This is an optimization exercise on Yosys and OpenROAD, whose aim is small area, a short achievable clock period and few clock cycles, not a production implementation. RTL that was checked went through simulation tests only; none was proved equivalent to the original. Some runs may be left out. An edit can pass the tests and still lose a function that they never use. The RTL of runs 2 to 5 and 7 was laid out without a check of its function.

$ cat design/flow/design.v
module cordic_core (
    input  wire         clk,
    input  wire         rst,
    input  wire         bus_write,
    input  wire         bus_read,
    input  wire [5:0]   addr,
    input  wire [31:0]  wdata,
    output reg  [31:0]  rdata,
    output reg          done
);
    parameter WIDTH = 16;       
    parameter ITER  = 16;       
    reg signed [WIDTH-1:0] x, y;
    reg signed [31:0]       z;
    reg [4:0]               iter_cnt;
    reg                     busy;
    reg [31:0] atan_val;
    always @(*) begin
        case (iter_cnt[3:0])
            4'd0:  atan_val = 32'b00100000000000000000000000000000;
            4'd1:  atan_val = 32'b00010010111001000000010100011101;
            4'd2:  atan_val = 32'b00001001111110110011100001011011;
            4'd3:  atan_val = 32'b00000101000100010001000111010100;
            4'd4:  atan_val = 32'b00000010100010110000110101000011;
            4'd5:  atan_val = 32'b00000001010001011101011111100001;
            4'd6:  atan_val = 32'b00000000101000101111011000011110;
            4'd7:  atan_val = 32'b00000000010100010111110001010101;
            4'd8:  atan_val = 32'b00000000001010001011111001010011;
            4'd9:  atan_val = 32'b00000000000101000101111100101110;
            4'd10: atan_val = 32'b00000000000010100010111110011000;
            4'd11: atan_val = 32'b00000000000001010001011111001100;
            4'd12: atan_val = 32'b00000000000000101000101111100110;
            4'd13: atan_val = 32'b00000000000000010100010111110011;
            4'd14: atan_val = 32'b00000000000000001010001011111001;
            default: atan_val = 32'b00000000000000000101000101111100;
        endcase
    end
    localparam ADDR_CTRL  = 6'h00;
    localparam ADDR_ANGLE = 6'h04;
    localparam ADDR_COS   = 6'h08;
    localparam ADDR_SIN   = 6'h0C;
    always @(posedge clk) begin
        if (rst) begin
            busy     <= 0;
            done     <= 0;
            iter_cnt <= 0;
            x        <= 0;
            y        <= 0;
            z        <= 0;
        end else begin
            if (done && !bus_write) begin
                done <= 0;
            end
            if (bus_write && addr == ADDR_ANGLE) begin
                z        <= wdata;
                x        <= 16'd19890;  
                y        <= 0;
                iter_cnt <= 0;
                busy     <= 1;
                done     <= 0;
            end 
            else if (busy) begin
                if (z[31] == 0) begin
                    x <= x - (y >>> iter_cnt);
                    y <= y + (x >>> iter_cnt);
                    z <= z - atan_val;
                end else begin
                    x <= x + (y >>> iter_cnt);
                    y <= y - (x >>> iter_cnt);
                    z <= z + atan_val;
                end
                if (iter_cnt == ITER-1) begin
                    busy     <= 0;
                    done     <= 1;
                    iter_cnt <= 0;
                end else begin
                    iter_cnt <= iter_cnt + 1;
                end
            end
        end
    end
    always @(*) begin
        case(addr)
            ADDR_CTRL:  rdata = {31'b0, done};
            ADDR_COS:   rdata = {{16{x[WIDTH-1]}}, x};  
            ADDR_SIN:   rdata = {{16{y[WIDTH-1]}}, y};  
            default:    rdata = 32'b0;
        endcase
    end
endmodule
$ cat design/flow/run.sh
#!/bin/bash
# synth_recipe.tcl (not shown) runs the flow's synth.tcl, then flattens the netlist and writes it again
# the make line also repeats each setting of config.mk as NAME=value (left out here)
make -C /OpenROAD-flow-scripts/flow DESIGN_CONFIG=/design/flow/config.mk WORK_HOME=/design/flow/orfs CLKGATE_MAP_FILE= SYNTH_SCRIPT=/design/flow/synth_recipe.tcl finish
$ cat design/flow/constraint.sdc
create_clock -name core_clock -period 10.0 [get_ports {clk}]
set_input_delay 2.0000 -clock core_clock [delete_from_list [all_inputs] [get_ports {clk}]]
set_output_delay 2.0000 -clock core_clock [all_outputs]
set_load 0.01 [all_outputs]
$ cat design/flow/config.mk
export PLATFORM = sky130hd
export DESIGN_NAME = cordic_core
export DESIGN_NICKNAME = cordic_core
export VERILOG_FILES = /design/flow/design.v
export SDC_FILE = /design/flow/constraint.sdc
export NUM_CORES = 4
export LEC_CHECK = 0
export CAP_MARGIN = 20
export CORE_MARGIN = 2
export CORE_UTILIZATION = 40
export SLEW_MARGIN = 20
### M1 wires, run 1

Supply wires on this layer in grey. Cells faint in the background.
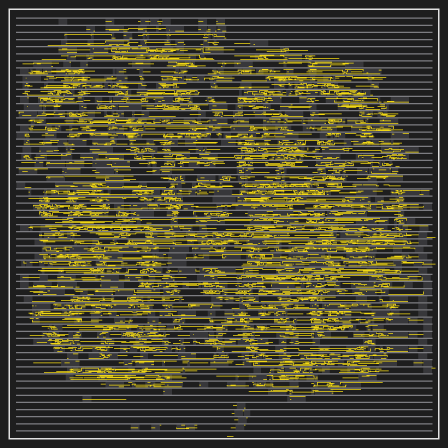
main direction: horizontal
share of all routed wire: 44%
nets with wire on the layer: 1283
via count: 9500
Routed WL: 29.0 mm

### M2 wires, run 1

The bar under the picture is 50 um long. Cells faint in the background.
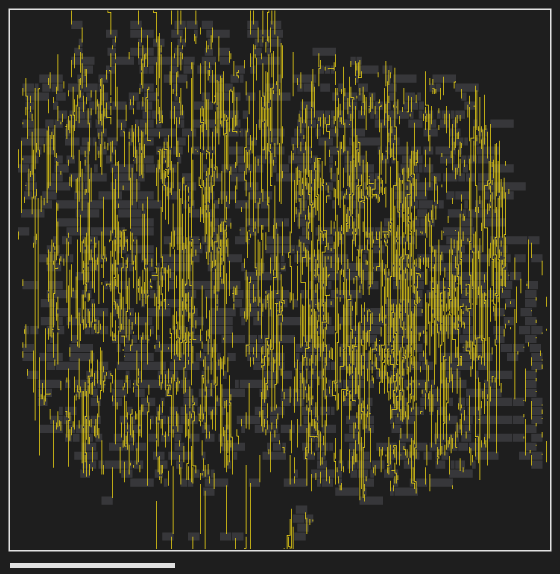
main direction: vertical
longest straight run: 68.0 um
met2 GRT Util: 0.374

==> out/qor.csv, run 1 <==
metric;value;unit
syn_inst;1275;
ys_types;73;
htree_levels;3;
postSynth.asyncResetShare;0;
relSlewSlack;0.331;
rsz0062_at_grt;false;
clk-insertion-delay-late;0.37;ns
regArea;2030;um2
synthToLayoutAreaGrowth;10.7;%
status;finished clean;
synth.avg_cell_area;7.99;um2
start_util;0.406;
cts_tree;done;
grt_max_degree;75;
place_hpwl;20.6;mm
port_buffers;73;
hold_ws;0.503;ns
synth-seq-cells;101;
period_share;0.703;
yosysSeqAreaShare;0.198;
rows;58;
utilization;0.449;
arrival;5.03;ns
startpoint_type;input pin;
cp_slowest_stage_delay;0.77;ns
final_hold_viol_count;0;
slowest_stage;nor2_1;
ys_warn_count;1;
synth_nets;1393;
drtIter0Drc;713;
Testbench counts for the RTL of run 1, summed over its fixed seeds: cycles 136,000.
### Met3 routing, run 1

Cells faint in the background.
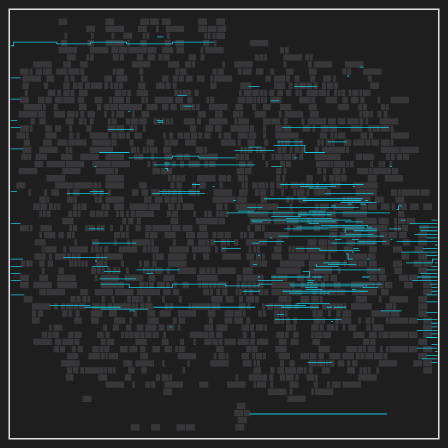
nets with wire on the layer: 121
wire length on this layer: 1820 um
main direction: horizontal
met3 usage: 0.0381

==> run 1: synthesized netlist by cell type (5+ instances only) <==
cell type | count | area (um2)
clkbuf_1 | 48 | 180
o211ai_1 | 11 | 82.6
inv_1 | 32 | 120
o21a_1 | 12 | 90.1
and2_1 | 16 | 100
or3_1 | 5 | 31.3
o21bai_1 | 7 | 52.6
mux2_2 | 12 | 135
buf_1 | 9 | 33.8
mux4_2 | 20 | 450
o21ai_0 | 58 | 290
nor2b_1 | 8 | 50.1
xnor2_1 | 51 | 447
nand4_1 | 6 | 37.5
a21o_1 | 26 | 195
buf_2 | 7 | 35.0
buf_4 | 17 | 128
o31ai_1 | 7 | 52.6
nor4_1 | 8 | 50.1
mux2i_1 | 59 | 591
a211oi_1 | 36 | 270
a21oi_1 | 114 | 571
dfxtp_1 | 101 | 2020
o22ai_1 | 7 | 43.8
and3_1 | 14 | 87.6
nor3_1 | 27 | 135
nand3_1 | 19 | 95.1
a22o_1 | 17 | 149
or2_2 | 9 | 56.3
mux4_1 | 9 | 236
ha_1 | 73 | 913
nand2b_1 | 10 | 62.6
nand2_1 | 101 | 379
a31oi_1 | 22 | 138
nor2_1 | 162 | 608
xor2_1 | 55 | 482
==> run 1: metal layers <==
layer / global-route usage / wire [um]
met5: 0 / 0
met4: 0.0746 / 948
met3: 0.0381 / 1820
met2: 0.374 / 13600
met1: 0.278 / 12700
==> run 1: sequential cells by signal, indices dropped and copies added (netlist names) <==
| signal | count |
|---|---|
| atan_val | 30 |
| busy | 1 |
| done | 1 |
| iter_cnt | 5 |
| x | 16 |
| y | 16 |
| z | 32 |
==> run 1: final timing paths <==
kind | start | endpoint | slack, ns
setup reg to reg | iter_cnt[1]$_SDFFE_PP0P_ | x[15]$_SDFFE_PP0P_ | 4.43
hold reg to reg | y[0]$_SDFFE_PP0P_ | y[0]$_SDFFE_PP0P_ | 0.50
setup / recovery | addr[1] | rdata[27] | 2.97
hold / removal | y[0]$_SDFFE_PP0P_ | y[0]$_SDFFE_PP0P_ | 0.50
==> run 1: logic make-up after synthesis <==
logic type      share of synthesized area
flops                               0.198
fa+ha+maj                          0.0955
xor+xnor                           0.0927
simple gates                        0.180
mux                                 0.139
buf+inv                            0.0586
compound gates                      0.236
==> run 1: worst register-to-register path: stages (launching register included) <==
cell and delay (ns):
dfxtp_2 0.32, buf_4 0.56, mux4_1 0.71, mux2i_1 0.38, o22a_1 0.21, and2_1 0.15, ha_1 0.21, nand2_1 0.09
nor3_1 0.53, nand3_1 0.18, a31oi_1 0.20, o21ai_0 0.11, ha_1 0.40, and2_1 0.19, o211ai_1 0.24, nand4_1 0.17
a41oi_1 0.37, xnor2_2 0.16, a21oi_1 0.08, a31o_1 0.22
==> run 1: per-stage QoR <==
step	cells	setup WS, ns
3_3_place_gp	1605	3.04
2_1_floorplan	1275	4.20
3_5_place_dp	1605	2.96
6_report	1621	2.97
5_1_grt	1621	2.76
4_1_cts	1621	2.96
==> run 1: cell type report <==
type / instances / share of cell area
sequential: 101 / 0.180
inverter: 36 / 0.0120
clock inverter: 7 / 0.00588
tap: 330 / 0.0366
multi-input combinational: 1051 / 0.672
timing repair buffer: 87 / 0.0737
clock buffer: 9 / 0.0200
--- run 2 (diff from run 1) ---
==> design/flow/design.v (replaced) <==
module cordic_core (
    input  wire         clk,
    input  wire         rst,
    input  wire         bus_write,
    input  wire         bus_read,
    input  wire [5:0]   addr,
    input  wire [31:0]  wdata,
    output reg  [31:0]  rdata,
    output reg          done
);
    wire d0 = ~wdata[31];
    wire d1 = d0 ? ($signed(wdata) >= 32'sd536870912) : ($signed(wdata) >= -32'sd536870912);
    wire [31:0] pm = ({d1, d0} == 2'd0) ? 32'd3441162979 : ({d1, d0} == 2'd1) ? 32'd219937507 : ({d1, d0} == 2'd2) ? 32'd4075029789 : 32'd853804317;
    wire [15:0] xm = ({d1, d0} == 2'd0) ? 16'h26d9 : ({d1, d0} == 2'd1) ? 16'h748b : ({d1, d0} == 2'd2) ? 16'h748b : 16'h26d9;
    wire [15:0] ym = ({d1, d0} == 2'd0) ? 16'h8b75 : ({d1, d0} == 2'd1) ? 16'h26d9 : ({d1, d0} == 2'd2) ? 16'hd927 : 16'h748b;
    wire [31:0] zm = wdata - pm;
    reg [15:0] xr, yr;
    reg [31:0] zr;
    reg [3:0]  cnt;       
    reg        busy;
    wire dc = ~zr[31];
    wire [15:0] xs = $signed(xr) >>> cnt;
    wire [15:0] ys = $signed(yr) >>> cnt;
    reg [31:0] at;
    always @(*) begin
        case (cnt)
            4'd2: at = 32'd167458907;
            4'd3: at = 32'd85004756;
            4'd4: at = 32'd42667331;
            4'd5: at = 32'd21354465;
            4'd6: at = 32'd10679838;
            4'd7: at = 32'd5340245;
            4'd8: at = 32'd2670163;
            4'd9: at = 32'd1335086;
            4'd10: at = 32'd667544;
            4'd11: at = 32'd333772;
            4'd12: at = 32'd166886;
            4'd13: at = 32'd83443;
            4'd14: at = 32'd41721;
            default: at = 32'd0;
        endcase
    end
    wire [16:0] xn_t = {xr, 1'b1} + {ys ^ {16{dc}}, dc};
    wire [15:0] xn = xn_t[16:1];
    wire [16:0] yn_t = {yr, 1'b1} + {xs ^ {16{~dc}}, ~dc};
    wire [15:0] yn = yn_t[16:1];
    wire [32:0] zn_t = {zr, 1'b1} + {at ^ {32{dc}}, dc};
    wire [31:0] zn = zn_t[32:1];
    wire start = bus_write && (addr == 6'h04);
    always @(posedge clk) begin
        if (start) begin
            xr <= xm; yr <= ym; zr <= zm; cnt <= 4'd2;
        end else if (busy) begin
            xr <= xn; yr <= yn; zr <= zn; cnt <= cnt + 4'd1;
        end
    end
    always @(posedge clk) begin
        if (rst) begin
            busy <= 1'b0; done <= 1'b0;
        end else if (start) begin
            busy <= 1'b1; done <= 1'b0;
        end else if (busy) begin
            if (cnt == 4'd14) begin busy <= 1'b0; done <= 1'b1; end
        end else begin
            done <= done & bus_write;
        end
    end
    wire d15 = ~zr[31];
    wire [15:0] xs15 = {16{xr[15]}};    
    wire [15:0] ys15 = {16{yr[15]}};
    wire [16:0] xf_t = {xr, 1'b1} + {ys15 ^ {16{d15}}, d15};
    wire [15:0] xf = xf_t[16:1];
    wire [16:0] yf_t = {yr, 1'b1} + {xs15 ^ {16{~d15}}, ~d15};
    wire [15:0] yf = yf_t[16:1];
    always @(*) begin
        case (addr)
            6'h00:   rdata = {31'b0, done};
            6'h08:   rdata = {{16{xf[15]}}, xf};
            6'h0C:   rdata = {{16{yf[15]}}, yf};
            default: rdata = 32'b0;
        endcase
    end
endmodule
--- a/design/flow/config.mk
+++ b/design/flow/config.mk
@@ -10,2 +10,3 @@
 export CORE_UTILIZATION = 40
+export SETUP_SLACK_MARGIN = 4.0
 export SLEW_MARGIN = 20
### Routing congestion map, run 2

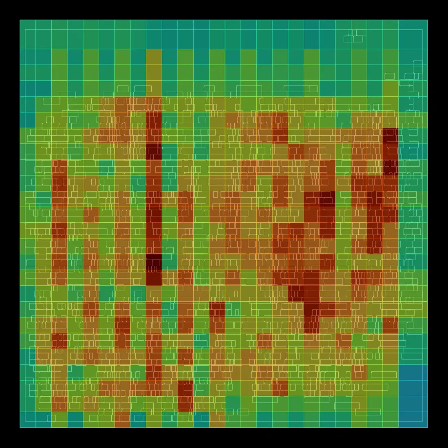
GR peak layer: met2
Final Core Density: 0.477
gr usage total: 0.221

### M1 wires, run 2

Supply wires on this layer in grey. Cells faint in the background.
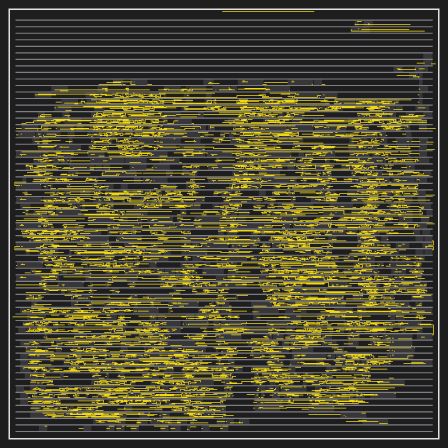
longest straight run: 50.1 um
share of all routed wire: 44%
main direction: horizontal
wire length on this layer: 15500 um
GR Util met1: 0.283
Routed WL: 35.3 mm
via count: 11256

==> run 2 against run 1 <==
Effect of this change:
- still clean
- synthesized area up 19%
- register-to-register slack gained 0.56 ns
- via count is 18% higher
- hold slack better by 0.086 ns
- first-iteration DRC count down 3.8%
- global-route usage up 0.24 points
- cell count grew 20%
- non-clock buffer count is 26 higher
- synthesized cell count up 18%
- setup slack improved by 1.1 ns
- critical path type unchanged
- largest cell class unchanged
==> out/qor.csv, run 2 <==
metric;value;unit
route.detailed.drc;0;
yosysMostFrequentCell;a21oi_1;
yosysSeqAreaShare;0.214;
dp_slack;2.51;ns
synth_top_area_frac;0.158;
synth_common_cells;132 x a21oi_1, 130 x o21ai_0, 129 x nor2_1;
cts_tree;done;
reg2reg_to;xr[14]$_DFFE_PP_;
rsz0062_at_grt;true;
htree_levels;3;
clk-insertion-delay-late;0.36;ns
r2r_setup_slack;4.99;ns
nets;1715;
path_delay_family;simple AND/OR/NAND/NOR gates;
slowest_stage;or4_4;
relSlewSlack;0.381;
grt_pass1_vias;10548;
arrival;3.94;ns
min_from;busy$_SDFF_PP0_;
drtIter0Drc;686;
postSynth.asyncResetShare;0;
finalWorstSetupSlack;4.06;ns
crit-reg2reg-launch;cnt[1]$_SDFFE_PP1P_;
period_share;0.594;
synth-edff-count;64;
synth_area_leaders;edfxtp_1 16%, ha_1 13%, xnor2_1 8.9%;
holdPathStages;2;
rows;63;
min_period;5.94;ns
ys_types;78;
crit_path_max_fanout;16;
final_hold_viol_count;0;
synth.avg_cell_area;8.08;um2
cp_slowest_stage_delay;0.53;ns
regMostFlops;zr;
hold_path_end;busy$_SDFF_PP0_;
syn_area;12200;um2
grt_max_degree;72;
cts-root-buf;clkbuf_16;
crit_buf_inv;4;
synth_nets;1670;
synth-seq-cells;98;
drv_cap;0;
status;finished clean;
ios;75;
synthToLayoutAreaGrowth;17.0;%
yosysTopAreaCell;edfxtp_1;
place_hpwl;25.7;mm
fin_tns_setup;0;ns
port_buffers;73;
ys_warn_count;1;
startpoint_type;input pin;
syn_inst;1504;
largest_reg_flops;32;
start_util;0.408;
### M2 wires, run 2

The bar under the picture is 50 um long. Cells faint in the background.
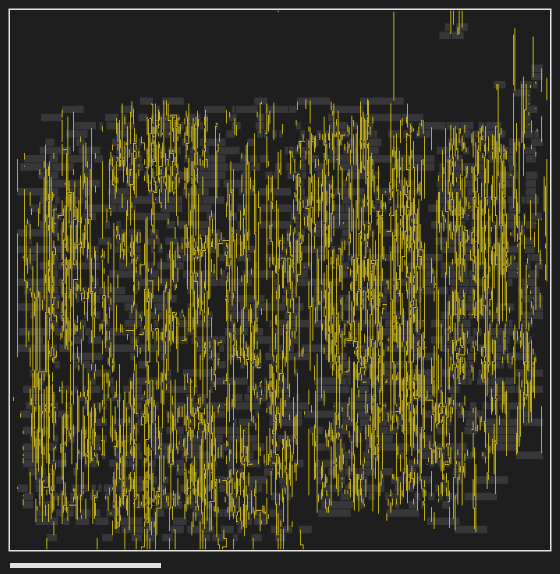
main direction: vertical
share of all routed wire: 49%

### Sequential cells coloured by netlist name, run 2

Other sequential cells in the stronger grey, the rest of the logic in the fainter grey.
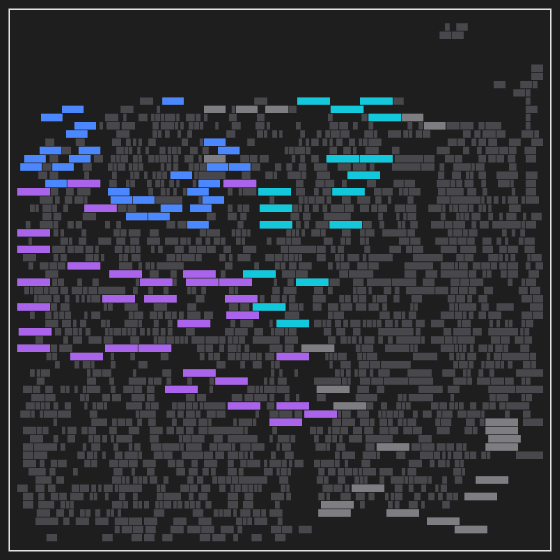
legend:
  purple:
    netlist_name: `zr`
    placed_flops: 32
  blue:
    netlist_name: `at`
    placed_flops: 28
  cyan:
    netlist_name: `yr`
    placed_flops: 16
fraction of area in registers: 0.183
register area: 2600 um2

## run 2: changes by cell type after synthesis, sizes merged, moves of 33 or more
| cell | change |
|---|---|
| edfxtp | +64 |
| dfxtp | -67 |
| xnor2 | +71 |
| ha | +50 |
| o21ai | +74 |
| nor2 | -33 |
## run 2: through the flow
step / cell area, um2 / hold WS [ns] / std cells
after floorplan: 12200 / 0.599 / 1504
after global placement: 13200 / 0.579 / 1900
after detailed placement: 13200 / 0.577 / 1900
after CTS: 13900 / 0.588 / 1934
after global routing: 14200 / 0.665 / 1944
final: 14200 / 0.589 / 1944
## run 2: worst reg2reg max path, cell delays in order, from the launching register on
cell and delay [ns]:
dfxtp_2 0.31, buf_4 0.48, mux4_1 0.64, mux2i_1 0.49, nand2_1 0.10, o21ai_0 0.16, xnor2_1 0.16, ha_1 0.26
nor2b_1 0.14, o21ai_0 0.20, a21oi_1 0.12, o21ai_0 0.20, a21boi_0 0.14, o21ai_0 0.21, a21oi_1 0.14, o31ai_1 0.49
a31oi_1 0.20, mux2i_1 0.15, and3_1 0.17
## run 2: kinds of logic after synthesis
family / synth area share
flip-flops: 0.214
buffers and inverters: 0.0449
multiplexers: 0.0719
AND/OR/NAND/NOR: 0.179
AO/OA/AOI/OAI: 0.241
XOR/XNOR: 0.119
adder cells (fa/ha/maj): 0.131
## run 2: worst max-delay path by stage
| stage | from | end | slack [ns] | cells past startpoint |
|---|---|---|---|---|
| floorplan | wdata[2] | zr[29]$_DFFE_PP_ | 4.00 | 20 |
| global placement | wdata[31] | zr[29]$_DFFE_PP_ | 2.60 | 19 |
| detailed placement | wdata[31] | zr[29]$_DFFE_PP_ | 2.51 | 19 |
| CTS | zr[31]$_DFFE_PP_ | rdata[15] | 3.90 | 14 |
| global route | zr[31]$_DFFE_PP_ | rdata[30] | 3.91 | 17 |
| finish | addr[4] | rdata[17] | 4.06 | 8 |
## run 2: area by class of cell
cell class | count | area (um2) | area share
flip-flops and latches | 98 | 2600 | 0.183
well taps | 390 | 488 | 0.0343
clock buffers | 10 | 229 | 0.0161
multi-input cells | 1282 | 9560 | 0.672
repair buffers | 113 | 1130 | 0.0797
clock inverters | 6 | 47.5 | 0.00334
inverters | 45 | 169 | 0.0119
## run 2: repair_timing
| item | CTS | global route |
|---|---|---|
| buffers inserted | 15 | 9 |
| hold buffers | 0 | 0 |
| endpoints found under the setup margin | 53 | 37 |
| cloned | 3 | 1 |
| gates resized for setup | 74 | 126 |
| pin swaps | 13 | 26 |
## run 2: layer usage
metal  wire, um  up-vias  GRT usage
met5          0        -          0
met4        943        0     0.0762
met3       1450       56     0.0213
met2      17300      292      0.389
met1      15500     5285      0.283
li1           -     5623          -
### Met3 routing, run 2

Cells faint in the background.
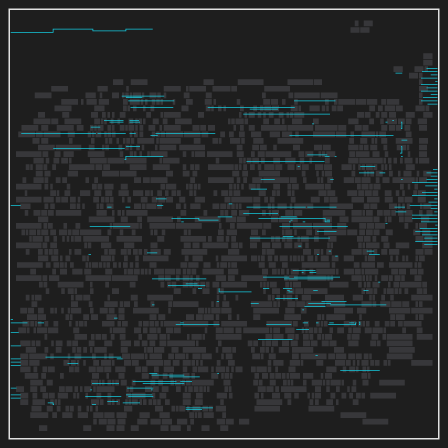

--- run 3 (diff from run 2) ---
--- a/design/flow/config.mk
+++ b/design/flow/config.mk
@@ -10,3 +10,3 @@
 export CORE_UTILIZATION = 40
-export SETUP_SLACK_MARGIN = 4.0
+export SETUP_SLACK_MARGIN = 5.0
 export SLEW_MARGIN = 20
### Met3 routing, run 3

Cells faint in the background.
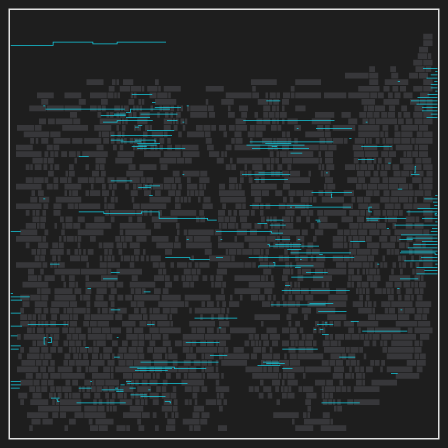
nets with wire on the layer: 161
longest straight run: 43.7 um
main direction: horizontal
share of all routed wire: 4.6%

### Sequential cells coloured by netlist name, run 3

Other sequential cells in the stronger grey, the rest of the logic in the fainter grey.
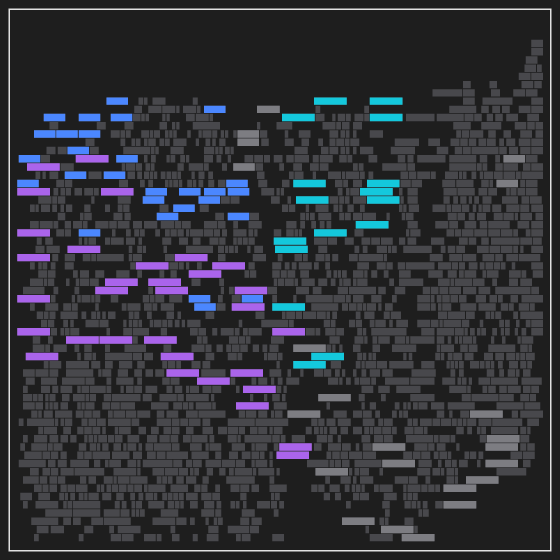
legend:
  purple:
    netlist_name: `zr`
    placed_flops: 32
  cyan:
    netlist_name: `yr`
    placed_flops: 16
  blue:
    netlist_name: `at`
    placed_flops: 28
not coloured: 22

### M2 wires, run 3

The bar under the picture is 50 um long. Cells faint in the background.
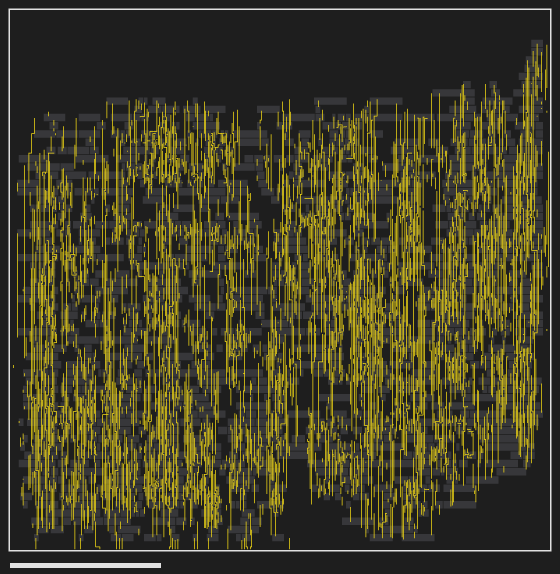
share of all routed wire: 50%
longest straight run: 68.2 um
met2 GRT Util: 0.411
via count: 11813
Routed WL: 38.0 mm

### Routing congestion map, run 3

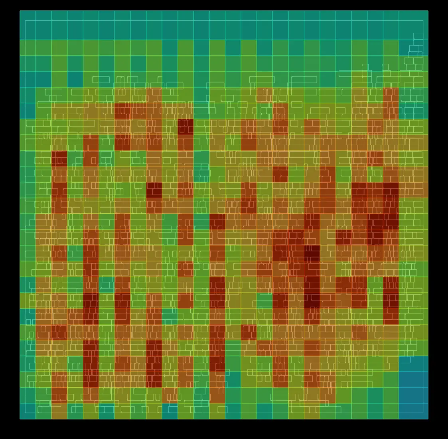
post-DR wirelength/cell: 18.6 um
gr usage total: 0.233
GR Util met1: 0.292
met3 usage: 0.0241
Final Core Density: 0.534

==> run 3 against run 2 <==
Effect of this change:
- still clean on timing, DRC and antenna
- clock skew grew 0.0047 ns
==> out/qor.csv, run 3 <==
metric;value;unit
synth-edff-count;64;
synth_area_leaders;edfxtp_1 16%, ha_1 13%, xnor2_1 8.9%;
port_buffers;73;
syn_inst;1504;
place_hpwl;25.7;mm
cts_tree;done;
synthToLayoutAreaGrowth;30.8;%
start_util;0.408;
placed_area;13400;um2
reg2reg_to;yr[14]$_DFFE_PP_;
crit_path_max_fanout;4;
crit-reg2reg-launch;cnt[2]$_SDFFE_PP0P_;
yosysSeqAreaShare;0.214;
synth-seq-cells;98;
r2r_setup_slack;5.37;ns
rows;63;
ys_types;78;
synth_adder_area_share;0.131;
ys_warn_count;1;
yosys.area_share.simple;0.179;
yosysTopAreaCell;edfxtp_1;
route.detailed.drc;0;
synth-xor-area-share;0.119;
cts-root-buf;clkbuf_16;
postSynth.asyncResetShare;0;
final_hold_viol_count;0;
holdPathStages;2;
grt_max_degree;72;
period_share;0.592;
synth_common_cells;132 x a21oi_1, 130 x o21ai_0, 129 x nor2_1;
htree_levels;3;
largest_reg_flops;32;
yosysMostFrequentCell;a21oi_1;
status;finished clean;
min_from;busy$_SDFF_PP0_;
hold_path_end;busy$_SDFF_PP0_;
grt_pass1_vias;10932;
run 3: changes by cell type in the layout (fill, tap and decap cells not counted), sizes merged:
cell and delta:
buf +139, clkdlybuf4s50 -39, dlymetal6s2s -11, clkdlybuf4s15 +6, dlygate4sd2 +3, clkbuf +2
clkinv +2, inv -2, clkinvlp +1, nand2 +1
run 3: per-layer routing:
metal	share of wire	GRT usage	vias to the layer above
met3	0.045	0.0241	57
met4	0.030	0.0857	0
met2	0.50	0.411	311
met5	0	0	-
met1	0.42	0.292	5618
li1	-	-	5827
run 3: critical path, cell delays in order, from the launching register on:
cell,delay (ns)
edfxtp_1,0.43
buf_12,0.18
xor2_4,0.19
buf_6,0.14
buf_6,0.11
ha_4,0.22
inv_4,0.06
o21bai_4,0.08
a2111oi_4,0.41
o21ai_2,0.11
a41oi_2,0.19
o21ai_2,0.08
o21a_1,0.18
o21a_1,0.18
or4_4,0.64
nand2_4,0.14
buf_4,0.13
buf_6,0.09
run 3: worst max path at each step:
stage / to / from / slack [ns] / cells after the start
global placement: zr[29]$_DFFE_PP_ / wdata[31] / 2.80 / 19
detailed placement: zr[29]$_DFFE_PP_ / wdata[31] / 2.74 / 19
global route: rdata[22] / zr[31]$_DFFE_PP_ / 3.97 / 17
finish: rdata[22] / zr[31]$_DFFE_PP_ / 4.08 / 17
CTS: rdata[29] / zr[31]$_DFFE_PP_ / 4.07 / 15
floorplan: rdata[16] / zr[31]$_DFFE_PP_ / 4.31 / 16
run 3: logic make-up (layout without fill, tap and decap cells):
| logic type | count (synthesis) | count (layout) |
|---|---|---|
| AND/OR/NAND/NOR | 458 | 461 |
| multiplexers | 63 | 63 |
| AO/OA/AOI/OAI | 467 | 467 |
| flip-flops | 98 | 98 |
| XOR/XNOR | 165 | 165 |
| buffers and inverters | 126 | 275 |
| adder cells (fa/ha/maj) | 127 | 127 |
run 3: what timing repair did:
action	CTS	global route
gates resized for setup	435	114
cloned	7	0
setup endpoints to repair	62	57
pin swaps	88	63
setup buffers	93	31
hold buffers	0	0
run 3: area by class of cell:
type / count / area (um2)
Sequential cell: 98 / 2600
Multi-Input combinational cell: 1283 / 10300
Clock buffer: 11 / 264
Timing Repair inverter: 2 / 32.5
Timing Repair Buffer: 212 / 1970
Tap cell: 390 / 488
Clock inverter: 5 / 46.3
Inverter: 45 / 209
Fill cell: 2703 / 13900
run 3: through the flow:
stage,worst slack (ns),cells
after floorplan,4.31,1504
after global placement,2.80,1899
after detailed placement,2.74,1899
after CTS,4.07,2015
after global routing,3.97,2046
final,4.08,2046
--- run 4 (changed files replaced; the others as in run 3) ---
==> design/flow/design.v <==
module cordic_core (
    input  wire         clk,
    input  wire         rst,
    input  wire         bus_write,
    input  wire         bus_read,
    input  wire [5:0]   addr,
    input  wire [31:0]  wdata,
    output reg  [31:0]  rdata,
    output reg          done
);
    wire d0 = ~wdata[31];
    wire d1 = d0 ? ($signed(wdata) >= 32'sd536870912) : ($signed(wdata) >= -32'sd536870912);
    wire [31:0] pm = ({d1, d0} == 2'd0) ? 32'd3441162979 : ({d1, d0} == 2'd1) ? 32'd219937507 : ({d1, d0} == 2'd2) ? 32'd4075029789 : 32'd853804317;
    wire [15:0] xm = ({d1, d0} == 2'd0) ? 16'h26d9 : ({d1, d0} == 2'd1) ? 16'h748b : ({d1, d0} == 2'd2) ? 16'h748b : 16'h26d9;
    wire [15:0] ym = ({d1, d0} == 2'd0) ? 16'h8b75 : ({d1, d0} == 2'd1) ? 16'h26d9 : ({d1, d0} == 2'd2) ? 16'hd927 : 16'h748b;
    wire [31:0] zm = wdata - pm;
    reg [15:0] xr, yr;
    reg [31:0] zr;
    reg [2:0]  cnt;       
    reg        busy;
    wire e0 = ~zr[31];
    reg [31:0] tp;
    always @(*) begin
        case (cnt)
            3'd0: tp = 32'd167458907;
            3'd1: tp = 32'd42667331;
            3'd2: tp = 32'd10679838;
            3'd3: tp = 32'd2670163;
            3'd4: tp = 32'd667544;
            3'd5: tp = 32'd166886;
            3'd6: tp = 32'd41721;
            default: tp = 32'd0;
        endcase
    end
    reg [31:0] tn;
    always @(*) begin
        case (cnt)
            3'd0: tn = 32'd4127508389;
            3'd1: tn = 32'd4252299965;
            3'd2: tn = 32'd4284287458;
            3'd3: tn = 32'd4292297133;
            3'd4: tn = 32'd4294299752;
            3'd5: tn = 32'd4294800410;
            3'd6: tn = 32'd4294925575;
            default: tn = 32'd0;
        endcase
    end
    wire e1 = e0 ? ($signed(zr) >= $signed(tp)) : ($signed(zr) >= $signed(tn));
    reg [31:0] zp;
    always @(*) begin
        case ({cnt, e1, e0})
            5'd0: zp = 32'd4042503633;
            5'd1: zp = 32'd82454151;
            5'd2: zp = 32'd4212513145;
            5'd3: zp = 32'd252463663;
            5'd4: zp = 32'd4230945500;
            5'd5: zp = 32'd21312866;
            5'd6: zp = 32'd4273654430;
            5'd7: zp = 32'd64021796;
            5'd8: zp = 32'd4278947213;
            5'd9: zp = 32'd5339593;
            5'd10: zp = 32'd4289627703;
            5'd11: zp = 32'd16020083;
            5'd12: zp = 32'd4290962047;
            5'd13: zp = 32'd1335077;
            5'd14: zp = 32'd4293632219;
            5'd15: zp = 32'd4005249;
            5'd16: zp = 32'd4293965980;
            5'd17: zp = 32'd333772;
            5'd18: zp = 32'd4294633524;
            5'd19: zp = 32'd1001316;
            5'd20: zp = 32'd4294716967;
            5'd21: zp = 32'd83443;
            5'd22: zp = 32'd4294883853;
            5'd23: zp = 32'd250329;
            5'd24: zp = 32'd4294904715;
            5'd25: zp = 32'd20861;
            5'd26: zp = 32'd4294946435;
            5'd27: zp = 32'd62581;
            default: zp = 32'd0;
        endcase
    end
    wire [31:0] zn = zr - zp;
    reg [15:0] sx0;
    always @(*) begin
        case (cnt)
            3'd0: sx0 = $signed(xr) >>> 2;
            3'd1: sx0 = $signed(xr) >>> 4;
            3'd2: sx0 = $signed(xr) >>> 6;
            3'd3: sx0 = $signed(xr) >>> 8;
            3'd4: sx0 = $signed(xr) >>> 10;
            3'd5: sx0 = $signed(xr) >>> 12;
            3'd6: sx0 = $signed(xr) >>> 14;
            default: sx0 = 16'd0;
        endcase
    end
    reg [15:0] sy0;
    always @(*) begin
        case (cnt)
            3'd0: sy0 = $signed(yr) >>> 2;
            3'd1: sy0 = $signed(yr) >>> 4;
            3'd2: sy0 = $signed(yr) >>> 6;
            3'd3: sy0 = $signed(yr) >>> 8;
            3'd4: sy0 = $signed(yr) >>> 10;
            3'd5: sy0 = $signed(yr) >>> 12;
            3'd6: sy0 = $signed(yr) >>> 14;
            default: sy0 = 16'd0;
        endcase
    end
    reg [15:0] sx1;
    always @(*) begin
        case (cnt)
            3'd0: sx1 = $signed(xr) >>> 3;
            3'd1: sx1 = $signed(xr) >>> 5;
            3'd2: sx1 = $signed(xr) >>> 7;
            3'd3: sx1 = $signed(xr) >>> 9;
            3'd4: sx1 = $signed(xr) >>> 11;
            3'd5: sx1 = $signed(xr) >>> 13;
            3'd6: sx1 = $signed(xr) >>> 15;
            default: sx1 = 16'd0;
        endcase
    end
    reg [15:0] sy1;
    always @(*) begin
        case (cnt)
            3'd0: sy1 = $signed(yr) >>> 3;
            3'd1: sy1 = $signed(yr) >>> 5;
            3'd2: sy1 = $signed(yr) >>> 7;
            3'd3: sy1 = $signed(yr) >>> 9;
            3'd4: sy1 = $signed(yr) >>> 11;
            3'd5: sy1 = $signed(yr) >>> 13;
            3'd6: sy1 = $signed(yr) >>> 15;
            default: sy1 = 16'd0;
        endcase
    end
    reg [15:0] sx2;
    always @(*) begin
        case (cnt)
            3'd0: sx2 = $signed(xr) >>> 5;
            3'd1: sx2 = $signed(xr) >>> 9;
            3'd2: sx2 = $signed(xr) >>> 13;
            3'd3: sx2 = $signed(xr) >>> 15;
            3'd4: sx2 = $signed(xr) >>> 15;
            3'd5: sx2 = $signed(xr) >>> 15;
            3'd6: sx2 = $signed(xr) >>> 15;
            default: sx2 = 16'd0;
        endcase
    end
    reg [15:0] sy2;
    always @(*) begin
        case (cnt)
            3'd0: sy2 = $signed(yr) >>> 5;
            3'd1: sy2 = $signed(yr) >>> 9;
            3'd2: sy2 = $signed(yr) >>> 13;
            3'd3: sy2 = $signed(yr) >>> 15;
            3'd4: sy2 = $signed(yr) >>> 15;
            3'd5: sy2 = $signed(yr) >>> 15;
            3'd6: sy2 = $signed(yr) >>> 15;
            default: sy2 = 16'd0;
        endcase
    end
    reg [15:0] lm;
    always @(*) begin
        case (cnt)
            3'd0: lm = 16'h0007;
            3'd1: lm = 16'h001f;
            3'd2: lm = 16'h007f;
            3'd3: lm = 16'h01ff;
            3'd4: lm = 16'h07ff;
            3'd5: lm = 16'h1fff;
            3'd6: lm = 16'h7fff;
            default: lm = 16'd0;
        endcase
    end
    wire [15:0] m0 = {16{e0}}, m1 = {16{e1}};
    wire [15:0] vx = sy0 ^ m0;           
    wire [15:0] vy = sx0 ^ ~m0;          
    wire [16:0] lx = {1'b0, xr & lm} + {1'b0, vx & lm} + {16'b0, e0};
    wire [16:0] ly = {1'b0, yr & lm} + {1'b0, vy & lm} + {16'b0, ~e0};
    reg [0:0] cx;
    always @(*) begin
        case (cnt)
            3'd0: cx = lx[3];
            3'd1: cx = lx[5];
            3'd2: cx = lx[7];
            3'd3: cx = lx[9];
            3'd4: cx = lx[11];
            3'd5: cx = lx[13];
            3'd6: cx = lx[15];
            default: cx = 1'd0;
        endcase
    end
    reg [0:0] cy;
    always @(*) begin
        case (cnt)
            3'd0: cy = ly[3];
            3'd1: cy = ly[5];
            3'd2: cy = ly[7];
            3'd3: cy = ly[9];
            3'd4: cy = ly[11];
            3'd5: cy = ly[13];
            3'd6: cy = ly[15];
            default: cy = 1'd0;
        endcase
    end
    wire [15:0] ax = sy1 ^ m1, bx = sx2 ^ ~m0 ^ m1;
    wire [15:0] ay = sx1 ^ ~m1, by = sy2 ^ m0 ^ ~m1;
    wire [15:0] xs1 = xr ^ vx ^ ax;
    wire [15:0] xc1 = {(xr[14:0] & vx[14:0]) | (xr[14:0] & ax[14:0]) | (vx[14:0] & ax[14:0]), e0};
    wire [15:0] xs2 = xs1 ^ xc1 ^ bx;
    wire [15:0] xc2 = {(xs1[14:0] & xc1[14:0]) | (xs1[14:0] & bx[14:0]) | (xc1[14:0] & bx[14:0]), e1};
    wire xci = cy ^ e1;
    wire [16:0] xt = {xs2, xci} + {xc2, xci};
    wire [15:0] xn = xt[16:1];
    wire [15:0] ys1 = yr ^ vy ^ ay;
    wire [15:0] yc1 = {(yr[14:0] & vy[14:0]) | (yr[14:0] & ay[14:0]) | (vy[14:0] & ay[14:0]), ~e0};
    wire [15:0] ys2 = ys1 ^ yc1 ^ by;
    wire [15:0] yc2 = {(ys1[14:0] & yc1[14:0]) | (ys1[14:0] & by[14:0]) | (yc1[14:0] & by[14:0]), ~e1};
    wire yci = cx ^ ~e1;
    wire [16:0] yt = {ys2, yci} + {yc2, yci};
    wire [15:0] yn = yt[16:1];
    wire start = bus_write && (addr == 6'h04);
    always @(posedge clk) begin
        if (start) begin
            xr <= xm; yr <= ym; zr <= zm; cnt <= 3'd0;
        end else if (busy) begin
            xr <= xn; yr <= yn; zr <= zn; cnt <= cnt + 3'd1;
        end
    end
    always @(posedge clk) begin
        if (rst) begin
            busy <= 1'b0; done <= 1'b0;
        end else if (start) begin
            busy <= 1'b1; done <= 1'b0;
        end else if (busy) begin
            if (cnt == 3'd6) begin busy <= 1'b0; done <= 1'b1; end
        end else begin
            done <= done & bus_write;
        end
    end
    wire sel_xy = ~addr[5] & ~addr[4] & addr[3] & ~addr[1] & ~addr[0];
    wire sel_ct = ~addr[5] & ~addr[4] & ~addr[3] & ~addr[2] & ~addr[1] & ~addr[0];
    wire [15:0] rv = addr[2] ? yr : xr;
    always @(*) begin
        rdata = {{16{sel_xy & rv[15]}}, {16{sel_xy}} & rv};
        rdata[0] = (sel_xy & rv[0]) | (sel_ct & done);
    end
endmodule
==> design/flow/config.mk <==
export PLATFORM = sky130hd
export DESIGN_NAME = cordic_core
export DESIGN_NICKNAME = cordic_core
export VERILOG_FILES = /design/flow/design.v
export SDC_FILE = /design/flow/constraint.sdc
export NUM_CORES = 4
export LEC_CHECK = 0
export ABC_AREA = 1
export CAP_MARGIN = 20
export CORE_MARGIN = 2
export CORE_UTILIZATION = 40
export SETUP_SLACK_MARGIN = 5.0
export SLEW_MARGIN = 20
### Sequential cells coloured by netlist name, run 4

Other sequential cells in the stronger grey, the rest of the logic in the fainter grey.
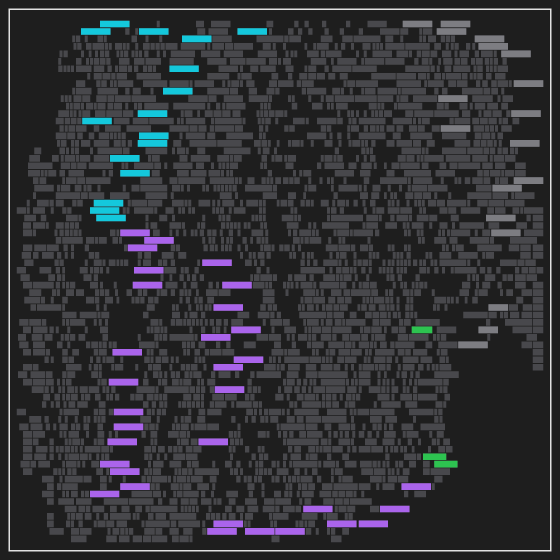
legend:
  green:
    netlist_name: `cnt`
    placed_flops: 3
  purple:
    netlist_name: `zr`
    placed_flops: 32
  cyan:
    netlist_name: `yr`
    placed_flops: 16
    where: upper left
not coloured: 18
Final Core Density: 0.566
fraction of area in registers: 0.0980
register area: 2030 um2

### Routing congestion map, run 4

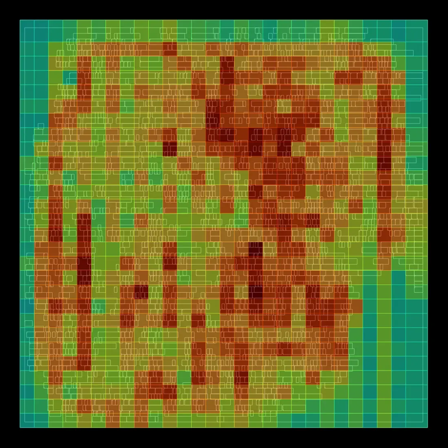
post-DR wirelength/cell: 19.8 um
gr usage total: 0.299
met2 GRT Util: 0.500
met3 usage: 0.0358
GR Util met1: 0.401

### M1 wires, run 4

Supply wires on this layer in grey. Cells faint in the background.
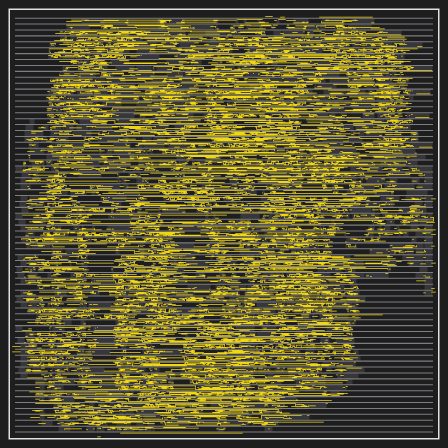
longest straight run: 62.6 um
wire length on this layer: 25.7 mm

### M2 wires, run 4

The bar under the picture is 50 um long. Cells faint in the background.
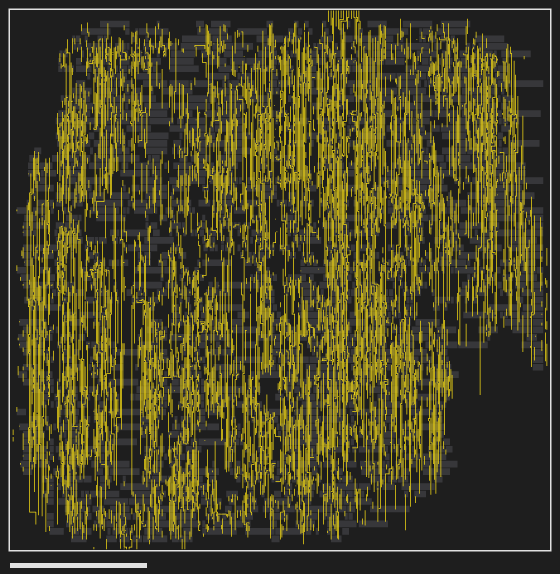
wire length on this layer: 26.7 mm
nets with wire on the layer: 2270
longest straight run: 70.0 um
main direction: vertical
share of all routed wire: 46%
Routed WL: 57.7 mm
via count: 16312

==> run 4 against run 3 <==
Effect of this change:
- sequential share of layout area shrank 6.6 points
- setup slack worse by 0.19 ns
- critical path depth increased by 26
- design area increased by 30%
- register-to-register slack got worse by 1.5 ns
- critical path type is now flip-flop to flip-flop
- critical endpoint is now zr[16]$_DFFE_PP_
- highest routed layer unchanged
==> out/qor.csv, run 4 <==
metric;value;unit
synthToLayoutAreaGrowth;39.2;%
reg2reg_to;zr[16]$_DFFE_PP_;
finalWorstSetupSlack;3.89;ns
fin_cells;2911;
place_hpwl;41.6;mm
synth_common_cells;494 x nand2_1, 279 x inv_1, 249 x nor2_1;
ys_warn_count;1;
min_period;6.11;ns
holdPathStages;2;
slowest_stage;dfxtp_4;
r2r_setup_slack;3.89;ns
rows;70;
rsz0062_at_grt;true;
yosysTopAreaCell;ha_1;
arrival;6.23;ns
hold_ws;0.520;ns
yosysSeqAreaShare;0.136;
ios;75;
synth-seq-cells;69;
fin_tns_setup;0;ns
grt_max_degree;62;
crit_path_max_fanout;5;
period_share;0.611;
cp_slowest_stage_delay;0.39;ns
syn_inst;2222;
synth_area_leaders;ha_1 17%, edfxtp_1 13%, nand2_1 12%;
port_buffers;73;
min_from;done$_SDFFE_PP0P_;
route.detailed.drc;0;
htree_levels;3;
start_util;0.406;
dp_cells;2712;
crit_buf_inv;12;
nets;2740;
yosysMostFrequentCell;nand2_1;
drtIter0Drc;1229;
clk-insertion-delay-late;0.36;ns
cts_tree;done;
grt_pass1_vias;16088;
largest_reg_flops;32;
startpoint_type;flip-flop;
synth.avg_cell_area;6.70;um2
cts-root-buf;clkbuf_16;
synth_nets;2523;
ctsHoldBuffers;0;
relSlewSlack;0.426;
regMostFlops;zr;
ys_types;54;
crit_top_cell;nand2_2;
status;finished clean;
run 4: cell count changes after synthesis, moves of 34 or more:
cell | before | now
nand3_1 | 32 | 81
nand2_1 | 124 | 494
xor2_1 | 42 | 90
ha_1 | 123 | 197
inv_1 | 41 | 279
nor2_1 | 129 | 249
xnor2_1 | 123 | 37
fa_1 | 1 | 62
a21oi_1 | 132 | 196
mux2i_1 | 35 | 1
run 4: what timing repair did:
item	CTS	global route
gates cloned	12	0
setup buffers	133	39
setup endpoints to repair	95	91
gates resized for setup	523	181
pin swaps	175	121
run 4: worst max path at each step:
stage | startpoint | end | slack, ns | depth (start not counted)
after floorplan | wdata[2] | zr[23]$_DFFE_PP_ | 3.94 | 24
after global placement | cnt[1]$_SDFFE_PP0P_ | zr[24]$_DFFE_PP_ | 1.99 | 39
after detailed placement | cnt[1]$_SDFFE_PP0P_ | zr[24]$_DFFE_PP_ | 1.95 | 39
after CTS | wdata[7] | zr[24]$_DFFE_PP_ | 3.97 | 25
after global routing | cnt[1]$_SDFFE_PP0P_ | zr[24]$_DFFE_PP_ | 3.62 | 52
final | cnt[1]$_SDFFE_PP0P_ | zr[16]$_DFFE_PP_ | 3.89 | 43
run 4: per-layer routing:
layer	routed length (um)	global-route usage
met1	25700	0.401
met2	26700	0.500
met3	3510	0.0358
met4	1820	0.0991
met5	0	0
run 4: layout make-up:
| class | instances | area [um2] | area share |
|---|---|---|---|
| clock buffers | 9 | 225 | 0.0109 |
| flip-flops and latches | 69 | 2030 | 0.0980 |
| repair buffers | 270 | 2770 | 0.134 |
| inverters | 289 | 1160 | 0.0562 |
| well taps | 468 | 586 | 0.0283 |
| multi-input cells | 1799 | 13900 | 0.670 |
| clock inverters | 6 | 55.1 | 0.00266 |
| repair inverters | 1 | 5.00 | 0.000242 |
run 4: cell families after synthesis:
group,share of synthesized area
AO/OA/AOI/OAI,0.180
AND/OR/NAND/NOR,0.263
adder cells (fa/ha/maj),0.249
multiplexers,0.000673
flip-flops,0.136
buffers and inverters,0.0959
XOR/XNOR,0.0748
run 4: per-stage QoR:
stage	utilization	instance area, um2
floorplan	-	15800
global placement	0.458	16800
detailed placement	0.458	16800
CTS	0.540	19800
global route	0.566	20700
finish	0.566	20700
run 4: worst reg2reg max path, delay by kind of cell, from the launching register on:
family | cells | cell delay, ns
buffers and inverters | 12 | 1.33
DFF | 1 | 0.39
adders and majority gates | 4 | 0.86
AOI/OAI and AO/OA | 10 | 1.42
and+or+nand+nor | 17 | 1.85
### Met3 routing, run 4

Cells faint in the background.
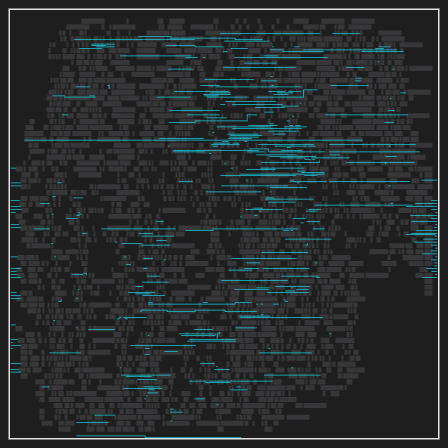

--- run 5 (diff from run 4) ---
--- a/design/flow/config.mk
+++ b/design/flow/config.mk
@@ -7,3 +7,2 @@
 export LEC_CHECK = 0
-export ABC_AREA = 1
 export CAP_MARGIN = 20
### Met3 routing, run 5

Cells faint in the background.
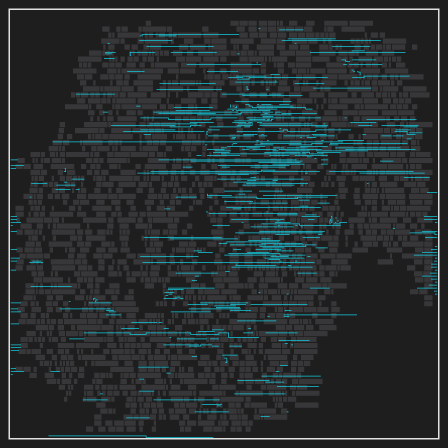
main direction: horizontal
nets with wire on the layer: 255
share of all routed wire: 8.4%

### Routing congestion map, run 5

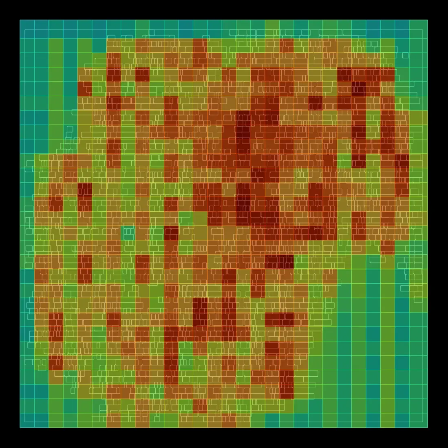
Final Core Density: 0.570
post-DR wirelength/cell: 22.1 um

==> run 5 against run 4 <==
Effect of this change:
- still clean on timing, DRC and antenna
- sequential share of layout area rose by 0.17 points
- fmax fell by 11%
- sequential cell count did not move
- global-route usage fell by 1.7 points
- cell count fell by 13%
- die area fell by 1.8%
- non-clock buffer count rose by 56
- critical path type unchanged
- highest routed layer is now met5
==> out/qor.csv, run 5 <==
metric;value;unit
syn_area;14600;um2
synth.avg_cell_area;7.99;um2
yosysMostFrequentCell;ha_1;
final_hold_viol_count;0;
start_util;0.409;
dp_slack;1.51;ns
status;finished clean;
ys_types;81;
port_buffers;73;
crit_start;cnt[0]$_SDFFE_PP0P_;
arrival;7.09;ns
synth_top_family_by_area;compound AO/OA/AOI/OAI gates;
rows;69;
yosys.area_share.simple;0.176;
path_delay_family;simple AND/OR/NAND/NOR gates;
clk-insertion-delay-late;0.38;ns
ys_warn_count;1;
drtIter0Drc;1367;
postSynth.asyncResetShare;0;
grt_max_degree;60;
synth_adder_area_share;0.254;
min_period;6.86;ns
synth-seq-cells;69;
crit-reg2reg-launch;cnt[0]$_SDFFE_PP0P_;
place_hpwl;37.5;mm
crit_buf_inv;4;
cts-root-buf;clkbuf_16;
### M2 wires, run 5

The bar under the picture is 50 um long. Cells faint in the background.
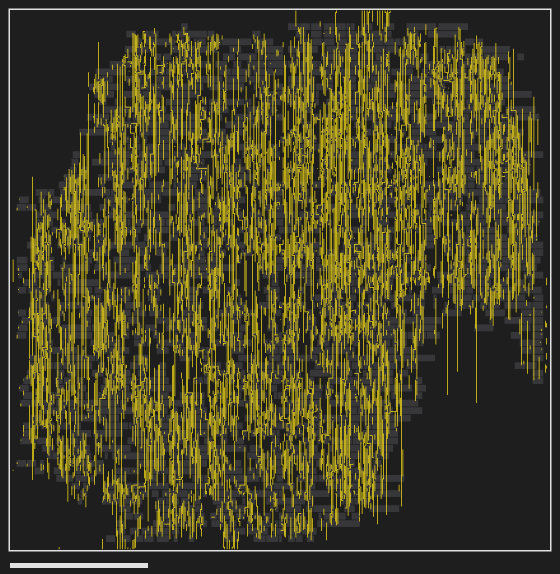
share of all routed wire: 45%
nets with wire on the layer: 2041
Routed WL: 55.9 mm
met2 GRT Util: 0.442
via count: 15518

### Sequential cells coloured by netlist name, run 5

Other sequential cells in the stronger grey, the rest of the logic in the fainter grey.
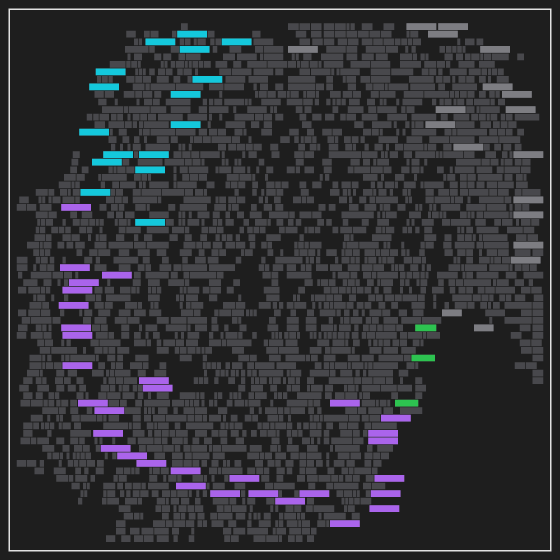
legend:
  purple:
    netlist_name: `zr`
    placed_flops: 32
  green:
    netlist_name: `cnt`
    placed_flops: 3
  cyan:
    netlist_name: `yr`
    placed_flops: 16
    where: upper left
not coloured: 18
fraction of area in registers: 0.0997

## run 5: through the flow
stage                      util  hold WS (ns)
after floorplan               -         0.509
after global placement    0.447         0.503
after detailed placement  0.447         0.524
after CTS                 0.529         0.543
after global routing      0.570         0.588
final                     0.570         0.553
## run 5: routing by layer
metal / global-route usage / up-vias
met3: 0.0492 / 133
met2: 0.442 / 719
met5: 0 / -
li1: - / 7152
met1: 0.390 / 7512
met4: 0.0956 / 2
## run 5: worst reg2reg max path: cells and delay by family (launching register included)
family / cells / cell delay [ns]
multiplexers: 1 / 0.08
adder cells (fa/ha/maj): 4 / 0.94
AO/OA/AOI/OAI: 13 / 2.34
buffers and inverters: 4 / 0.43
flip-flops: 1 / 0.40
AND/OR/NAND/NOR: 12 / 2.52
## run 5: path summary, 6_finish.rpt
kind	to	slack, ns	depth (start not counted)
max	zr[30]$_DFFE_PP_	3.14	34
min	done$_SDFFE_PP0P_	0.55	2
max reg2reg	zr[30]$_DFFE_PP_	3.14	34
min reg2reg	done$_SDFFE_PP0P_	0.55	2
## run 5: layout make-up
| type | instances | share of cell area |
|---|---|---|
| diodes | 1 | 0.000123 |
| repair buffers | 326 | 0.155 |
| clock inverters | 3 | 0.00184 |
| multi-input cells | 1545 | 0.679 |
| well taps | 461 | 0.0283 |
| clock buffers | 12 | 0.0116 |
| flip-flops and latches | 69 | 0.0997 |
| inverters | 113 | 0.0237 |
| repair inverters | 1 | 0.000307 |
## run 5: what timing repair did
action                                  in CTS  in global routing
resized for setup                          455                208
setup buffers                              152                 68
endpoints found under the setup margin      95                 95
gates cloned                                 7                  0
pin swaps                                  153                130
## run 5: logic make-up (layout without fill, tap and decap cells)
| kind of cell | after synthesis | after routing |
|---|---|---|
| compound gates | 560 | 560 |
| simple gates | 538 | 539 |
| fa+ha+maj | 259 | 259 |
| buf+inv | 214 | 455 |
| xor+xnor | 153 | 153 |
| flops | 69 | 69 |
| mux | 34 | 34 |
| other cells | 0 | 1 |
--- run 6 (diff from run 5) ---
--- a/design/flow/design.v
+++ b/design/flow/design.v
@@ -11,3 +11,3 @@
     wire d0 = ~wdata[31];
-    wire d1 = d0 ? ($signed(wdata) >= 32'sd536870912) : ($signed(wdata) >= -32'sd536870912);
+    wire d1 = d0 ? (wdata[30] | wdata[29]) : (wdata[30] & wdata[29]);
     wire [31:0] pm = ({d1, d0} == 2'd0) ? 32'd3441162979 : ({d1, d0} == 2'd1) ? 32'd219937507 : ({d1, d0} == 2'd2) ? 32'd4075029789 : 32'd853804317;
@@ -47,3 +47,3 @@
     end
-    wire e1 = e0 ? ($signed(zr) >= $signed(tp)) : ($signed(zr) >= $signed(tn));
+    wire e1 = e0 ? ({~zr[31], zr[30:0]} >= {~tp[31], tp[30:0]}) : ({~zr[31], zr[30:0]} >= {~tn[31], tn[30:0]});
     reg [31:0] zp;
@@ -86,9 +86,9 @@
         case (cnt)
-            3'd0: sx0 = $signed(xr) >>> 2;
-            3'd1: sx0 = $signed(xr) >>> 4;
-            3'd2: sx0 = $signed(xr) >>> 6;
-            3'd3: sx0 = $signed(xr) >>> 8;
-            3'd4: sx0 = $signed(xr) >>> 10;
-            3'd5: sx0 = $signed(xr) >>> 12;
-            3'd6: sx0 = $signed(xr) >>> 14;
+            3'd0: sx0 = {{2{xr[15]}}, xr[15:2]};
+            3'd1: sx0 = {{4{xr[15]}}, xr[15:4]};
+            3'd2: sx0 = {{6{xr[15]}}, xr[15:6]};
+            3'd3: sx0 = {{8{xr[15]}}, xr[15:8]};
+            3'd4: sx0 = {{10{xr[15]}}, xr[15:10]};
+            3'd5: sx0 = {{12{xr[15]}}, xr[15:12]};
+            3'd6: sx0 = {{14{xr[15]}}, xr[15:14]};
             default: sx0 = 16'd0;
@@ -99,9 +99,9 @@
         case (cnt)
-            3'd0: sy0 = $signed(yr) >>> 2;
-            3'd1: sy0 = $signed(yr) >>> 4;
-            3'd2: sy0 = $signed(yr) >>> 6;
-            3'd3: sy0 = $signed(yr) >>> 8;
-            3'd4: sy0 = $signed(yr) >>> 10;
-            3'd5: sy0 = $signed(yr) >>> 12;
-            3'd6: sy0 = $signed(yr) >>> 14;
+            3'd0: sy0 = {{2{yr[15]}}, yr[15:2]};
+            3'd1: sy0 = {{4{yr[15]}}, yr[15:4]};
+            3'd2: sy0 = {{6{yr[15]}}, yr[15:6]};
+            3'd3: sy0 = {{8{yr[15]}}, yr[15:8]};
+            3'd4: sy0 = {{10{yr[15]}}, yr[15:10]};
+            3'd5: sy0 = {{12{yr[15]}}, yr[15:12]};
+            3'd6: sy0 = {{14{yr[15]}}, yr[15:14]};
             default: sy0 = 16'd0;
@@ -112,9 +112,9 @@
         case (cnt)
-            3'd0: sx1 = $signed(xr) >>> 3;
-            3'd1: sx1 = $signed(xr) >>> 5;
-            3'd2: sx1 = $signed(xr) >>> 7;
-            3'd3: sx1 = $signed(xr) >>> 9;
-            3'd4: sx1 = $signed(xr) >>> 11;
-            3'd5: sx1 = $signed(xr) >>> 13;
-            3'd6: sx1 = $signed(xr) >>> 15;
+            3'd0: sx1 = {{3{xr[15]}}, xr[15:3]};
+            3'd1: sx1 = {{5{xr[15]}}, xr[15:5]};
+            3'd2: sx1 = {{7{xr[15]}}, xr[15:7]};
+            3'd3: sx1 = {{9{xr[15]}}, xr[15:9]};
+            3'd4: sx1 = {{11{xr[15]}}, xr[15:11]};
+            3'd5: sx1 = {{13{xr[15]}}, xr[15:13]};
+            3'd6: sx1 = {{15{xr[15]}}, xr[15:15]};
             default: sx1 = 16'd0;
@@ -125,9 +125,9 @@
         case (cnt)
-            3'd0: sy1 = $signed(yr) >>> 3;
-            3'd1: sy1 = $signed(yr) >>> 5;
-            3'd2: sy1 = $signed(yr) >>> 7;
-            3'd3: sy1 = $signed(yr) >>> 9;
-            3'd4: sy1 = $signed(yr) >>> 11;
-            3'd5: sy1 = $signed(yr) >>> 13;
-            3'd6: sy1 = $signed(yr) >>> 15;
+            3'd0: sy1 = {{3{yr[15]}}, yr[15:3]};
+            3'd1: sy1 = {{5{yr[15]}}, yr[15:5]};
+            3'd2: sy1 = {{7{yr[15]}}, yr[15:7]};
+            3'd3: sy1 = {{9{yr[15]}}, yr[15:9]};
+            3'd4: sy1 = {{11{yr[15]}}, yr[15:11]};
+            3'd5: sy1 = {{13{yr[15]}}, yr[15:13]};
+            3'd6: sy1 = {{15{yr[15]}}, yr[15:15]};
             default: sy1 = 16'd0;
@@ -138,9 +138,9 @@
         case (cnt)
-            3'd0: sx2 = $signed(xr) >>> 5;
-            3'd1: sx2 = $signed(xr) >>> 9;
-            3'd2: sx2 = $signed(xr) >>> 13;
-            3'd3: sx2 = $signed(xr) >>> 15;
-            3'd4: sx2 = $signed(xr) >>> 15;
-            3'd5: sx2 = $signed(xr) >>> 15;
-            3'd6: sx2 = $signed(xr) >>> 15;
+            3'd0: sx2 = {{5{xr[15]}}, xr[15:5]};
+            3'd1: sx2 = {{9{xr[15]}}, xr[15:9]};
+            3'd2: sx2 = {{13{xr[15]}}, xr[15:13]};
+            3'd3: sx2 = {{15{xr[15]}}, xr[15:15]};
+            3'd4: sx2 = {{15{xr[15]}}, xr[15:15]};
+            3'd5: sx2 = {{15{xr[15]}}, xr[15:15]};
+            3'd6: sx2 = {{15{xr[15]}}, xr[15:15]};
             default: sx2 = 16'd0;
@@ -151,9 +151,9 @@
         case (cnt)
-            3'd0: sy2 = $signed(yr) >>> 5;
-            3'd1: sy2 = $signed(yr) >>> 9;
-            3'd2: sy2 = $signed(yr) >>> 13;
-            3'd3: sy2 = $signed(yr) >>> 15;
-            3'd4: sy2 = $signed(yr) >>> 15;
-            3'd5: sy2 = $signed(yr) >>> 15;
-            3'd6: sy2 = $signed(yr) >>> 15;
+            3'd0: sy2 = {{5{yr[15]}}, yr[15:5]};
+            3'd1: sy2 = {{9{yr[15]}}, yr[15:9]};
+            3'd2: sy2 = {{13{yr[15]}}, yr[15:13]};
+            3'd3: sy2 = {{15{yr[15]}}, yr[15:15]};
+            3'd4: sy2 = {{15{yr[15]}}, yr[15:15]};
+            3'd5: sy2 = {{15{yr[15]}}, yr[15:15]};
+            3'd6: sy2 = {{15{yr[15]}}, yr[15:15]};
             default: sy2 = 16'd0;
--- a/design/flow/config.mk
+++ b/design/flow/config.mk
@@ -7,2 +7,3 @@
 export LEC_CHECK = 0
+export ABC_AREA = 1
 export CAP_MARGIN = 20
### M2 wires, run 6

The bar under the picture is 50 um long. Cells faint in the background.
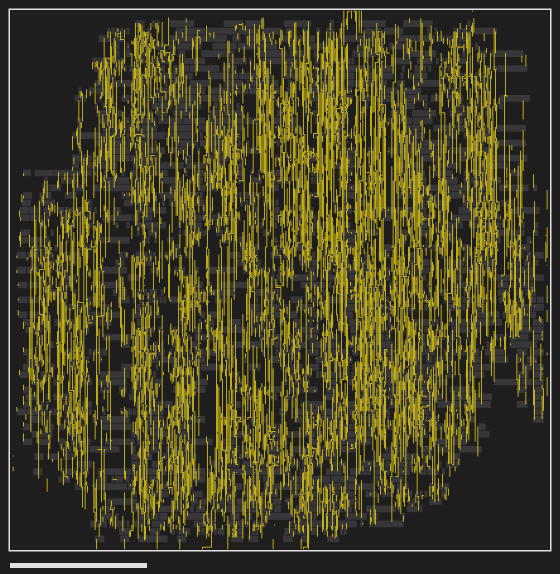
wire length on this layer: 25.7 mm
longest straight run: 67.7 um
share of all routed wire: 45%
main direction: vertical
nets with wire on the layer: 2259
met2 GRT Util: 0.468
via count: 16280
Routed WL: 57.0 mm

### M1 wires, run 6

Supply wires on this layer in grey. Cells faint in the background.
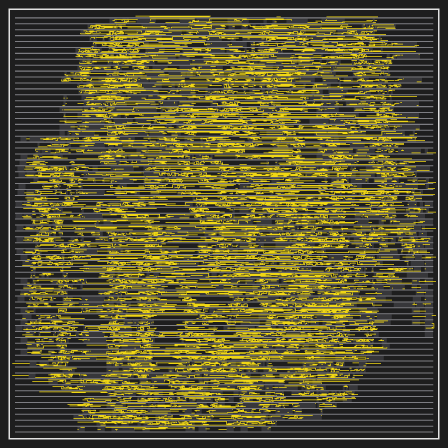
share of all routed wire: 45%
wire length on this layer: 25.5 mm
GR Util met1: 0.398

==> run 6 against run 5 <==
Effect of this change:
- critical path depth decreased by 4
- still clean
- die area increased by 1.7%
- highest routed layer is now met4
==> out/qor.csv, run 6 <==
metric;value;unit
final_hold_viol_count;0;
yosysTopAreaCell;ha_1;
largest_reg_flops;32;
crit_start;cnt[1]$_SDFFE_PP0P_;
syn_inst;2223;
status;finished clean;
rsz0062_at_grt;true;
min_from;done$_SDFFE_PP0P_;
synthToLayoutAreaGrowth;34.4;%
grt_max_degree;56;
syn_area;14900;um2
regMostFlops;zr;
antenna_cells;0;
ys_types;59;
synth_top_area_frac;0.164;
synth_area_leaders;ha_1 16%, edfxtp_1 13%, nand2_1 12%;
crit_top_cell;a21oi_1;
yosysMostFrequentCell;nand2_1;
startpoint_type;flip-flop;
route.detailed.drc;0;
clk-insertion-delay-late;0.36;ns
start_util;0.406;
yosysSeqAreaShare;0.136;
cts_tree;done;
synth-edff-count;64;
crit_buf_inv;7;
slowest_stage;fa_1;
path_delay_family;adder cells;
ctsHoldBuffers;0;
port_buffers;73;
relSlewSlack;0.364;
grt_pass1_vias;15540;
ys_warn_count;1;
crit-reg2reg-launch;cnt[1]$_SDFFE_PP0P_;
synth_adder_area_share;0.248;
rows;70;
place_hpwl;41.3;mm
cp_slowest_stage_delay;0.46;ns
cts-root-buf;clkbuf_16;
min_period;5.82;ns
synth-xor-area-share;0.0636;
synth_compound_area_frac;0.181;
synth_common_cells;483 x nand2_1, 303 x inv_1, 256 x nor2_1;
drtIter0Drc;1250;
Testbench counts for the RTL of run 6, summed over its fixed seeds: cycles 64,000.
### Met3 routing, run 6

Cells faint in the background.
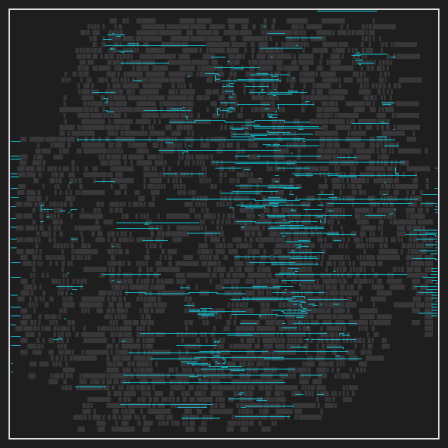
share of all routed wire: 6.5%
nets with wire on the layer: 252
wire length on this layer: 3700 um
longest straight run: 146 um
main direction: horizontal
met3 usage: 0.0385

### Routing congestion map, run 6

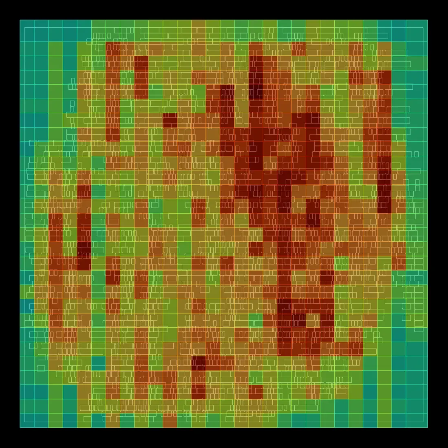
gr usage total: 0.289
Final Core Density: 0.545
post-DR wirelength/cell: 19.5 um

==> run 6: changes by cell type in the layout (fill, tap and decap cells not counted), sizes merged, moves of 48 or more <==
cell | previous run | this run
nand2 | 131 | 504
inv | 107 | 315
nor2 | 182 | 262
xnor2 | 109 | 33
nand3 | 26 | 99
buf | 287 | 232
a21o | 58 | 10
a21oi | 144 | 192
==> run 6: final cells by class <==
type / count / area [um2]
tap: 468 / 586
sequential: 69 / 2030
clock inverter: 5 / 75.1
fill: 3473 / 16600
timing repair buffer: 270 / 2630
multi-input combinational: 1775 / 13100
clock buffer: 11 / 233
inverter: 321 / 1290
==> run 6: routing by layer <==
layer  track usage  vias up  routed length [um]
met3        0.0385      136                3700
met1         0.398     7701               25500
met4        0.0958        0                2070
li1              -     7857                   -
met5             0        -                   0
met2         0.468      586               25700
==> run 6: cell families after synthesis <==
family | after synthesis
AND/OR/NAND/NOR | 936
XOR/XNOR | 107
AO/OA/AOI/OAI | 470
flip-flops | 69
adder cells (fa/ha/maj) | 257
buffers and inverters | 383
multiplexers | 1
==> run 6: timing repair <==
action / in CTS / in global routing
gates cloned: 7 / 1
pin swaps: 88 / 68
gates resized for setup: 375 / 162
endpoints found under the setup margin: 137 / 135
setup buffers: 139 / 45
==> run 6: stage by stage <==
step	hold slack, ns	utilization	std cells	setup slack, ns	instance area [um2]
after floorplan	0.486	-	2223	4.29	15400
after global placement	0.524	0.447	2711	1.94	16400
after detailed placement	0.540	0.447	2711	1.88	16400
after CTS	0.549	0.517	2873	4.17	18900
after global routing	0.578	0.545	2919	3.82	20000
final	0.545	0.545	2919	4.18	20000
==> run 6: path summary, 6_finish.rpt <==
| path | endpoint | cells past startpoint | slack (ns) |
|---|---|---|---|
| max | xr[15]$_SDFFCE_PP0P_ | 30 | 4.18 |
| min | done$_SDFFE_PP0P_ | 2 | 0.55 |
| max reg2reg | xr[15]$_SDFFCE_PP0P_ | 30 | 4.18 |
| min reg2reg | done$_SDFFE_PP0P_ | 2 | 0.55 |
==> run 6: tightest hold or removal path, stage by stage, from the launching register on <==
cell,delay [ns]
dfxtp_1,0.34
nor2_1,0.11
nor4_1,0.06
--- run 7 (changed files replaced; the others as in run 6) ---
==> design/flow/design.v <==
module cordic_core (
    input  wire         clk,
    input  wire         rst,
    input  wire         bus_write,
    input  wire         bus_read,
    input  wire [5:0]   addr,
    input  wire [31:0]  wdata,
    output reg  [31:0]  rdata,
    output reg          done
);
    wire d0 = ~wdata[31];
    wire d1 = d0 ? ($signed(wdata) >= 32'sd536870912) : ($signed(wdata) >= -32'sd536870912);
    wire [31:0] pm = ({d1, d0} == 2'd0) ? 32'd3441162979 : ({d1, d0} == 2'd1) ? 32'd219937507 : ({d1, d0} == 2'd2) ? 32'd4075029789 : 32'd853804317;
    wire [15:0] xm = ({d1, d0} == 2'd0) ? 16'h26d9 : ({d1, d0} == 2'd1) ? 16'h748b : ({d1, d0} == 2'd2) ? 16'h748b : 16'h26d9;
    wire [15:0] ym = ({d1, d0} == 2'd0) ? 16'h8b75 : ({d1, d0} == 2'd1) ? 16'h26d9 : ({d1, d0} == 2'd2) ? 16'hd927 : 16'h748b;
    wire [31:0] zm = wdata - pm;                 
    wire d2 = ~zm[31];
    wire [31:0] kp = ({d1, d0} == 2'd0) ? 32'd686345410 : ({d1, d0} == 2'd1) ? 32'd3907570882 : ({d1, d0} == 2'd2) ? 32'd52478600 : 32'd3273704072;
    wire [31:0] kn = ({d1, d0} == 2'd0) ? 32'd1021263224 : ({d1, d0} == 2'd1) ? 32'd4242488696 : ({d1, d0} == 2'd2) ? 32'd387396414 : 32'd3608621886;
    wire [31:0] zmp = wdata + kp, zmn = wdata + kn;
    wire d3 = d2 ? ~zmp[31] : ~zmn[31];
    reg [15:0] xr, yr;
    reg [31:0] zr;
    reg [6:0]  cnt;       
    reg        er1;       
    reg        busy;
    wire e0 = ~zr[31];
    wire e1 = er1;
    reg [31:0] zp;
    always @(*) begin
        zp = 32'd0;
        case ({e1, e0})
            2'd0: begin
                if (cnt[0]) zp = 32'd4042503633;
                if (cnt[1]) zp = 32'd4230945500;
                if (cnt[2]) zp = 32'd4278947213;
                if (cnt[3]) zp = 32'd4290962047;
                if (cnt[4]) zp = 32'd4293965980;
                if (cnt[5]) zp = 32'd4294716967;
                if (cnt[6]) zp = 32'd4294904715;
            end
            2'd1: begin
                if (cnt[0]) zp = 32'd82454151;
                if (cnt[1]) zp = 32'd21312866;
                if (cnt[2]) zp = 32'd5339593;
                if (cnt[3]) zp = 32'd1335077;
                if (cnt[4]) zp = 32'd333772;
                if (cnt[5]) zp = 32'd83443;
                if (cnt[6]) zp = 32'd20861;
            end
            2'd2: begin
                if (cnt[0]) zp = 32'd4212513145;
                if (cnt[1]) zp = 32'd4273654430;
                if (cnt[2]) zp = 32'd4289627703;
                if (cnt[3]) zp = 32'd4293632219;
                if (cnt[4]) zp = 32'd4294633524;
                if (cnt[5]) zp = 32'd4294883853;
                if (cnt[6]) zp = 32'd4294946435;
            end
            2'd3: begin
                if (cnt[0]) zp = 32'd252463663;
                if (cnt[1]) zp = 32'd64021796;
                if (cnt[2]) zp = 32'd16020083;
                if (cnt[3]) zp = 32'd4005249;
                if (cnt[4]) zp = 32'd1001316;
                if (cnt[5]) zp = 32'd250329;
                if (cnt[6]) zp = 32'd62581;
            end
        endcase
    end
    reg [31:0] zkp;
    always @(*) begin
        zkp = 32'd0;
        case ({e1, e0})
            2'd0: begin
                if (cnt[0]) zkp = 32'd209796332;
                if (cnt[1]) zkp = 32'd53341958;
                if (cnt[2]) zkp = 32'd13349920;
                if (cnt[3]) zkp = 32'd3337705;
                if (cnt[4]) zkp = 32'd834430;
                if (cnt[5]) zkp = 32'd208608;
                if (cnt[6]) zkp = 32'd62581;
            end
            2'd1: begin
                if (cnt[0]) zkp = 32'd4169845814;
                if (cnt[1]) zkp = 32'd4262974592;
                if (cnt[2]) zkp = 32'd4286957540;
                if (cnt[3]) zkp = 32'd4292964675;
                if (cnt[4]) zkp = 32'd4294466638;
                if (cnt[5]) zkp = 32'd4294842132;
                if (cnt[6]) zkp = 32'd4294946435;
            end
            2'd2: begin
                if (cnt[0]) zkp = 32'd39786820;
                if (cnt[1]) zkp = 32'd10633028;
                if (cnt[2]) zkp = 32'd2669430;
                if (cnt[3]) zkp = 32'd667533;
                if (cnt[4]) zkp = 32'd166886;
                if (cnt[5]) zkp = 32'd41722;
                if (cnt[6]) zkp = 32'd20861;
            end
            2'd3: begin
                if (cnt[0]) zkp = 32'd3999836302;
                if (cnt[1]) zkp = 32'd4220265662;
                if (cnt[2]) zkp = 32'd4276277050;
                if (cnt[3]) zkp = 32'd4290294503;
                if (cnt[4]) zkp = 32'd4293799094;
                if (cnt[5]) zkp = 32'd4294675246;
                if (cnt[6]) zkp = 32'd4294904715;
            end
        endcase
    end
    reg [31:0] zkn;
    always @(*) begin
        zkn = 32'd0;
        case ({e1, e0})
            2'd0: begin
                if (cnt[0]) zkn = 32'd295130994;
                if (cnt[1]) zkn = 32'd74701634;
                if (cnt[2]) zkn = 32'd18690246;
                if (cnt[3]) zkn = 32'd4672793;
                if (cnt[4]) zkn = 32'd1168202;
                if (cnt[5]) zkn = 32'd292050;
                if (cnt[6]) zkn = 32'd62581;
            end
            2'd1: begin
                if (cnt[0]) zkn = 32'd4255180476;
                if (cnt[1]) zkn = 32'd4284334268;
                if (cnt[2]) zkn = 32'd4292297866;
                if (cnt[3]) zkn = 32'd4294299763;
                if (cnt[4]) zkn = 32'd4294800410;
                if (cnt[5]) zkn = 32'd4294925574;
                if (cnt[6]) zkn = 32'd4294946435;
            end
            2'd2: begin
                if (cnt[0]) zkn = 32'd125121482;
                if (cnt[1]) zkn = 32'd31992704;
                if (cnt[2]) zkn = 32'd8009756;
                if (cnt[3]) zkn = 32'd2002621;
                if (cnt[4]) zkn = 32'd500658;
                if (cnt[5]) zkn = 32'd125164;
                if (cnt[6]) zkn = 32'd20861;
            end
            2'd3: begin
                if (cnt[0]) zkn = 32'd4085170964;
                if (cnt[1]) zkn = 32'd4241625338;
                if (cnt[2]) zkn = 32'd4281617376;
                if (cnt[3]) zkn = 32'd4291629591;
                if (cnt[4]) zkn = 32'd4294132866;
                if (cnt[5]) zkn = 32'd4294758688;
                if (cnt[6]) zkn = 32'd4294904715;
            end
        endcase
    end
    wire [31:0] zn = zr - zp;
    wire [31:0] zsp = zr + zkp, zsn = zr + zkn;
    wire en1 = ~zn[31] ? ~zsp[31] : ~zsn[31];
    reg [15:0] sx0;
    always @(*) begin
        sx0 = 16'd0;
        if (cnt[0]) sx0 = sx0 | ($unsigned($signed(xr) >>> 2));
        if (cnt[1]) sx0 = sx0 | ($unsigned($signed(xr) >>> 4));
        if (cnt[2]) sx0 = sx0 | ($unsigned($signed(xr) >>> 6));
        if (cnt[3]) sx0 = sx0 | ($unsigned($signed(xr) >>> 8));
        if (cnt[4]) sx0 = sx0 | ($unsigned($signed(xr) >>> 10));
        if (cnt[5]) sx0 = sx0 | ($unsigned($signed(xr) >>> 12));
        if (cnt[6]) sx0 = sx0 | ($unsigned($signed(xr) >>> 14));
    end
    reg [15:0] sy0;
    always @(*) begin
        sy0 = 16'd0;
        if (cnt[0]) sy0 = sy0 | ($unsigned($signed(yr) >>> 2));
        if (cnt[1]) sy0 = sy0 | ($unsigned($signed(yr) >>> 4));
        if (cnt[2]) sy0 = sy0 | ($unsigned($signed(yr) >>> 6));
        if (cnt[3]) sy0 = sy0 | ($unsigned($signed(yr) >>> 8));
        if (cnt[4]) sy0 = sy0 | ($unsigned($signed(yr) >>> 10));
        if (cnt[5]) sy0 = sy0 | ($unsigned($signed(yr) >>> 12));
        if (cnt[6]) sy0 = sy0 | ($unsigned($signed(yr) >>> 14));
    end
    reg [15:0] sx1;
    always @(*) begin
        sx1 = 16'd0;
        if (cnt[0]) sx1 = sx1 | ($unsigned($signed(xr) >>> 3));
        if (cnt[1]) sx1 = sx1 | ($unsigned($signed(xr) >>> 5));
        if (cnt[2]) sx1 = sx1 | ($unsigned($signed(xr) >>> 7));
        if (cnt[3]) sx1 = sx1 | ($unsigned($signed(xr) >>> 9));
        if (cnt[4]) sx1 = sx1 | ($unsigned($signed(xr) >>> 11));
        if (cnt[5]) sx1 = sx1 | ($unsigned($signed(xr) >>> 13));
        if (cnt[6]) sx1 = sx1 | ($unsigned($signed(xr) >>> 15));
    end
    reg [15:0] sy1;
    always @(*) begin
        sy1 = 16'd0;
        if (cnt[0]) sy1 = sy1 | ($unsigned($signed(yr) >>> 3));
        if (cnt[1]) sy1 = sy1 | ($unsigned($signed(yr) >>> 5));
        if (cnt[2]) sy1 = sy1 | ($unsigned($signed(yr) >>> 7));
        if (cnt[3]) sy1 = sy1 | ($unsigned($signed(yr) >>> 9));
        if (cnt[4]) sy1 = sy1 | ($unsigned($signed(yr) >>> 11));
        if (cnt[5]) sy1 = sy1 | ($unsigned($signed(yr) >>> 13));
        if (cnt[6]) sy1 = sy1 | ($unsigned($signed(yr) >>> 15));
    end
    reg [15:0] sx2;
    always @(*) begin
        sx2 = 16'd0;
        if (cnt[0]) sx2 = sx2 | ($unsigned($signed(xr) >>> 5));
        if (cnt[1]) sx2 = sx2 | ($unsigned($signed(xr) >>> 9));
        if (cnt[2]) sx2 = sx2 | ($unsigned($signed(xr) >>> 13));
        if (cnt[3]) sx2 = sx2 | ($unsigned($signed(xr) >>> 15));
        if (cnt[4]) sx2 = sx2 | ($unsigned($signed(xr) >>> 15));
        if (cnt[5]) sx2 = sx2 | ($unsigned($signed(xr) >>> 15));
        if (cnt[6]) sx2 = sx2 | ($unsigned($signed(xr) >>> 15));
    end
    reg [15:0] sy2;
    always @(*) begin
        sy2 = 16'd0;
        if (cnt[0]) sy2 = sy2 | ($unsigned($signed(yr) >>> 5));
        if (cnt[1]) sy2 = sy2 | ($unsigned($signed(yr) >>> 9));
        if (cnt[2]) sy2 = sy2 | ($unsigned($signed(yr) >>> 13));
        if (cnt[3]) sy2 = sy2 | ($unsigned($signed(yr) >>> 15));
        if (cnt[4]) sy2 = sy2 | ($unsigned($signed(yr) >>> 15));
        if (cnt[5]) sy2 = sy2 | ($unsigned($signed(yr) >>> 15));
        if (cnt[6]) sy2 = sy2 | ($unsigned($signed(yr) >>> 15));
    end
    reg [15:0] lm;
    always @(*) begin
        lm = 16'd0;
        if (cnt[0]) lm = lm | (16'h0007);
        if (cnt[1]) lm = lm | (16'h001f);
        if (cnt[2]) lm = lm | (16'h007f);
        if (cnt[3]) lm = lm | (16'h01ff);
        if (cnt[4]) lm = lm | (16'h07ff);
        if (cnt[5]) lm = lm | (16'h1fff);
        if (cnt[6]) lm = lm | (16'h7fff);
    end
    wire [15:0] m0 = {16{e0}}, m1 = {16{e1}};
    wire [15:0] vx = sy0 ^ m0;           
    wire [15:0] vy = sx0 ^ ~m0;          
    wire [16:0] lx = {1'b0, xr & lm} + {1'b0, vx & lm} + {16'b0, e0};
    wire [16:0] ly = {1'b0, yr & lm} + {1'b0, vy & lm} + {16'b0, ~e0};
    reg [0:0] cx;
    always @(*) begin
        cx = 1'd0;
        if (cnt[0]) cx = cx | (lx[3]);
        if (cnt[1]) cx = cx | (lx[5]);
        if (cnt[2]) cx = cx | (lx[7]);
        if (cnt[3]) cx = cx | (lx[9]);
        if (cnt[4]) cx = cx | (lx[11]);
        if (cnt[5]) cx = cx | (lx[13]);
        if (cnt[6]) cx = cx | (lx[15]);
    end
    reg [0:0] cy;
    always @(*) begin
        cy = 1'd0;
        if (cnt[0]) cy = cy | (ly[3]);
        if (cnt[1]) cy = cy | (ly[5]);
        if (cnt[2]) cy = cy | (ly[7]);
        if (cnt[3]) cy = cy | (ly[9]);
        if (cnt[4]) cy = cy | (ly[11]);
        if (cnt[5]) cy = cy | (ly[13]);
        if (cnt[6]) cy = cy | (ly[15]);
    end
    wire [15:0] ax = sy1 ^ m1, bx = sx2 ^ ~m0 ^ m1;
    wire [15:0] ay = sx1 ^ ~m1, by = sy2 ^ m0 ^ ~m1;
    wire [15:0] xs1 = xr ^ vx ^ ax;
    wire [15:0] xc1 = {(xr[14:0] & vx[14:0]) | (xr[14:0] & ax[14:0]) | (vx[14:0] & ax[14:0]), e0};
    wire [15:0] xs2 = xs1 ^ xc1 ^ bx;
    wire [15:0] xc2 = {(xs1[14:0] & xc1[14:0]) | (xs1[14:0] & bx[14:0]) | (xc1[14:0] & bx[14:0]), e1};
    wire xci = cy ^ e1;
    wire [16:0] xt = {xs2, xci} + {xc2, xci};
    wire [15:0] xn = xt[16:1];
    wire [15:0] ys1 = yr ^ vy ^ ay;
    wire [15:0] yc1 = {(yr[14:0] & vy[14:0]) | (yr[14:0] & ay[14:0]) | (vy[14:0] & ay[14:0]), ~e0};
    wire [15:0] ys2 = ys1 ^ yc1 ^ by;
    wire [15:0] yc2 = {(ys1[14:0] & yc1[14:0]) | (ys1[14:0] & by[14:0]) | (yc1[14:0] & by[14:0]), ~e1};
    wire yci = cx ^ ~e1;
    wire [16:0] yt = {ys2, yci} + {yc2, yci};
    wire [15:0] yn = yt[16:1];
    wire start = bus_write && (addr == 6'h04);
    always @(posedge clk) begin
        if (start) begin
            xr <= xm; yr <= ym; zr <= zm; er1 <= d3; cnt <= 7'd1;
        end else if (busy) begin
            xr <= xn; yr <= yn; zr <= zn; er1 <= en1; cnt <= {cnt[5:0], 1'b0};
        end
    end
    always @(posedge clk) begin
        if (rst) begin
            busy <= 1'b0; done <= 1'b0;
        end else if (start) begin
            busy <= 1'b1; done <= 1'b0;
        end else if (busy) begin
            if (cnt[6]) begin busy <= 1'b0; done <= 1'b1; end
        end else begin
            done <= done & bus_write;
        end
    end
    wire sel_xy = ~addr[5] & ~addr[4] & addr[3] & ~addr[1] & ~addr[0];
    wire sel_ct = ~addr[5] & ~addr[4] & ~addr[3] & ~addr[2] & ~addr[1] & ~addr[0];
    wire [15:0] rv = addr[2] ? yr : xr;
    always @(*) begin
        rdata = {{16{sel_xy & rv[15]}}, {16{sel_xy}} & rv};
        rdata[0] = (sel_xy & rv[0]) | (sel_ct & done);
    end
endmodule
### Met3 routing, run 7

Cells faint in the background.
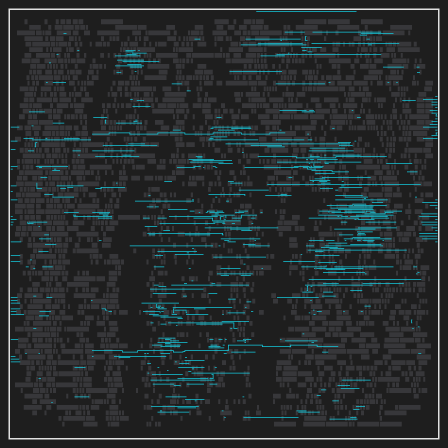
nets with wire on the layer: 296
wire length on this layer: 4140 um
share of all routed wire: 5.5%
Routed WL: 75.2 mm
via count: 19178
met3 usage: 0.0344

### Routing congestion map, run 7

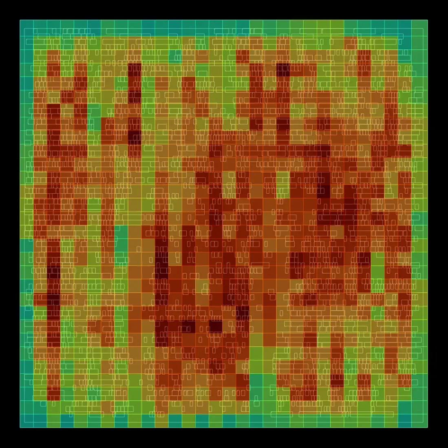
Final Core Density: 0.504
GR Util met1: 0.390
met2 GRT Util: 0.605
post-DR wirelength/cell: 22.8 um

==> run 7 against run 6 <==
Effect of this change:
- synthesized cell count rose by 17%
- largest cell class unchanged
- still clean on timing, DRC and antenna
- cell count grew 13%
- wire length is 32% higher
==> out/qor.csv, run 7 <==
metric;value;unit
syn_area;16700;um2
ys_types;60;
holdPathStages;2;
final_hold_viol_count;0;
path_depth;31;
startpoint_type;input pin;
fin_tns_setup;0;ns
ys_warn_count;1;
ctsHoldBuffers;0;
grt_max_degree;51;
multi_input_area;13900;um2
synth_top_area_frac;0.146;
synth_common_cells;531 x nand2_1, 364 x inv_1, 306 x nor2_1;
synth-xor-area-share;0.0587;
yosys.area_share.simple;0.267;
route.detailed.drc;0;
cts-root-buf;clkbuf_16;
path_delay_family;simple AND/OR/NAND/NOR gates;
synth-seq-cells;74;
synth_compound_area_frac;0.214;
start_util;0.407;
htree_levels;3;
synth_top_family_by_area;simple AND/OR/NAND/NOR gates;
synth_adder_area_share;0.220;
regMostFlops;zr;
cp_slowest_stage_delay;0.34;ns
yosysTopAreaCell;ha_1;
crit_buf_inv;6;
postSynth.asyncResetShare;0;
yosysSeqAreaShare;0.128;
num-fill-cells;4140;
crit_top_cell;nand2_1;
min_period;5.36;ns
drv_cap;0;
rows;74;
synth-edff-count;65;
grt_pass1_vias;18802;
port_buffers;73;
nets;3058;
slowest_stage;fa_2;
rsz0062_at_grt;true;
arrival;5.52;ns
synth_area_leaders;ha_1 15%, nand2_1 12%, edfxtp_1 12%;
placed_area;18100;um2
status;finished clean;
clk-insertion-delay-late;0.41;ns
### Sequential cells coloured by netlist name, run 7

Other sequential cells in the stronger grey, the rest of the logic in the fainter grey.
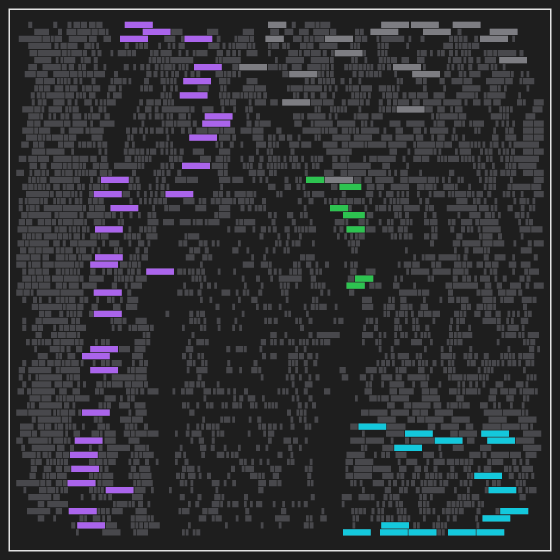
legend:
  cyan:
    netlist_name: `yr`
    placed_flops: 16
    where: lower right
  purple:
    netlist_name: `zr`
    placed_flops: 32
    where: a vertical strip on the left
  green:
    netlist_name: `cnt`
    placed_flops: 7
not coloured: 19
fraction of area in registers: 0.104
register area: 2140 um2

### M1 wires, run 7

Supply wires on this layer in grey. Cells faint in the background.
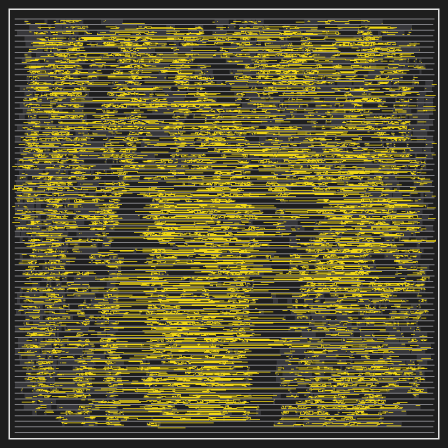
main direction: horizontal
wire length on this layer: 28.8 mm
share of all routed wire: 38%
nets with wire on the layer: 2902

[run 7: path summary, 6_finish.rpt]
kind	startpoint	endpoint	slack, ns
hold / removal	done$_SDFFE_PP0P_	done$_SDFFE_PP0P_	0.52
setup / recovery	wdata[18]	zr[26]$_DFFE_PP_	4.64
setup reg to reg	er1$_DFFE_PP_	zr[26]$_DFFE_PP_	5.01
hold reg to reg	done$_SDFFE_PP0P_	done$_SDFFE_PP0P_	0.52
[run 7: kinds of logic (layout without fill, tap and decap cells)]
logic type,after synthesis,in the layout
AND/OR/NAND/NOR,1069,1072
AO/OA/AOI/OAI,623,623
buffers and inverters,476,625
adder cells (fa/ha/maj),257,257
XOR/XNOR,112,112
flip-flops,74,74
multiplexers,1,1
[run 7: worst register-to-register path, delay by kind of cell, from the launching register on]
family	cells	cell delay (ns)
AO/OA/AOI/OAI	6	1.08
adder cells (fa/ha/maj)	1	0.38
buffers and inverters	7	1.26
flip-flops	1	0.34
AND/OR/NAND/NOR	14	1.66
[run 7: stage by stage]
| step | setup WS, ns | hold slack (ns) | util | std cells |
|---|---|---|---|---|
| 6_report | 4.64 | 0.523 | 0.504 | 3296 |
| 5_1_grt | 4.49 | 0.583 | 0.504 | 3296 |
| 4_1_cts | 4.74 | 0.535 | 0.486 | 3250 |
| 3_5_place_dp | 3.06 | 0.525 | 0.441 | 3145 |
| 3_3_place_gp | 3.12 | 0.508 | 0.441 | 3145 |
| 2_1_floorplan | 4.85 | 0.522 | - | 2612 |
[run 7: layout make-up]
type,count,area share
Multi-Input combinational cell,2065,0.672
Timing Repair Buffer,228,0.104
Sequential cell,74,0.104
Inverter,379,0.0718
Tap cell,532,0.0322
Clock buffer,9,0.0109
Clock inverter,7,0.00400
Timing Repair inverter,2,0.000727
[run 7: layer usage]
metal  vias to the layer above  wire length [um]  part of all wire  GRT usage
li1                       9077                 -                 -          -
met4                         0              5620             0.075      0.227
met1                      9030             28800              0.38      0.390
met3                       273              4140             0.055     0.0344
met2                       798             36600              0.49      0.605
met5                         -                 0                 0          0
[run 7: what timing repair did]
| item | in CTS | in global routing |
|---|---|---|
| endpoints found under the setup margin | 93 | 83 |
| hold endpoints to repair | 0 | 0 |
| pin swaps | 58 | 70 |
| gates cloned | 9 | 2 |
| resized for setup | 455 | 119 |
| setup buffers | 80 | 44 |
--- run 8 (diff from run 7) ---
--- a/design/flow/design.v
+++ b/design/flow/design.v
@@ -11,3 +11,3 @@
     wire d0 = ~wdata[31];
-    wire d1 = d0 ? ($signed(wdata) >= 32'sd536870912) : ($signed(wdata) >= -32'sd536870912);
+    wire d1 = d0 ? (wdata[30] | wdata[29]) : (wdata[30] & wdata[29]);
     wire [31:0] pm = ({d1, d0} == 2'd0) ? 32'd3441162979 : ({d1, d0} == 2'd1) ? 32'd219937507 : ({d1, d0} == 2'd2) ? 32'd4075029789 : 32'd853804317;
@@ -160,9 +160,9 @@
         sx0 = 16'd0;
-        if (cnt[0]) sx0 = sx0 | ($unsigned($signed(xr) >>> 2));
-        if (cnt[1]) sx0 = sx0 | ($unsigned($signed(xr) >>> 4));
-        if (cnt[2]) sx0 = sx0 | ($unsigned($signed(xr) >>> 6));
-        if (cnt[3]) sx0 = sx0 | ($unsigned($signed(xr) >>> 8));
-        if (cnt[4]) sx0 = sx0 | ($unsigned($signed(xr) >>> 10));
-        if (cnt[5]) sx0 = sx0 | ($unsigned($signed(xr) >>> 12));
-        if (cnt[6]) sx0 = sx0 | ($unsigned($signed(xr) >>> 14));
+        if (cnt[0]) sx0 = sx0 | ({{2{xr[15]}}, xr[15:2]});
+        if (cnt[1]) sx0 = sx0 | ({{4{xr[15]}}, xr[15:4]});
+        if (cnt[2]) sx0 = sx0 | ({{6{xr[15]}}, xr[15:6]});
+        if (cnt[3]) sx0 = sx0 | ({{8{xr[15]}}, xr[15:8]});
+        if (cnt[4]) sx0 = sx0 | ({{10{xr[15]}}, xr[15:10]});
+        if (cnt[5]) sx0 = sx0 | ({{12{xr[15]}}, xr[15:12]});
+        if (cnt[6]) sx0 = sx0 | ({{14{xr[15]}}, xr[15:14]});
     end
@@ -171,9 +171,9 @@
         sy0 = 16'd0;
-        if (cnt[0]) sy0 = sy0 | ($unsigned($signed(yr) >>> 2));
-        if (cnt[1]) sy0 = sy0 | ($unsigned($signed(yr) >>> 4));
-        if (cnt[2]) sy0 = sy0 | ($unsigned($signed(yr) >>> 6));
-        if (cnt[3]) sy0 = sy0 | ($unsigned($signed(yr) >>> 8));
-        if (cnt[4]) sy0 = sy0 | ($unsigned($signed(yr) >>> 10));
-        if (cnt[5]) sy0 = sy0 | ($unsigned($signed(yr) >>> 12));
-        if (cnt[6]) sy0 = sy0 | ($unsigned($signed(yr) >>> 14));
+        if (cnt[0]) sy0 = sy0 | ({{2{yr[15]}}, yr[15:2]});
+        if (cnt[1]) sy0 = sy0 | ({{4{yr[15]}}, yr[15:4]});
+        if (cnt[2]) sy0 = sy0 | ({{6{yr[15]}}, yr[15:6]});
+        if (cnt[3]) sy0 = sy0 | ({{8{yr[15]}}, yr[15:8]});
+        if (cnt[4]) sy0 = sy0 | ({{10{yr[15]}}, yr[15:10]});
+        if (cnt[5]) sy0 = sy0 | ({{12{yr[15]}}, yr[15:12]});
+        if (cnt[6]) sy0 = sy0 | ({{14{yr[15]}}, yr[15:14]});
     end
@@ -182,9 +182,9 @@
         sx1 = 16'd0;
-        if (cnt[0]) sx1 = sx1 | ($unsigned($signed(xr) >>> 3));
-        if (cnt[1]) sx1 = sx1 | ($unsigned($signed(xr) >>> 5));
-        if (cnt[2]) sx1 = sx1 | ($unsigned($signed(xr) >>> 7));
-        if (cnt[3]) sx1 = sx1 | ($unsigned($signed(xr) >>> 9));
-        if (cnt[4]) sx1 = sx1 | ($unsigned($signed(xr) >>> 11));
-        if (cnt[5]) sx1 = sx1 | ($unsigned($signed(xr) >>> 13));
-        if (cnt[6]) sx1 = sx1 | ($unsigned($signed(xr) >>> 15));
+        if (cnt[0]) sx1 = sx1 | ({{3{xr[15]}}, xr[15:3]});
+        if (cnt[1]) sx1 = sx1 | ({{5{xr[15]}}, xr[15:5]});
+        if (cnt[2]) sx1 = sx1 | ({{7{xr[15]}}, xr[15:7]});
+        if (cnt[3]) sx1 = sx1 | ({{9{xr[15]}}, xr[15:9]});
+        if (cnt[4]) sx1 = sx1 | ({{11{xr[15]}}, xr[15:11]});
+        if (cnt[5]) sx1 = sx1 | ({{13{xr[15]}}, xr[15:13]});
+        if (cnt[6]) sx1 = sx1 | ({{15{xr[15]}}, xr[15:15]});
     end
@@ -193,9 +193,9 @@
         sy1 = 16'd0;
-        if (cnt[0]) sy1 = sy1 | ($unsigned($signed(yr) >>> 3));
-        if (cnt[1]) sy1 = sy1 | ($unsigned($signed(yr) >>> 5));
-        if (cnt[2]) sy1 = sy1 | ($unsigned($signed(yr) >>> 7));
-        if (cnt[3]) sy1 = sy1 | ($unsigned($signed(yr) >>> 9));
-        if (cnt[4]) sy1 = sy1 | ($unsigned($signed(yr) >>> 11));
-        if (cnt[5]) sy1 = sy1 | ($unsigned($signed(yr) >>> 13));
-        if (cnt[6]) sy1 = sy1 | ($unsigned($signed(yr) >>> 15));
+        if (cnt[0]) sy1 = sy1 | ({{3{yr[15]}}, yr[15:3]});
+        if (cnt[1]) sy1 = sy1 | ({{5{yr[15]}}, yr[15:5]});
+        if (cnt[2]) sy1 = sy1 | ({{7{yr[15]}}, yr[15:7]});
+        if (cnt[3]) sy1 = sy1 | ({{9{yr[15]}}, yr[15:9]});
+        if (cnt[4]) sy1 = sy1 | ({{11{yr[15]}}, yr[15:11]});
+        if (cnt[5]) sy1 = sy1 | ({{13{yr[15]}}, yr[15:13]});
+        if (cnt[6]) sy1 = sy1 | ({{15{yr[15]}}, yr[15:15]});
     end
@@ -204,9 +204,9 @@
         sx2 = 16'd0;
-        if (cnt[0]) sx2 = sx2 | ($unsigned($signed(xr) >>> 5));
-        if (cnt[1]) sx2 = sx2 | ($unsigned($signed(xr) >>> 9));
-        if (cnt[2]) sx2 = sx2 | ($unsigned($signed(xr) >>> 13));
-        if (cnt[3]) sx2 = sx2 | ($unsigned($signed(xr) >>> 15));
-        if (cnt[4]) sx2 = sx2 | ($unsigned($signed(xr) >>> 15));
-        if (cnt[5]) sx2 = sx2 | ($unsigned($signed(xr) >>> 15));
-        if (cnt[6]) sx2 = sx2 | ($unsigned($signed(xr) >>> 15));
+        if (cnt[0]) sx2 = sx2 | ({{5{xr[15]}}, xr[15:5]});
+        if (cnt[1]) sx2 = sx2 | ({{9{xr[15]}}, xr[15:9]});
+        if (cnt[2]) sx2 = sx2 | ({{13{xr[15]}}, xr[15:13]});
+        if (cnt[3]) sx2 = sx2 | ({{15{xr[15]}}, xr[15:15]});
+        if (cnt[4]) sx2 = sx2 | ({{15{xr[15]}}, xr[15:15]});
+        if (cnt[5]) sx2 = sx2 | ({{15{xr[15]}}, xr[15:15]});
+        if (cnt[6]) sx2 = sx2 | ({{15{xr[15]}}, xr[15:15]});
     end
@@ -215,9 +215,9 @@
         sy2 = 16'd0;
-        if (cnt[0]) sy2 = sy2 | ($unsigned($signed(yr) >>> 5));
-        if (cnt[1]) sy2 = sy2 | ($unsigned($signed(yr) >>> 9));
-        if (cnt[2]) sy2 = sy2 | ($unsigned($signed(yr) >>> 13));
-        if (cnt[3]) sy2 = sy2 | ($unsigned($signed(yr) >>> 15));
-        if (cnt[4]) sy2 = sy2 | ($unsigned($signed(yr) >>> 15));
-        if (cnt[5]) sy2 = sy2 | ($unsigned($signed(yr) >>> 15));
-        if (cnt[6]) sy2 = sy2 | ($unsigned($signed(yr) >>> 15));
+        if (cnt[0]) sy2 = sy2 | ({{5{yr[15]}}, yr[15:5]});
+        if (cnt[1]) sy2 = sy2 | ({{9{yr[15]}}, yr[15:9]});
+        if (cnt[2]) sy2 = sy2 | ({{13{yr[15]}}, yr[15:13]});
+        if (cnt[3]) sy2 = sy2 | ({{15{yr[15]}}, yr[15:15]});
+        if (cnt[4]) sy2 = sy2 | ({{15{yr[15]}}, yr[15:15]});
+        if (cnt[5]) sy2 = sy2 | ({{15{yr[15]}}, yr[15:15]});
+        if (cnt[6]) sy2 = sy2 | ({{15{yr[15]}}, yr[15:15]});
     end
### Sequential cells coloured by netlist name, run 8

Other sequential cells in the stronger grey, the rest of the logic in the fainter grey.
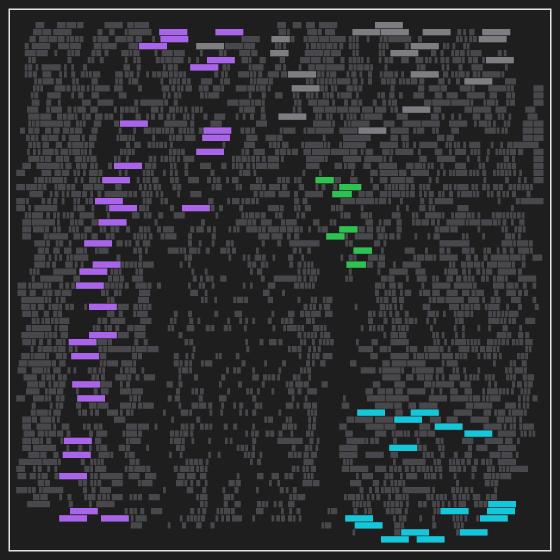
legend:
  cyan:
    netlist_name: `yr`
    placed_flops: 16
    where: lower right
  green:
    netlist_name: `cnt`
    placed_flops: 7
  purple:
    netlist_name: `zr`
    placed_flops: 32
not coloured: 19

### Routing congestion map, run 8

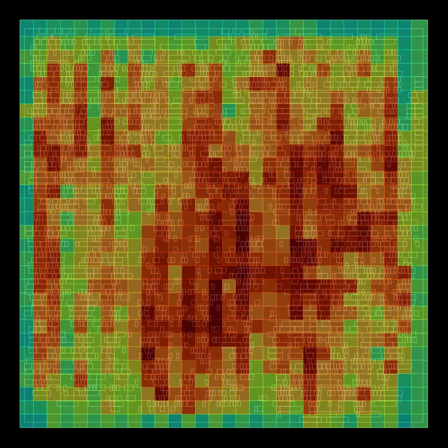
met2 GRT Util: 0.576
GR Util met1: 0.378
met3 usage: 0.0411
post-DR wirelength/cell: 22.5 um

==> run 8 against run 7 <==
Effect of this change:
- global-route usage shrank 1.2 points
- cell count is 1.1% lower
- wire length is 2.6% lower
==> out/qor.csv, run 8 <==
metric;value;unit
grt_pass1_vias;18426;
ys_warn_count;1;
drv_cap;0;
relSlewSlack;0.354;
finalWorstSetupSlack;4.84;ns
fin_tns_setup;0;ns
place_hpwl;54.9;mm
start_util;0.408;
synthToLayoutAreaGrowth;20.1;%
largest_reg_flops;32;
status;finished clean;
crit-reg2reg-launch;cnt[3]$_SDFFE_PP0P_;
min_from;done$_SDFFE_PP0P_;
rows;74;
crit_start;addr[3];
yosysSeqAreaShare;0.128;
yosysTopAreaCell;ha_1;
syn_inst;2615;
route.detailed.drc;0;
cts-root-buf;clkbuf_16;
slowest_stage;buf_2;
synth_top_area_frac;0.144;
grt_max_degree;51;
Testbench counts for the RTL of run 8, summed over its fixed seeds: cycles 64,000.
### M2 wires, run 8

The bar under the picture is 50 um long. Cells faint in the background.
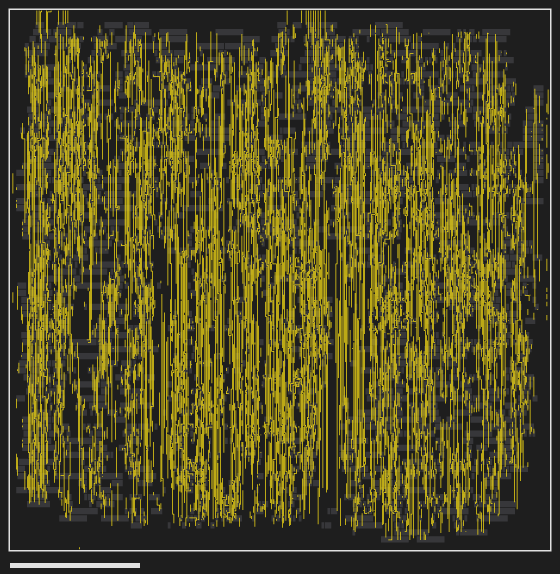
share of all routed wire: 48%
wire length on this layer: 35.3 mm
longest straight run: 107 um
nets with wire on the layer: 2541
main direction: vertical
Routed WL: 73.3 mm
via count: 19096

### Met3 routing, run 8

Cells faint in the background.
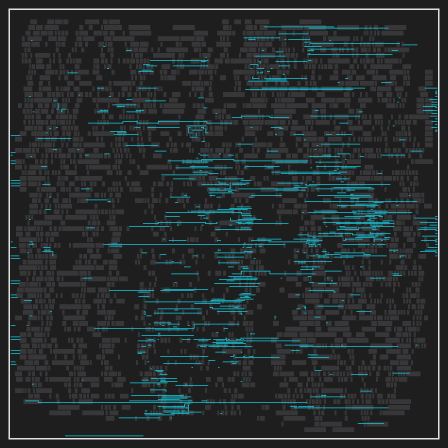
share of all routed wire: 6.2%
longest straight run: 131 um

[run 8: worst reg2reg max path: cells and delay by family (launching register included)]
| family | cells | cell delay (ns) |
|---|---|---|
| fa+ha+maj | 1 | 0.26 |
| flops | 1 | 0.70 |
| compound gates | 8 | 1.65 |
| buf+inv | 1 | 0.48 |
| simple gates | 12 | 1.65 |
[run 8: final cells by class]
type	count	area (um2)	area share
tap	532	666	0.0332
inverter	390	1520	0.0757
sequential	74	2140	0.106
timing repair buffer	186	1870	0.0934
clock buffer	9	225	0.0112
timing repair inverter	2	15.0	0.000748
clock inverter	7	98.8	0.00492
multi-input combinational	2060	13500	0.674
[run 8: what timing repair did]
action	in CTS	in global routing
gates resized for setup	278	143
setup buffers	42	38
endpoints found under the setup margin	96	72
hold buffers	0	0
cloned	6	3
pin swaps	25	45
[run 8: path summary, 6_finish.rpt]
kind,to,slack (ns),depth (start not counted)
worst max-delay path,rdata[24],4.84,7
worst min-delay path,done$_SDFFE_PP0P_,0.53,2
worst max register to register,zr[26]$_DFFE_PP_,5.04,22
worst min register to register,done$_SDFFE_PP0P_,0.53,2
[run 8: metrics by stage]
stage	hold WS (ns)	area [um2]
6_report	0.527	20100
5_1_grt	0.558	20100
4_1_cts	0.529	19100
3_5_place_dp	0.517	18000
3_3_place_gp	0.507	18000
2_1_floorplan	0.522	16800
[run 8: logic make-up (layout without fill, tap and decap cells)]
family | count (synthesis) | after routing | share of synthesized area
simple gates | 1034 | 1036 | 0.259
compound gates | 666 | 666 | 0.228
buf+inv | 483 | 594 | 0.113
fa+ha+maj | 255 | 255 | 0.219
xor+xnor | 103 | 103 | 0.0540
flops | 74 | 74 | 0.128
[run 8: layer usage]
layer,global-route usage,vias up,share of wire
met5,0,-,0
met4,0.219,0,0.074
met3,0.0411,259,0.062
met2,0.576,887,0.48
met1,0.378,8954,0.38
li1,-,8996,-
--- run 9 (diff from run 8) ---
--- a/design/flow/config.mk
+++ b/design/flow/config.mk
@@ -10,3 +10,3 @@
 export CORE_MARGIN = 2
-export CORE_UTILIZATION = 40
+export CORE_UTILIZATION = 50
 export SETUP_SLACK_MARGIN = 5.0
### Met3 routing, run 9

Cells faint in the background.
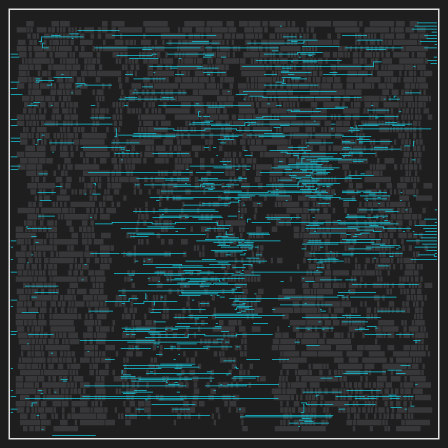
wire length on this layer: 6300 um
nets with wire on the layer: 388
longest straight run: 110 um
via count: 19476
met3 usage: 0.0724

### Routing congestion map, run 9

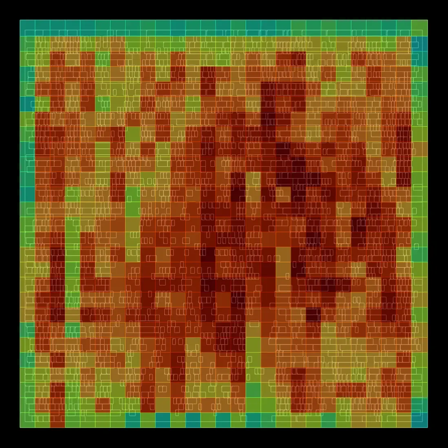
post-DR wirelength/cell: 22.9 um
met2 GRT Util: 0.692
gr usage total: 0.401

### M1 wires, run 9

Supply wires on this layer in grey. Cells faint in the background.
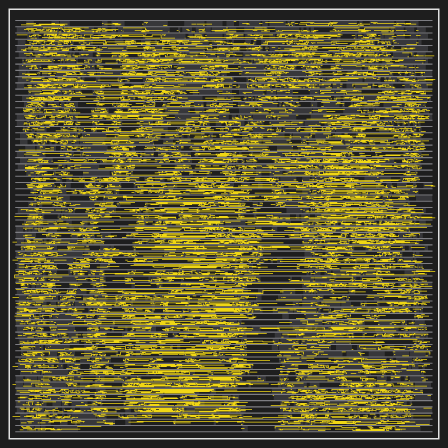
nets with wire on the layer: 2849
main direction: horizontal
share of all routed wire: 36%
longest straight run: 62.6 um

### Sequential cells coloured by netlist name, run 9

Other sequential cells in the stronger grey, the rest of the logic in the fainter grey.
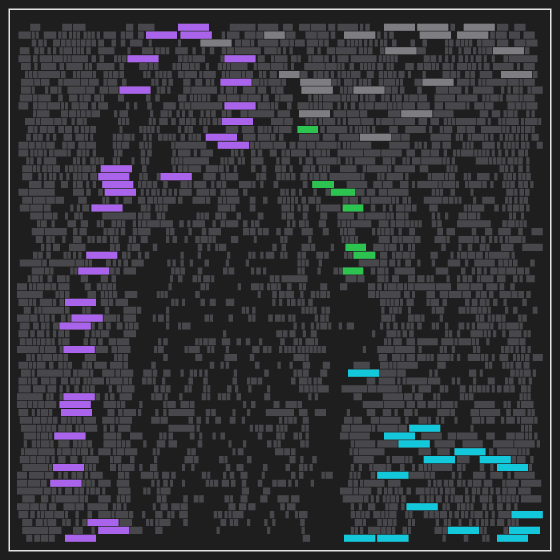
legend:
  cyan:
    netlist_name: `yr`
    placed_flops: 16
    where: lower right
  green:
    netlist_name: `cnt`
    placed_flops: 7
  purple:
    netlist_name: `zr`
    placed_flops: 32
fraction of area in registers: 0.108
register area: 2140 um2

==> run 9 against run 8 <==
Effect of this change:
- register-to-register slack better by 0.08 ns
- wire length is 1.4% lower
- die area is 20% lower
- global-route usage is 7.1 points higher
==> out/qor.csv, run 9 <==
metric;value;unit
status;finished clean;
synth-edff-count;65;
largest_reg_flops;32;
min_period;5.06;ns
synth_compound_area_frac;0.228;
route.detailed.drc;0;
place_hpwl;52.8;mm
ios;75;
rsz0062_at_grt;true;
start_util;0.511;
cp_slowest_stage_delay;0.25;ns
synth_adder_area_share;0.219;
syn_inst;2615;
drt_wl_total;72.3;mm
fin_tns_setup;0;ns
synth_top_area_frac;0.144;
synth_top_family_by_area;simple AND/OR/NAND/NOR gates;
antenna_cells;0;
crit_path_max_fanout;6;
regMostFlops;zr;
hold_ws;0.541;ns
clk-insertion-delay-late;0.37;ns
drv_cap;0;
rows;66;
syn_area;16700;um2
crit_top_cell;buf_6;
arrival;3.06;ns
yosysTopAreaCell;ha_1;
postSynth.asyncResetShare;0;
htree_levels;3;
cts_tree;done;
==> run 9: changes by cell type in the layout (fill, tap and decap cells not counted), moves of 4 or more <==
cell and change:
buf_6 -9, a211oi_4 -4, nand3_1 -6, nor2_1 -4
o21ai_1 +4, nand3_2 +5, a21oi_1 -5
==> run 9: cells by family (layout without fill, tap and decap cells) <==
| logic type | Yosys count | after routing |
|---|---|---|
| buffers and inverters | 483 | 585 |
| flip-flops | 74 | 74 |
| XOR/XNOR | 103 | 103 |
| AND/OR/NAND/NOR | 1034 | 1035 |
| AO/OA/AOI/OAI | 666 | 666 |
| adder cells (fa/ha/maj) | 255 | 255 |
==> run 9: cell type report <==
class,instances,area share
Sequential cell,74,0.108
Clock buffer,9,0.0113
Timing Repair inverter,2,0.000630
Clock inverter,7,0.00611
Timing Repair Buffer,177,0.0861
Inverter,390,0.0777
Multi-Input combinational cell,2059,0.683
Tap cell,442,0.0278
==> run 9: stage by stage <==
step,instance area (um2),setup WS (ns),utilization
after floorplan,16800,4.65,-
after global placement,17900,3.11,0.546
after detailed placement,17900,3.00,0.546
after CTS,19000,4.92,0.581
after global routing,19900,4.83,0.607
final,19900,4.94,0.607
==> run 9: timing repair <==
item / 4_1_cts / 5_1_grt
pin swaps: 39 / 49
hold endpoints to repair: 0 / 0
resized for setup: 281 / 145
cloned: 5 / 3
setup buffers: 40 / 35
endpoints found under the setup margin: 96 / 79
==> run 9: path summary, 6_finish.rpt <==
| check | startpoint | to | slack (ns) | depth (start not counted) |
|---|---|---|---|---|
| max | addr[5] | rdata[13] | 4.94 | 7 |
| min | done$_SDFFE_PP0P_ | done$_SDFFE_PP0P_ | 0.54 | 2 |
| max reg2reg | cnt[5]$_SDFFE_PP0P_ | zr[26]$_DFFE_PP_ | 5.12 | 26 |
| min reg2reg | done$_SDFFE_PP0P_ | done$_SDFFE_PP0P_ | 0.54 | 2 |
==> run 9: routing by layer <==
layer / wire length [um] / vias to the layer above / part of all wire / GRT usage
li1: - / 8989 / - / -
met1: 26300 / 9029 / 0.36 / 0.451
met3: 6300 / 361 / 0.087 / 0.0724
met5: 0 / - / 0 / 0
met2: 33600 / 1097 / 0.46 / 0.692
met4: 6160 / 0 / 0.085 / 0.271
==> run 9: worst max-delay path, delay by kind of cell <==
kind,cells,cell delay (ns)
buf+inv,4,0.49
compound gates,1,0.25
simple gates,2,0.32
### M2 wires, run 9

The bar under the picture is 50 um long. Cells faint in the background.
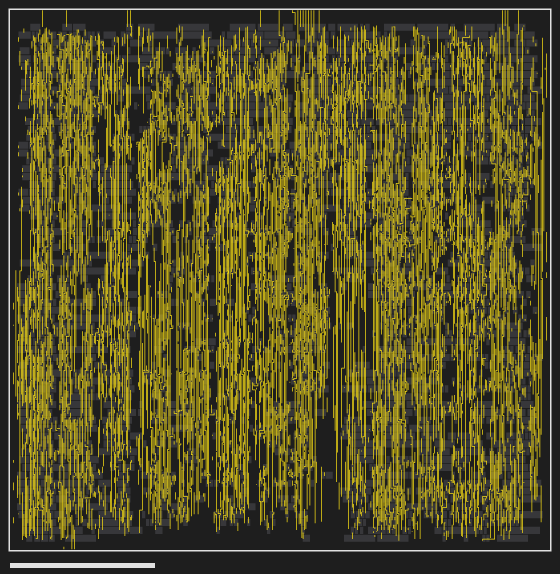

--- run 10 (diff from run 9) ---
--- a/design/flow/config.mk
+++ b/design/flow/config.mk
@@ -13 +13,2 @@
 export SLEW_MARGIN = 20
+export TNS_END_PERCENT = 10
### M2 wires, run 10

The bar under the picture is 50 um long. Cells faint in the background.
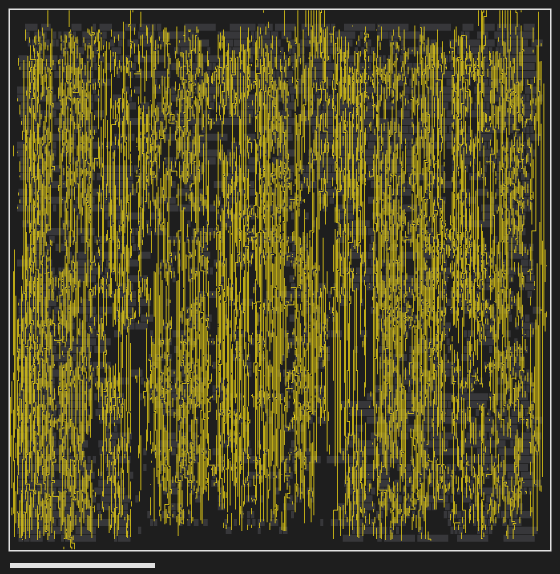
nets with wire on the layer: 2543
wire length on this layer: 33.5 mm

### Met3 routing, run 10

Cells faint in the background.
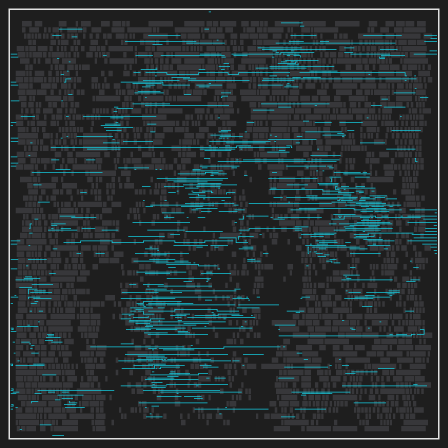
longest straight run: 72.7 um
nets with wire on the layer: 396
main direction: horizontal
share of all routed wire: 7.8%
met3 usage: 0.0531
Routed WL: 71.0 mm
via count: 19435

### Sequential cells coloured by netlist name, run 10

Other sequential cells in the stronger grey, the rest of the logic in the fainter grey.
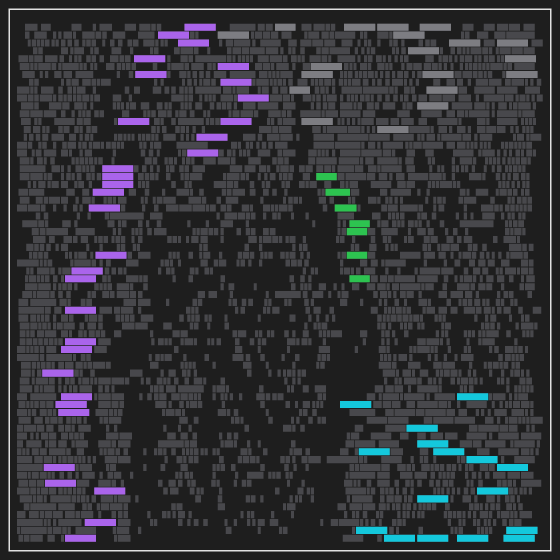
legend:
  green:
    netlist_name: `cnt`
    placed_flops: 7
  purple:
    netlist_name: `zr`
    placed_flops: 32
  cyan:
    netlist_name: `yr`
    placed_flops: 16
    where: lower right
not coloured: 19

### Routing congestion map, run 10

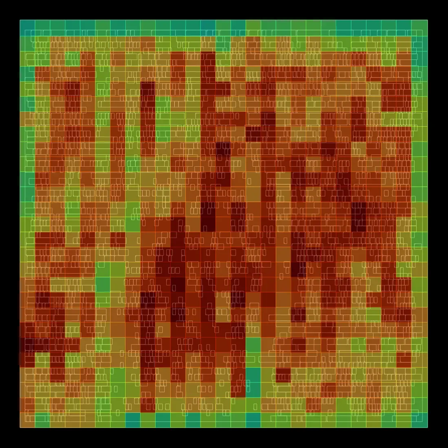
post-DR wirelength/cell: 22.5 um
met2 GRT Util: 0.684

==> run 10 against run 9 <==
Effect of this change:
- via count down 0.21%
- die area unchanged
- still clean
- register-to-register slack worse by 0.06 ns
- design area down 1.3%
- non-clock buffer count unchanged
- synthesized area unchanged
==> out/qor.csv, run 10 <==
metric;value;unit
yosysTopAreaCell;ha_1;
cts_tree;done;
arrival;3.14;ns
grt_max_degree;51;
period_share;0.514;
holdPathStages;2;
cts-root-buf;clkbuf_16;
hold_ws;0.564;ns
rsz0062_at_grt;true;
relSlewSlack;0.393;
nets;3009;
placed_area;17800;um2
yosysMostFrequentCell;nand2_1;
hold_path_end;done$_SDFFE_PP0P_;
syn_area;16700;um2
route.detailed.drc;0;
syn_inst;2615;
synth_top_area_frac;0.144;
ios;75;
regArea;2140;um2
fin_tns_setup;0;ns
place_hpwl;52.7;mm
synth_nets;2912;
synth.avg_cell_area;6.39;um2
r2r_setup_slack;5.06;ns
regMostFlops;zr;
crit-reg2reg-launch;cnt[4]$_SDFFE_PP0P_;
drtIter0Drc;1961;
min_period;5.14;ns
rows;66;
startpoint_type;input pin;
min_from;done$_SDFFE_PP0P_;
utilization;0.600;
dp_slack;2.95;ns
synth_common_cells;506 x nand2_1, 375 x inv_1, 301 x nor2_1;
status;finished clean;
synthToLayoutAreaGrowth;17.3;%
synth_area_leaders;ha_1 14%, edfxtp_1 12%, nand2_1 11%;
grt_pass1_vias;18511;
==> run 10: cell counts after synthesis <==
No cell type changed its count.
==> run 10: repair_timing <==
action | 4_1_cts | 5_1_grt
cloned | 5 | 0
hold buffers | 0 | 0
gates resized for setup | 276 | 89
setup buffers | 47 | 30
endpoints found under the setup margin | 94 | 85
pin swaps | 25 | 32
==> run 10: layout make-up <==
| class | count | area share |
|---|---|---|
| repair buffers | 177 | 0.0864 |
| clock inverters | 7 | 0.00619 |
| repair inverters | 1 | 0.000383 |
| multi-input cells | 2059 | 0.680 |
| inverters | 390 | 0.0785 |
| clock buffers | 9 | 0.0115 |
| flip-flops and latches | 74 | 0.109 |
| well taps | 442 | 0.0282 |
==> run 10: how the worst max path moves through the flow <==
stage / endpoint / depth (start not counted) / start / slack, ns
5_1_grt: zr[29]$_DFFE_PP_ / 23 / wdata[31] / 4.77
3_3_place_gp: zr[27]$_DFFE_PP_ / 25 / wdata[31] / 3.13
2_1_floorplan: zr[26]$_DFFE_PP_ / 26 / wdata[31] / 4.62
4_1_cts: xr[14]$_DFFE_PP_ / 20 / cnt[2]$_SDFFE_PP0P_ / 4.94
6_report: rdata[0] / 7 / addr[0] / 4.86
3_5_place_dp: zr[27]$_DFFE_PP_ / 25 / wdata[31] / 2.95
==> run 10: logic make-up (layout without fill, tap and decap cells) <==
| family | after synthesis | in the layout | synth area share |
|---|---|---|---|
| AO/OA/AOI/OAI | 666 | 666 | 0.228 |
| XOR/XNOR | 103 | 103 | 0.0540 |
| adder cells (fa/ha/maj) | 255 | 255 | 0.219 |
| buffers and inverters | 483 | 584 | 0.113 |
| flip-flops | 74 | 74 | 0.128 |
| AND/OR/NAND/NOR | 1034 | 1035 | 0.259 |
==> run 10: metrics by stage <==
step,instances
floorplan,2615
global placement,3061
detailed placement,3061
CTS,3129
global route,3159
finish,3159
==> run 10: layer usage <==
layer / wire [um] / GRT usage / vias up / part of all wire
met4: 5640 / 0.256 / 2 / 0.079
li1: - / - / 8980 / -
met1: 26300 / 0.465 / 9025 / 0.37
met5: 13 / 0 / - / 0.00018
met3: 5520 / 0.0531 / 339 / 0.078
met2: 33500 / 0.684 / 1089 / 0.47
==> run 10: critical path, stage by stage <==
cell and delay (ns):
buf_6 0.10, nor2_4 0.14, buf_4 0.14, buf_12 0.10
nand3_4 0.14, o21ai_1 0.25, clkdlybuf4s15_2 0.27

==> static timing again, ports no longer ideal <==
The flow's constraints put no driver on any port. The routed layouts listed below were extracted and timed again, unchanged, in two steps.
Step 1 sets driving cells, clkbuf_16 on the clock port and buf_2 on the other inputs (assumed; they add their load-dependent delay and slew).
Step 2 also shifts input and output timing later by t, the mid clock arrival at the registers, as if the neighbouring blocks saw the same clock.
Three values: no drivers, after step 1, after step 2; two values: the first two.
| run | shift t [ns] | setup slack, ns | worst slew at a driven data input, ns | cell pins on the clock port's net |
|---|---|---|---|---|
| run 1 | 0.411 | 2.971 / 2.948 / 2.948 | 0.04 | 1 |
| run 2 | 0.407 | 4.062 / 4.025 / 3.801 | 0.05 | 1 |
| run 3 | 0.413 | 4.078 / 4.029 / 4.367 | 0.06 | 1 |
| run 4 | 0.411 | 3.887 / 3.887 / 3.612 | 0.05 | 1 |
| run 5 | 0.424 | 3.142 / 3.142 / 3.012 | 0.05 | 1 |
| run 6 | 0.410 | 4.180 / 4.180 / 4.010 | 0.05 | 1 |
| run 7 | 0.451 | 4.638 / 4.650 / 4.199 | 0.06 | 1 |
| run 8 | 0.448 | 4.842 / 4.812 / 4.549 | 0.07 | 1 |
| run 9 | 0.424 | 4.940 / 4.903 / 4.617 | 0.06 | 1 |
| run 10 | 0.429 | 4.865 / 4.832 / 4.522 | 0.08 | 1 |
After both steps every run listed still meets setup and hold. The setup slack of run 7, which loses most, moves by +0.012 ns with the drivers and by -0.439 ns with both steps.
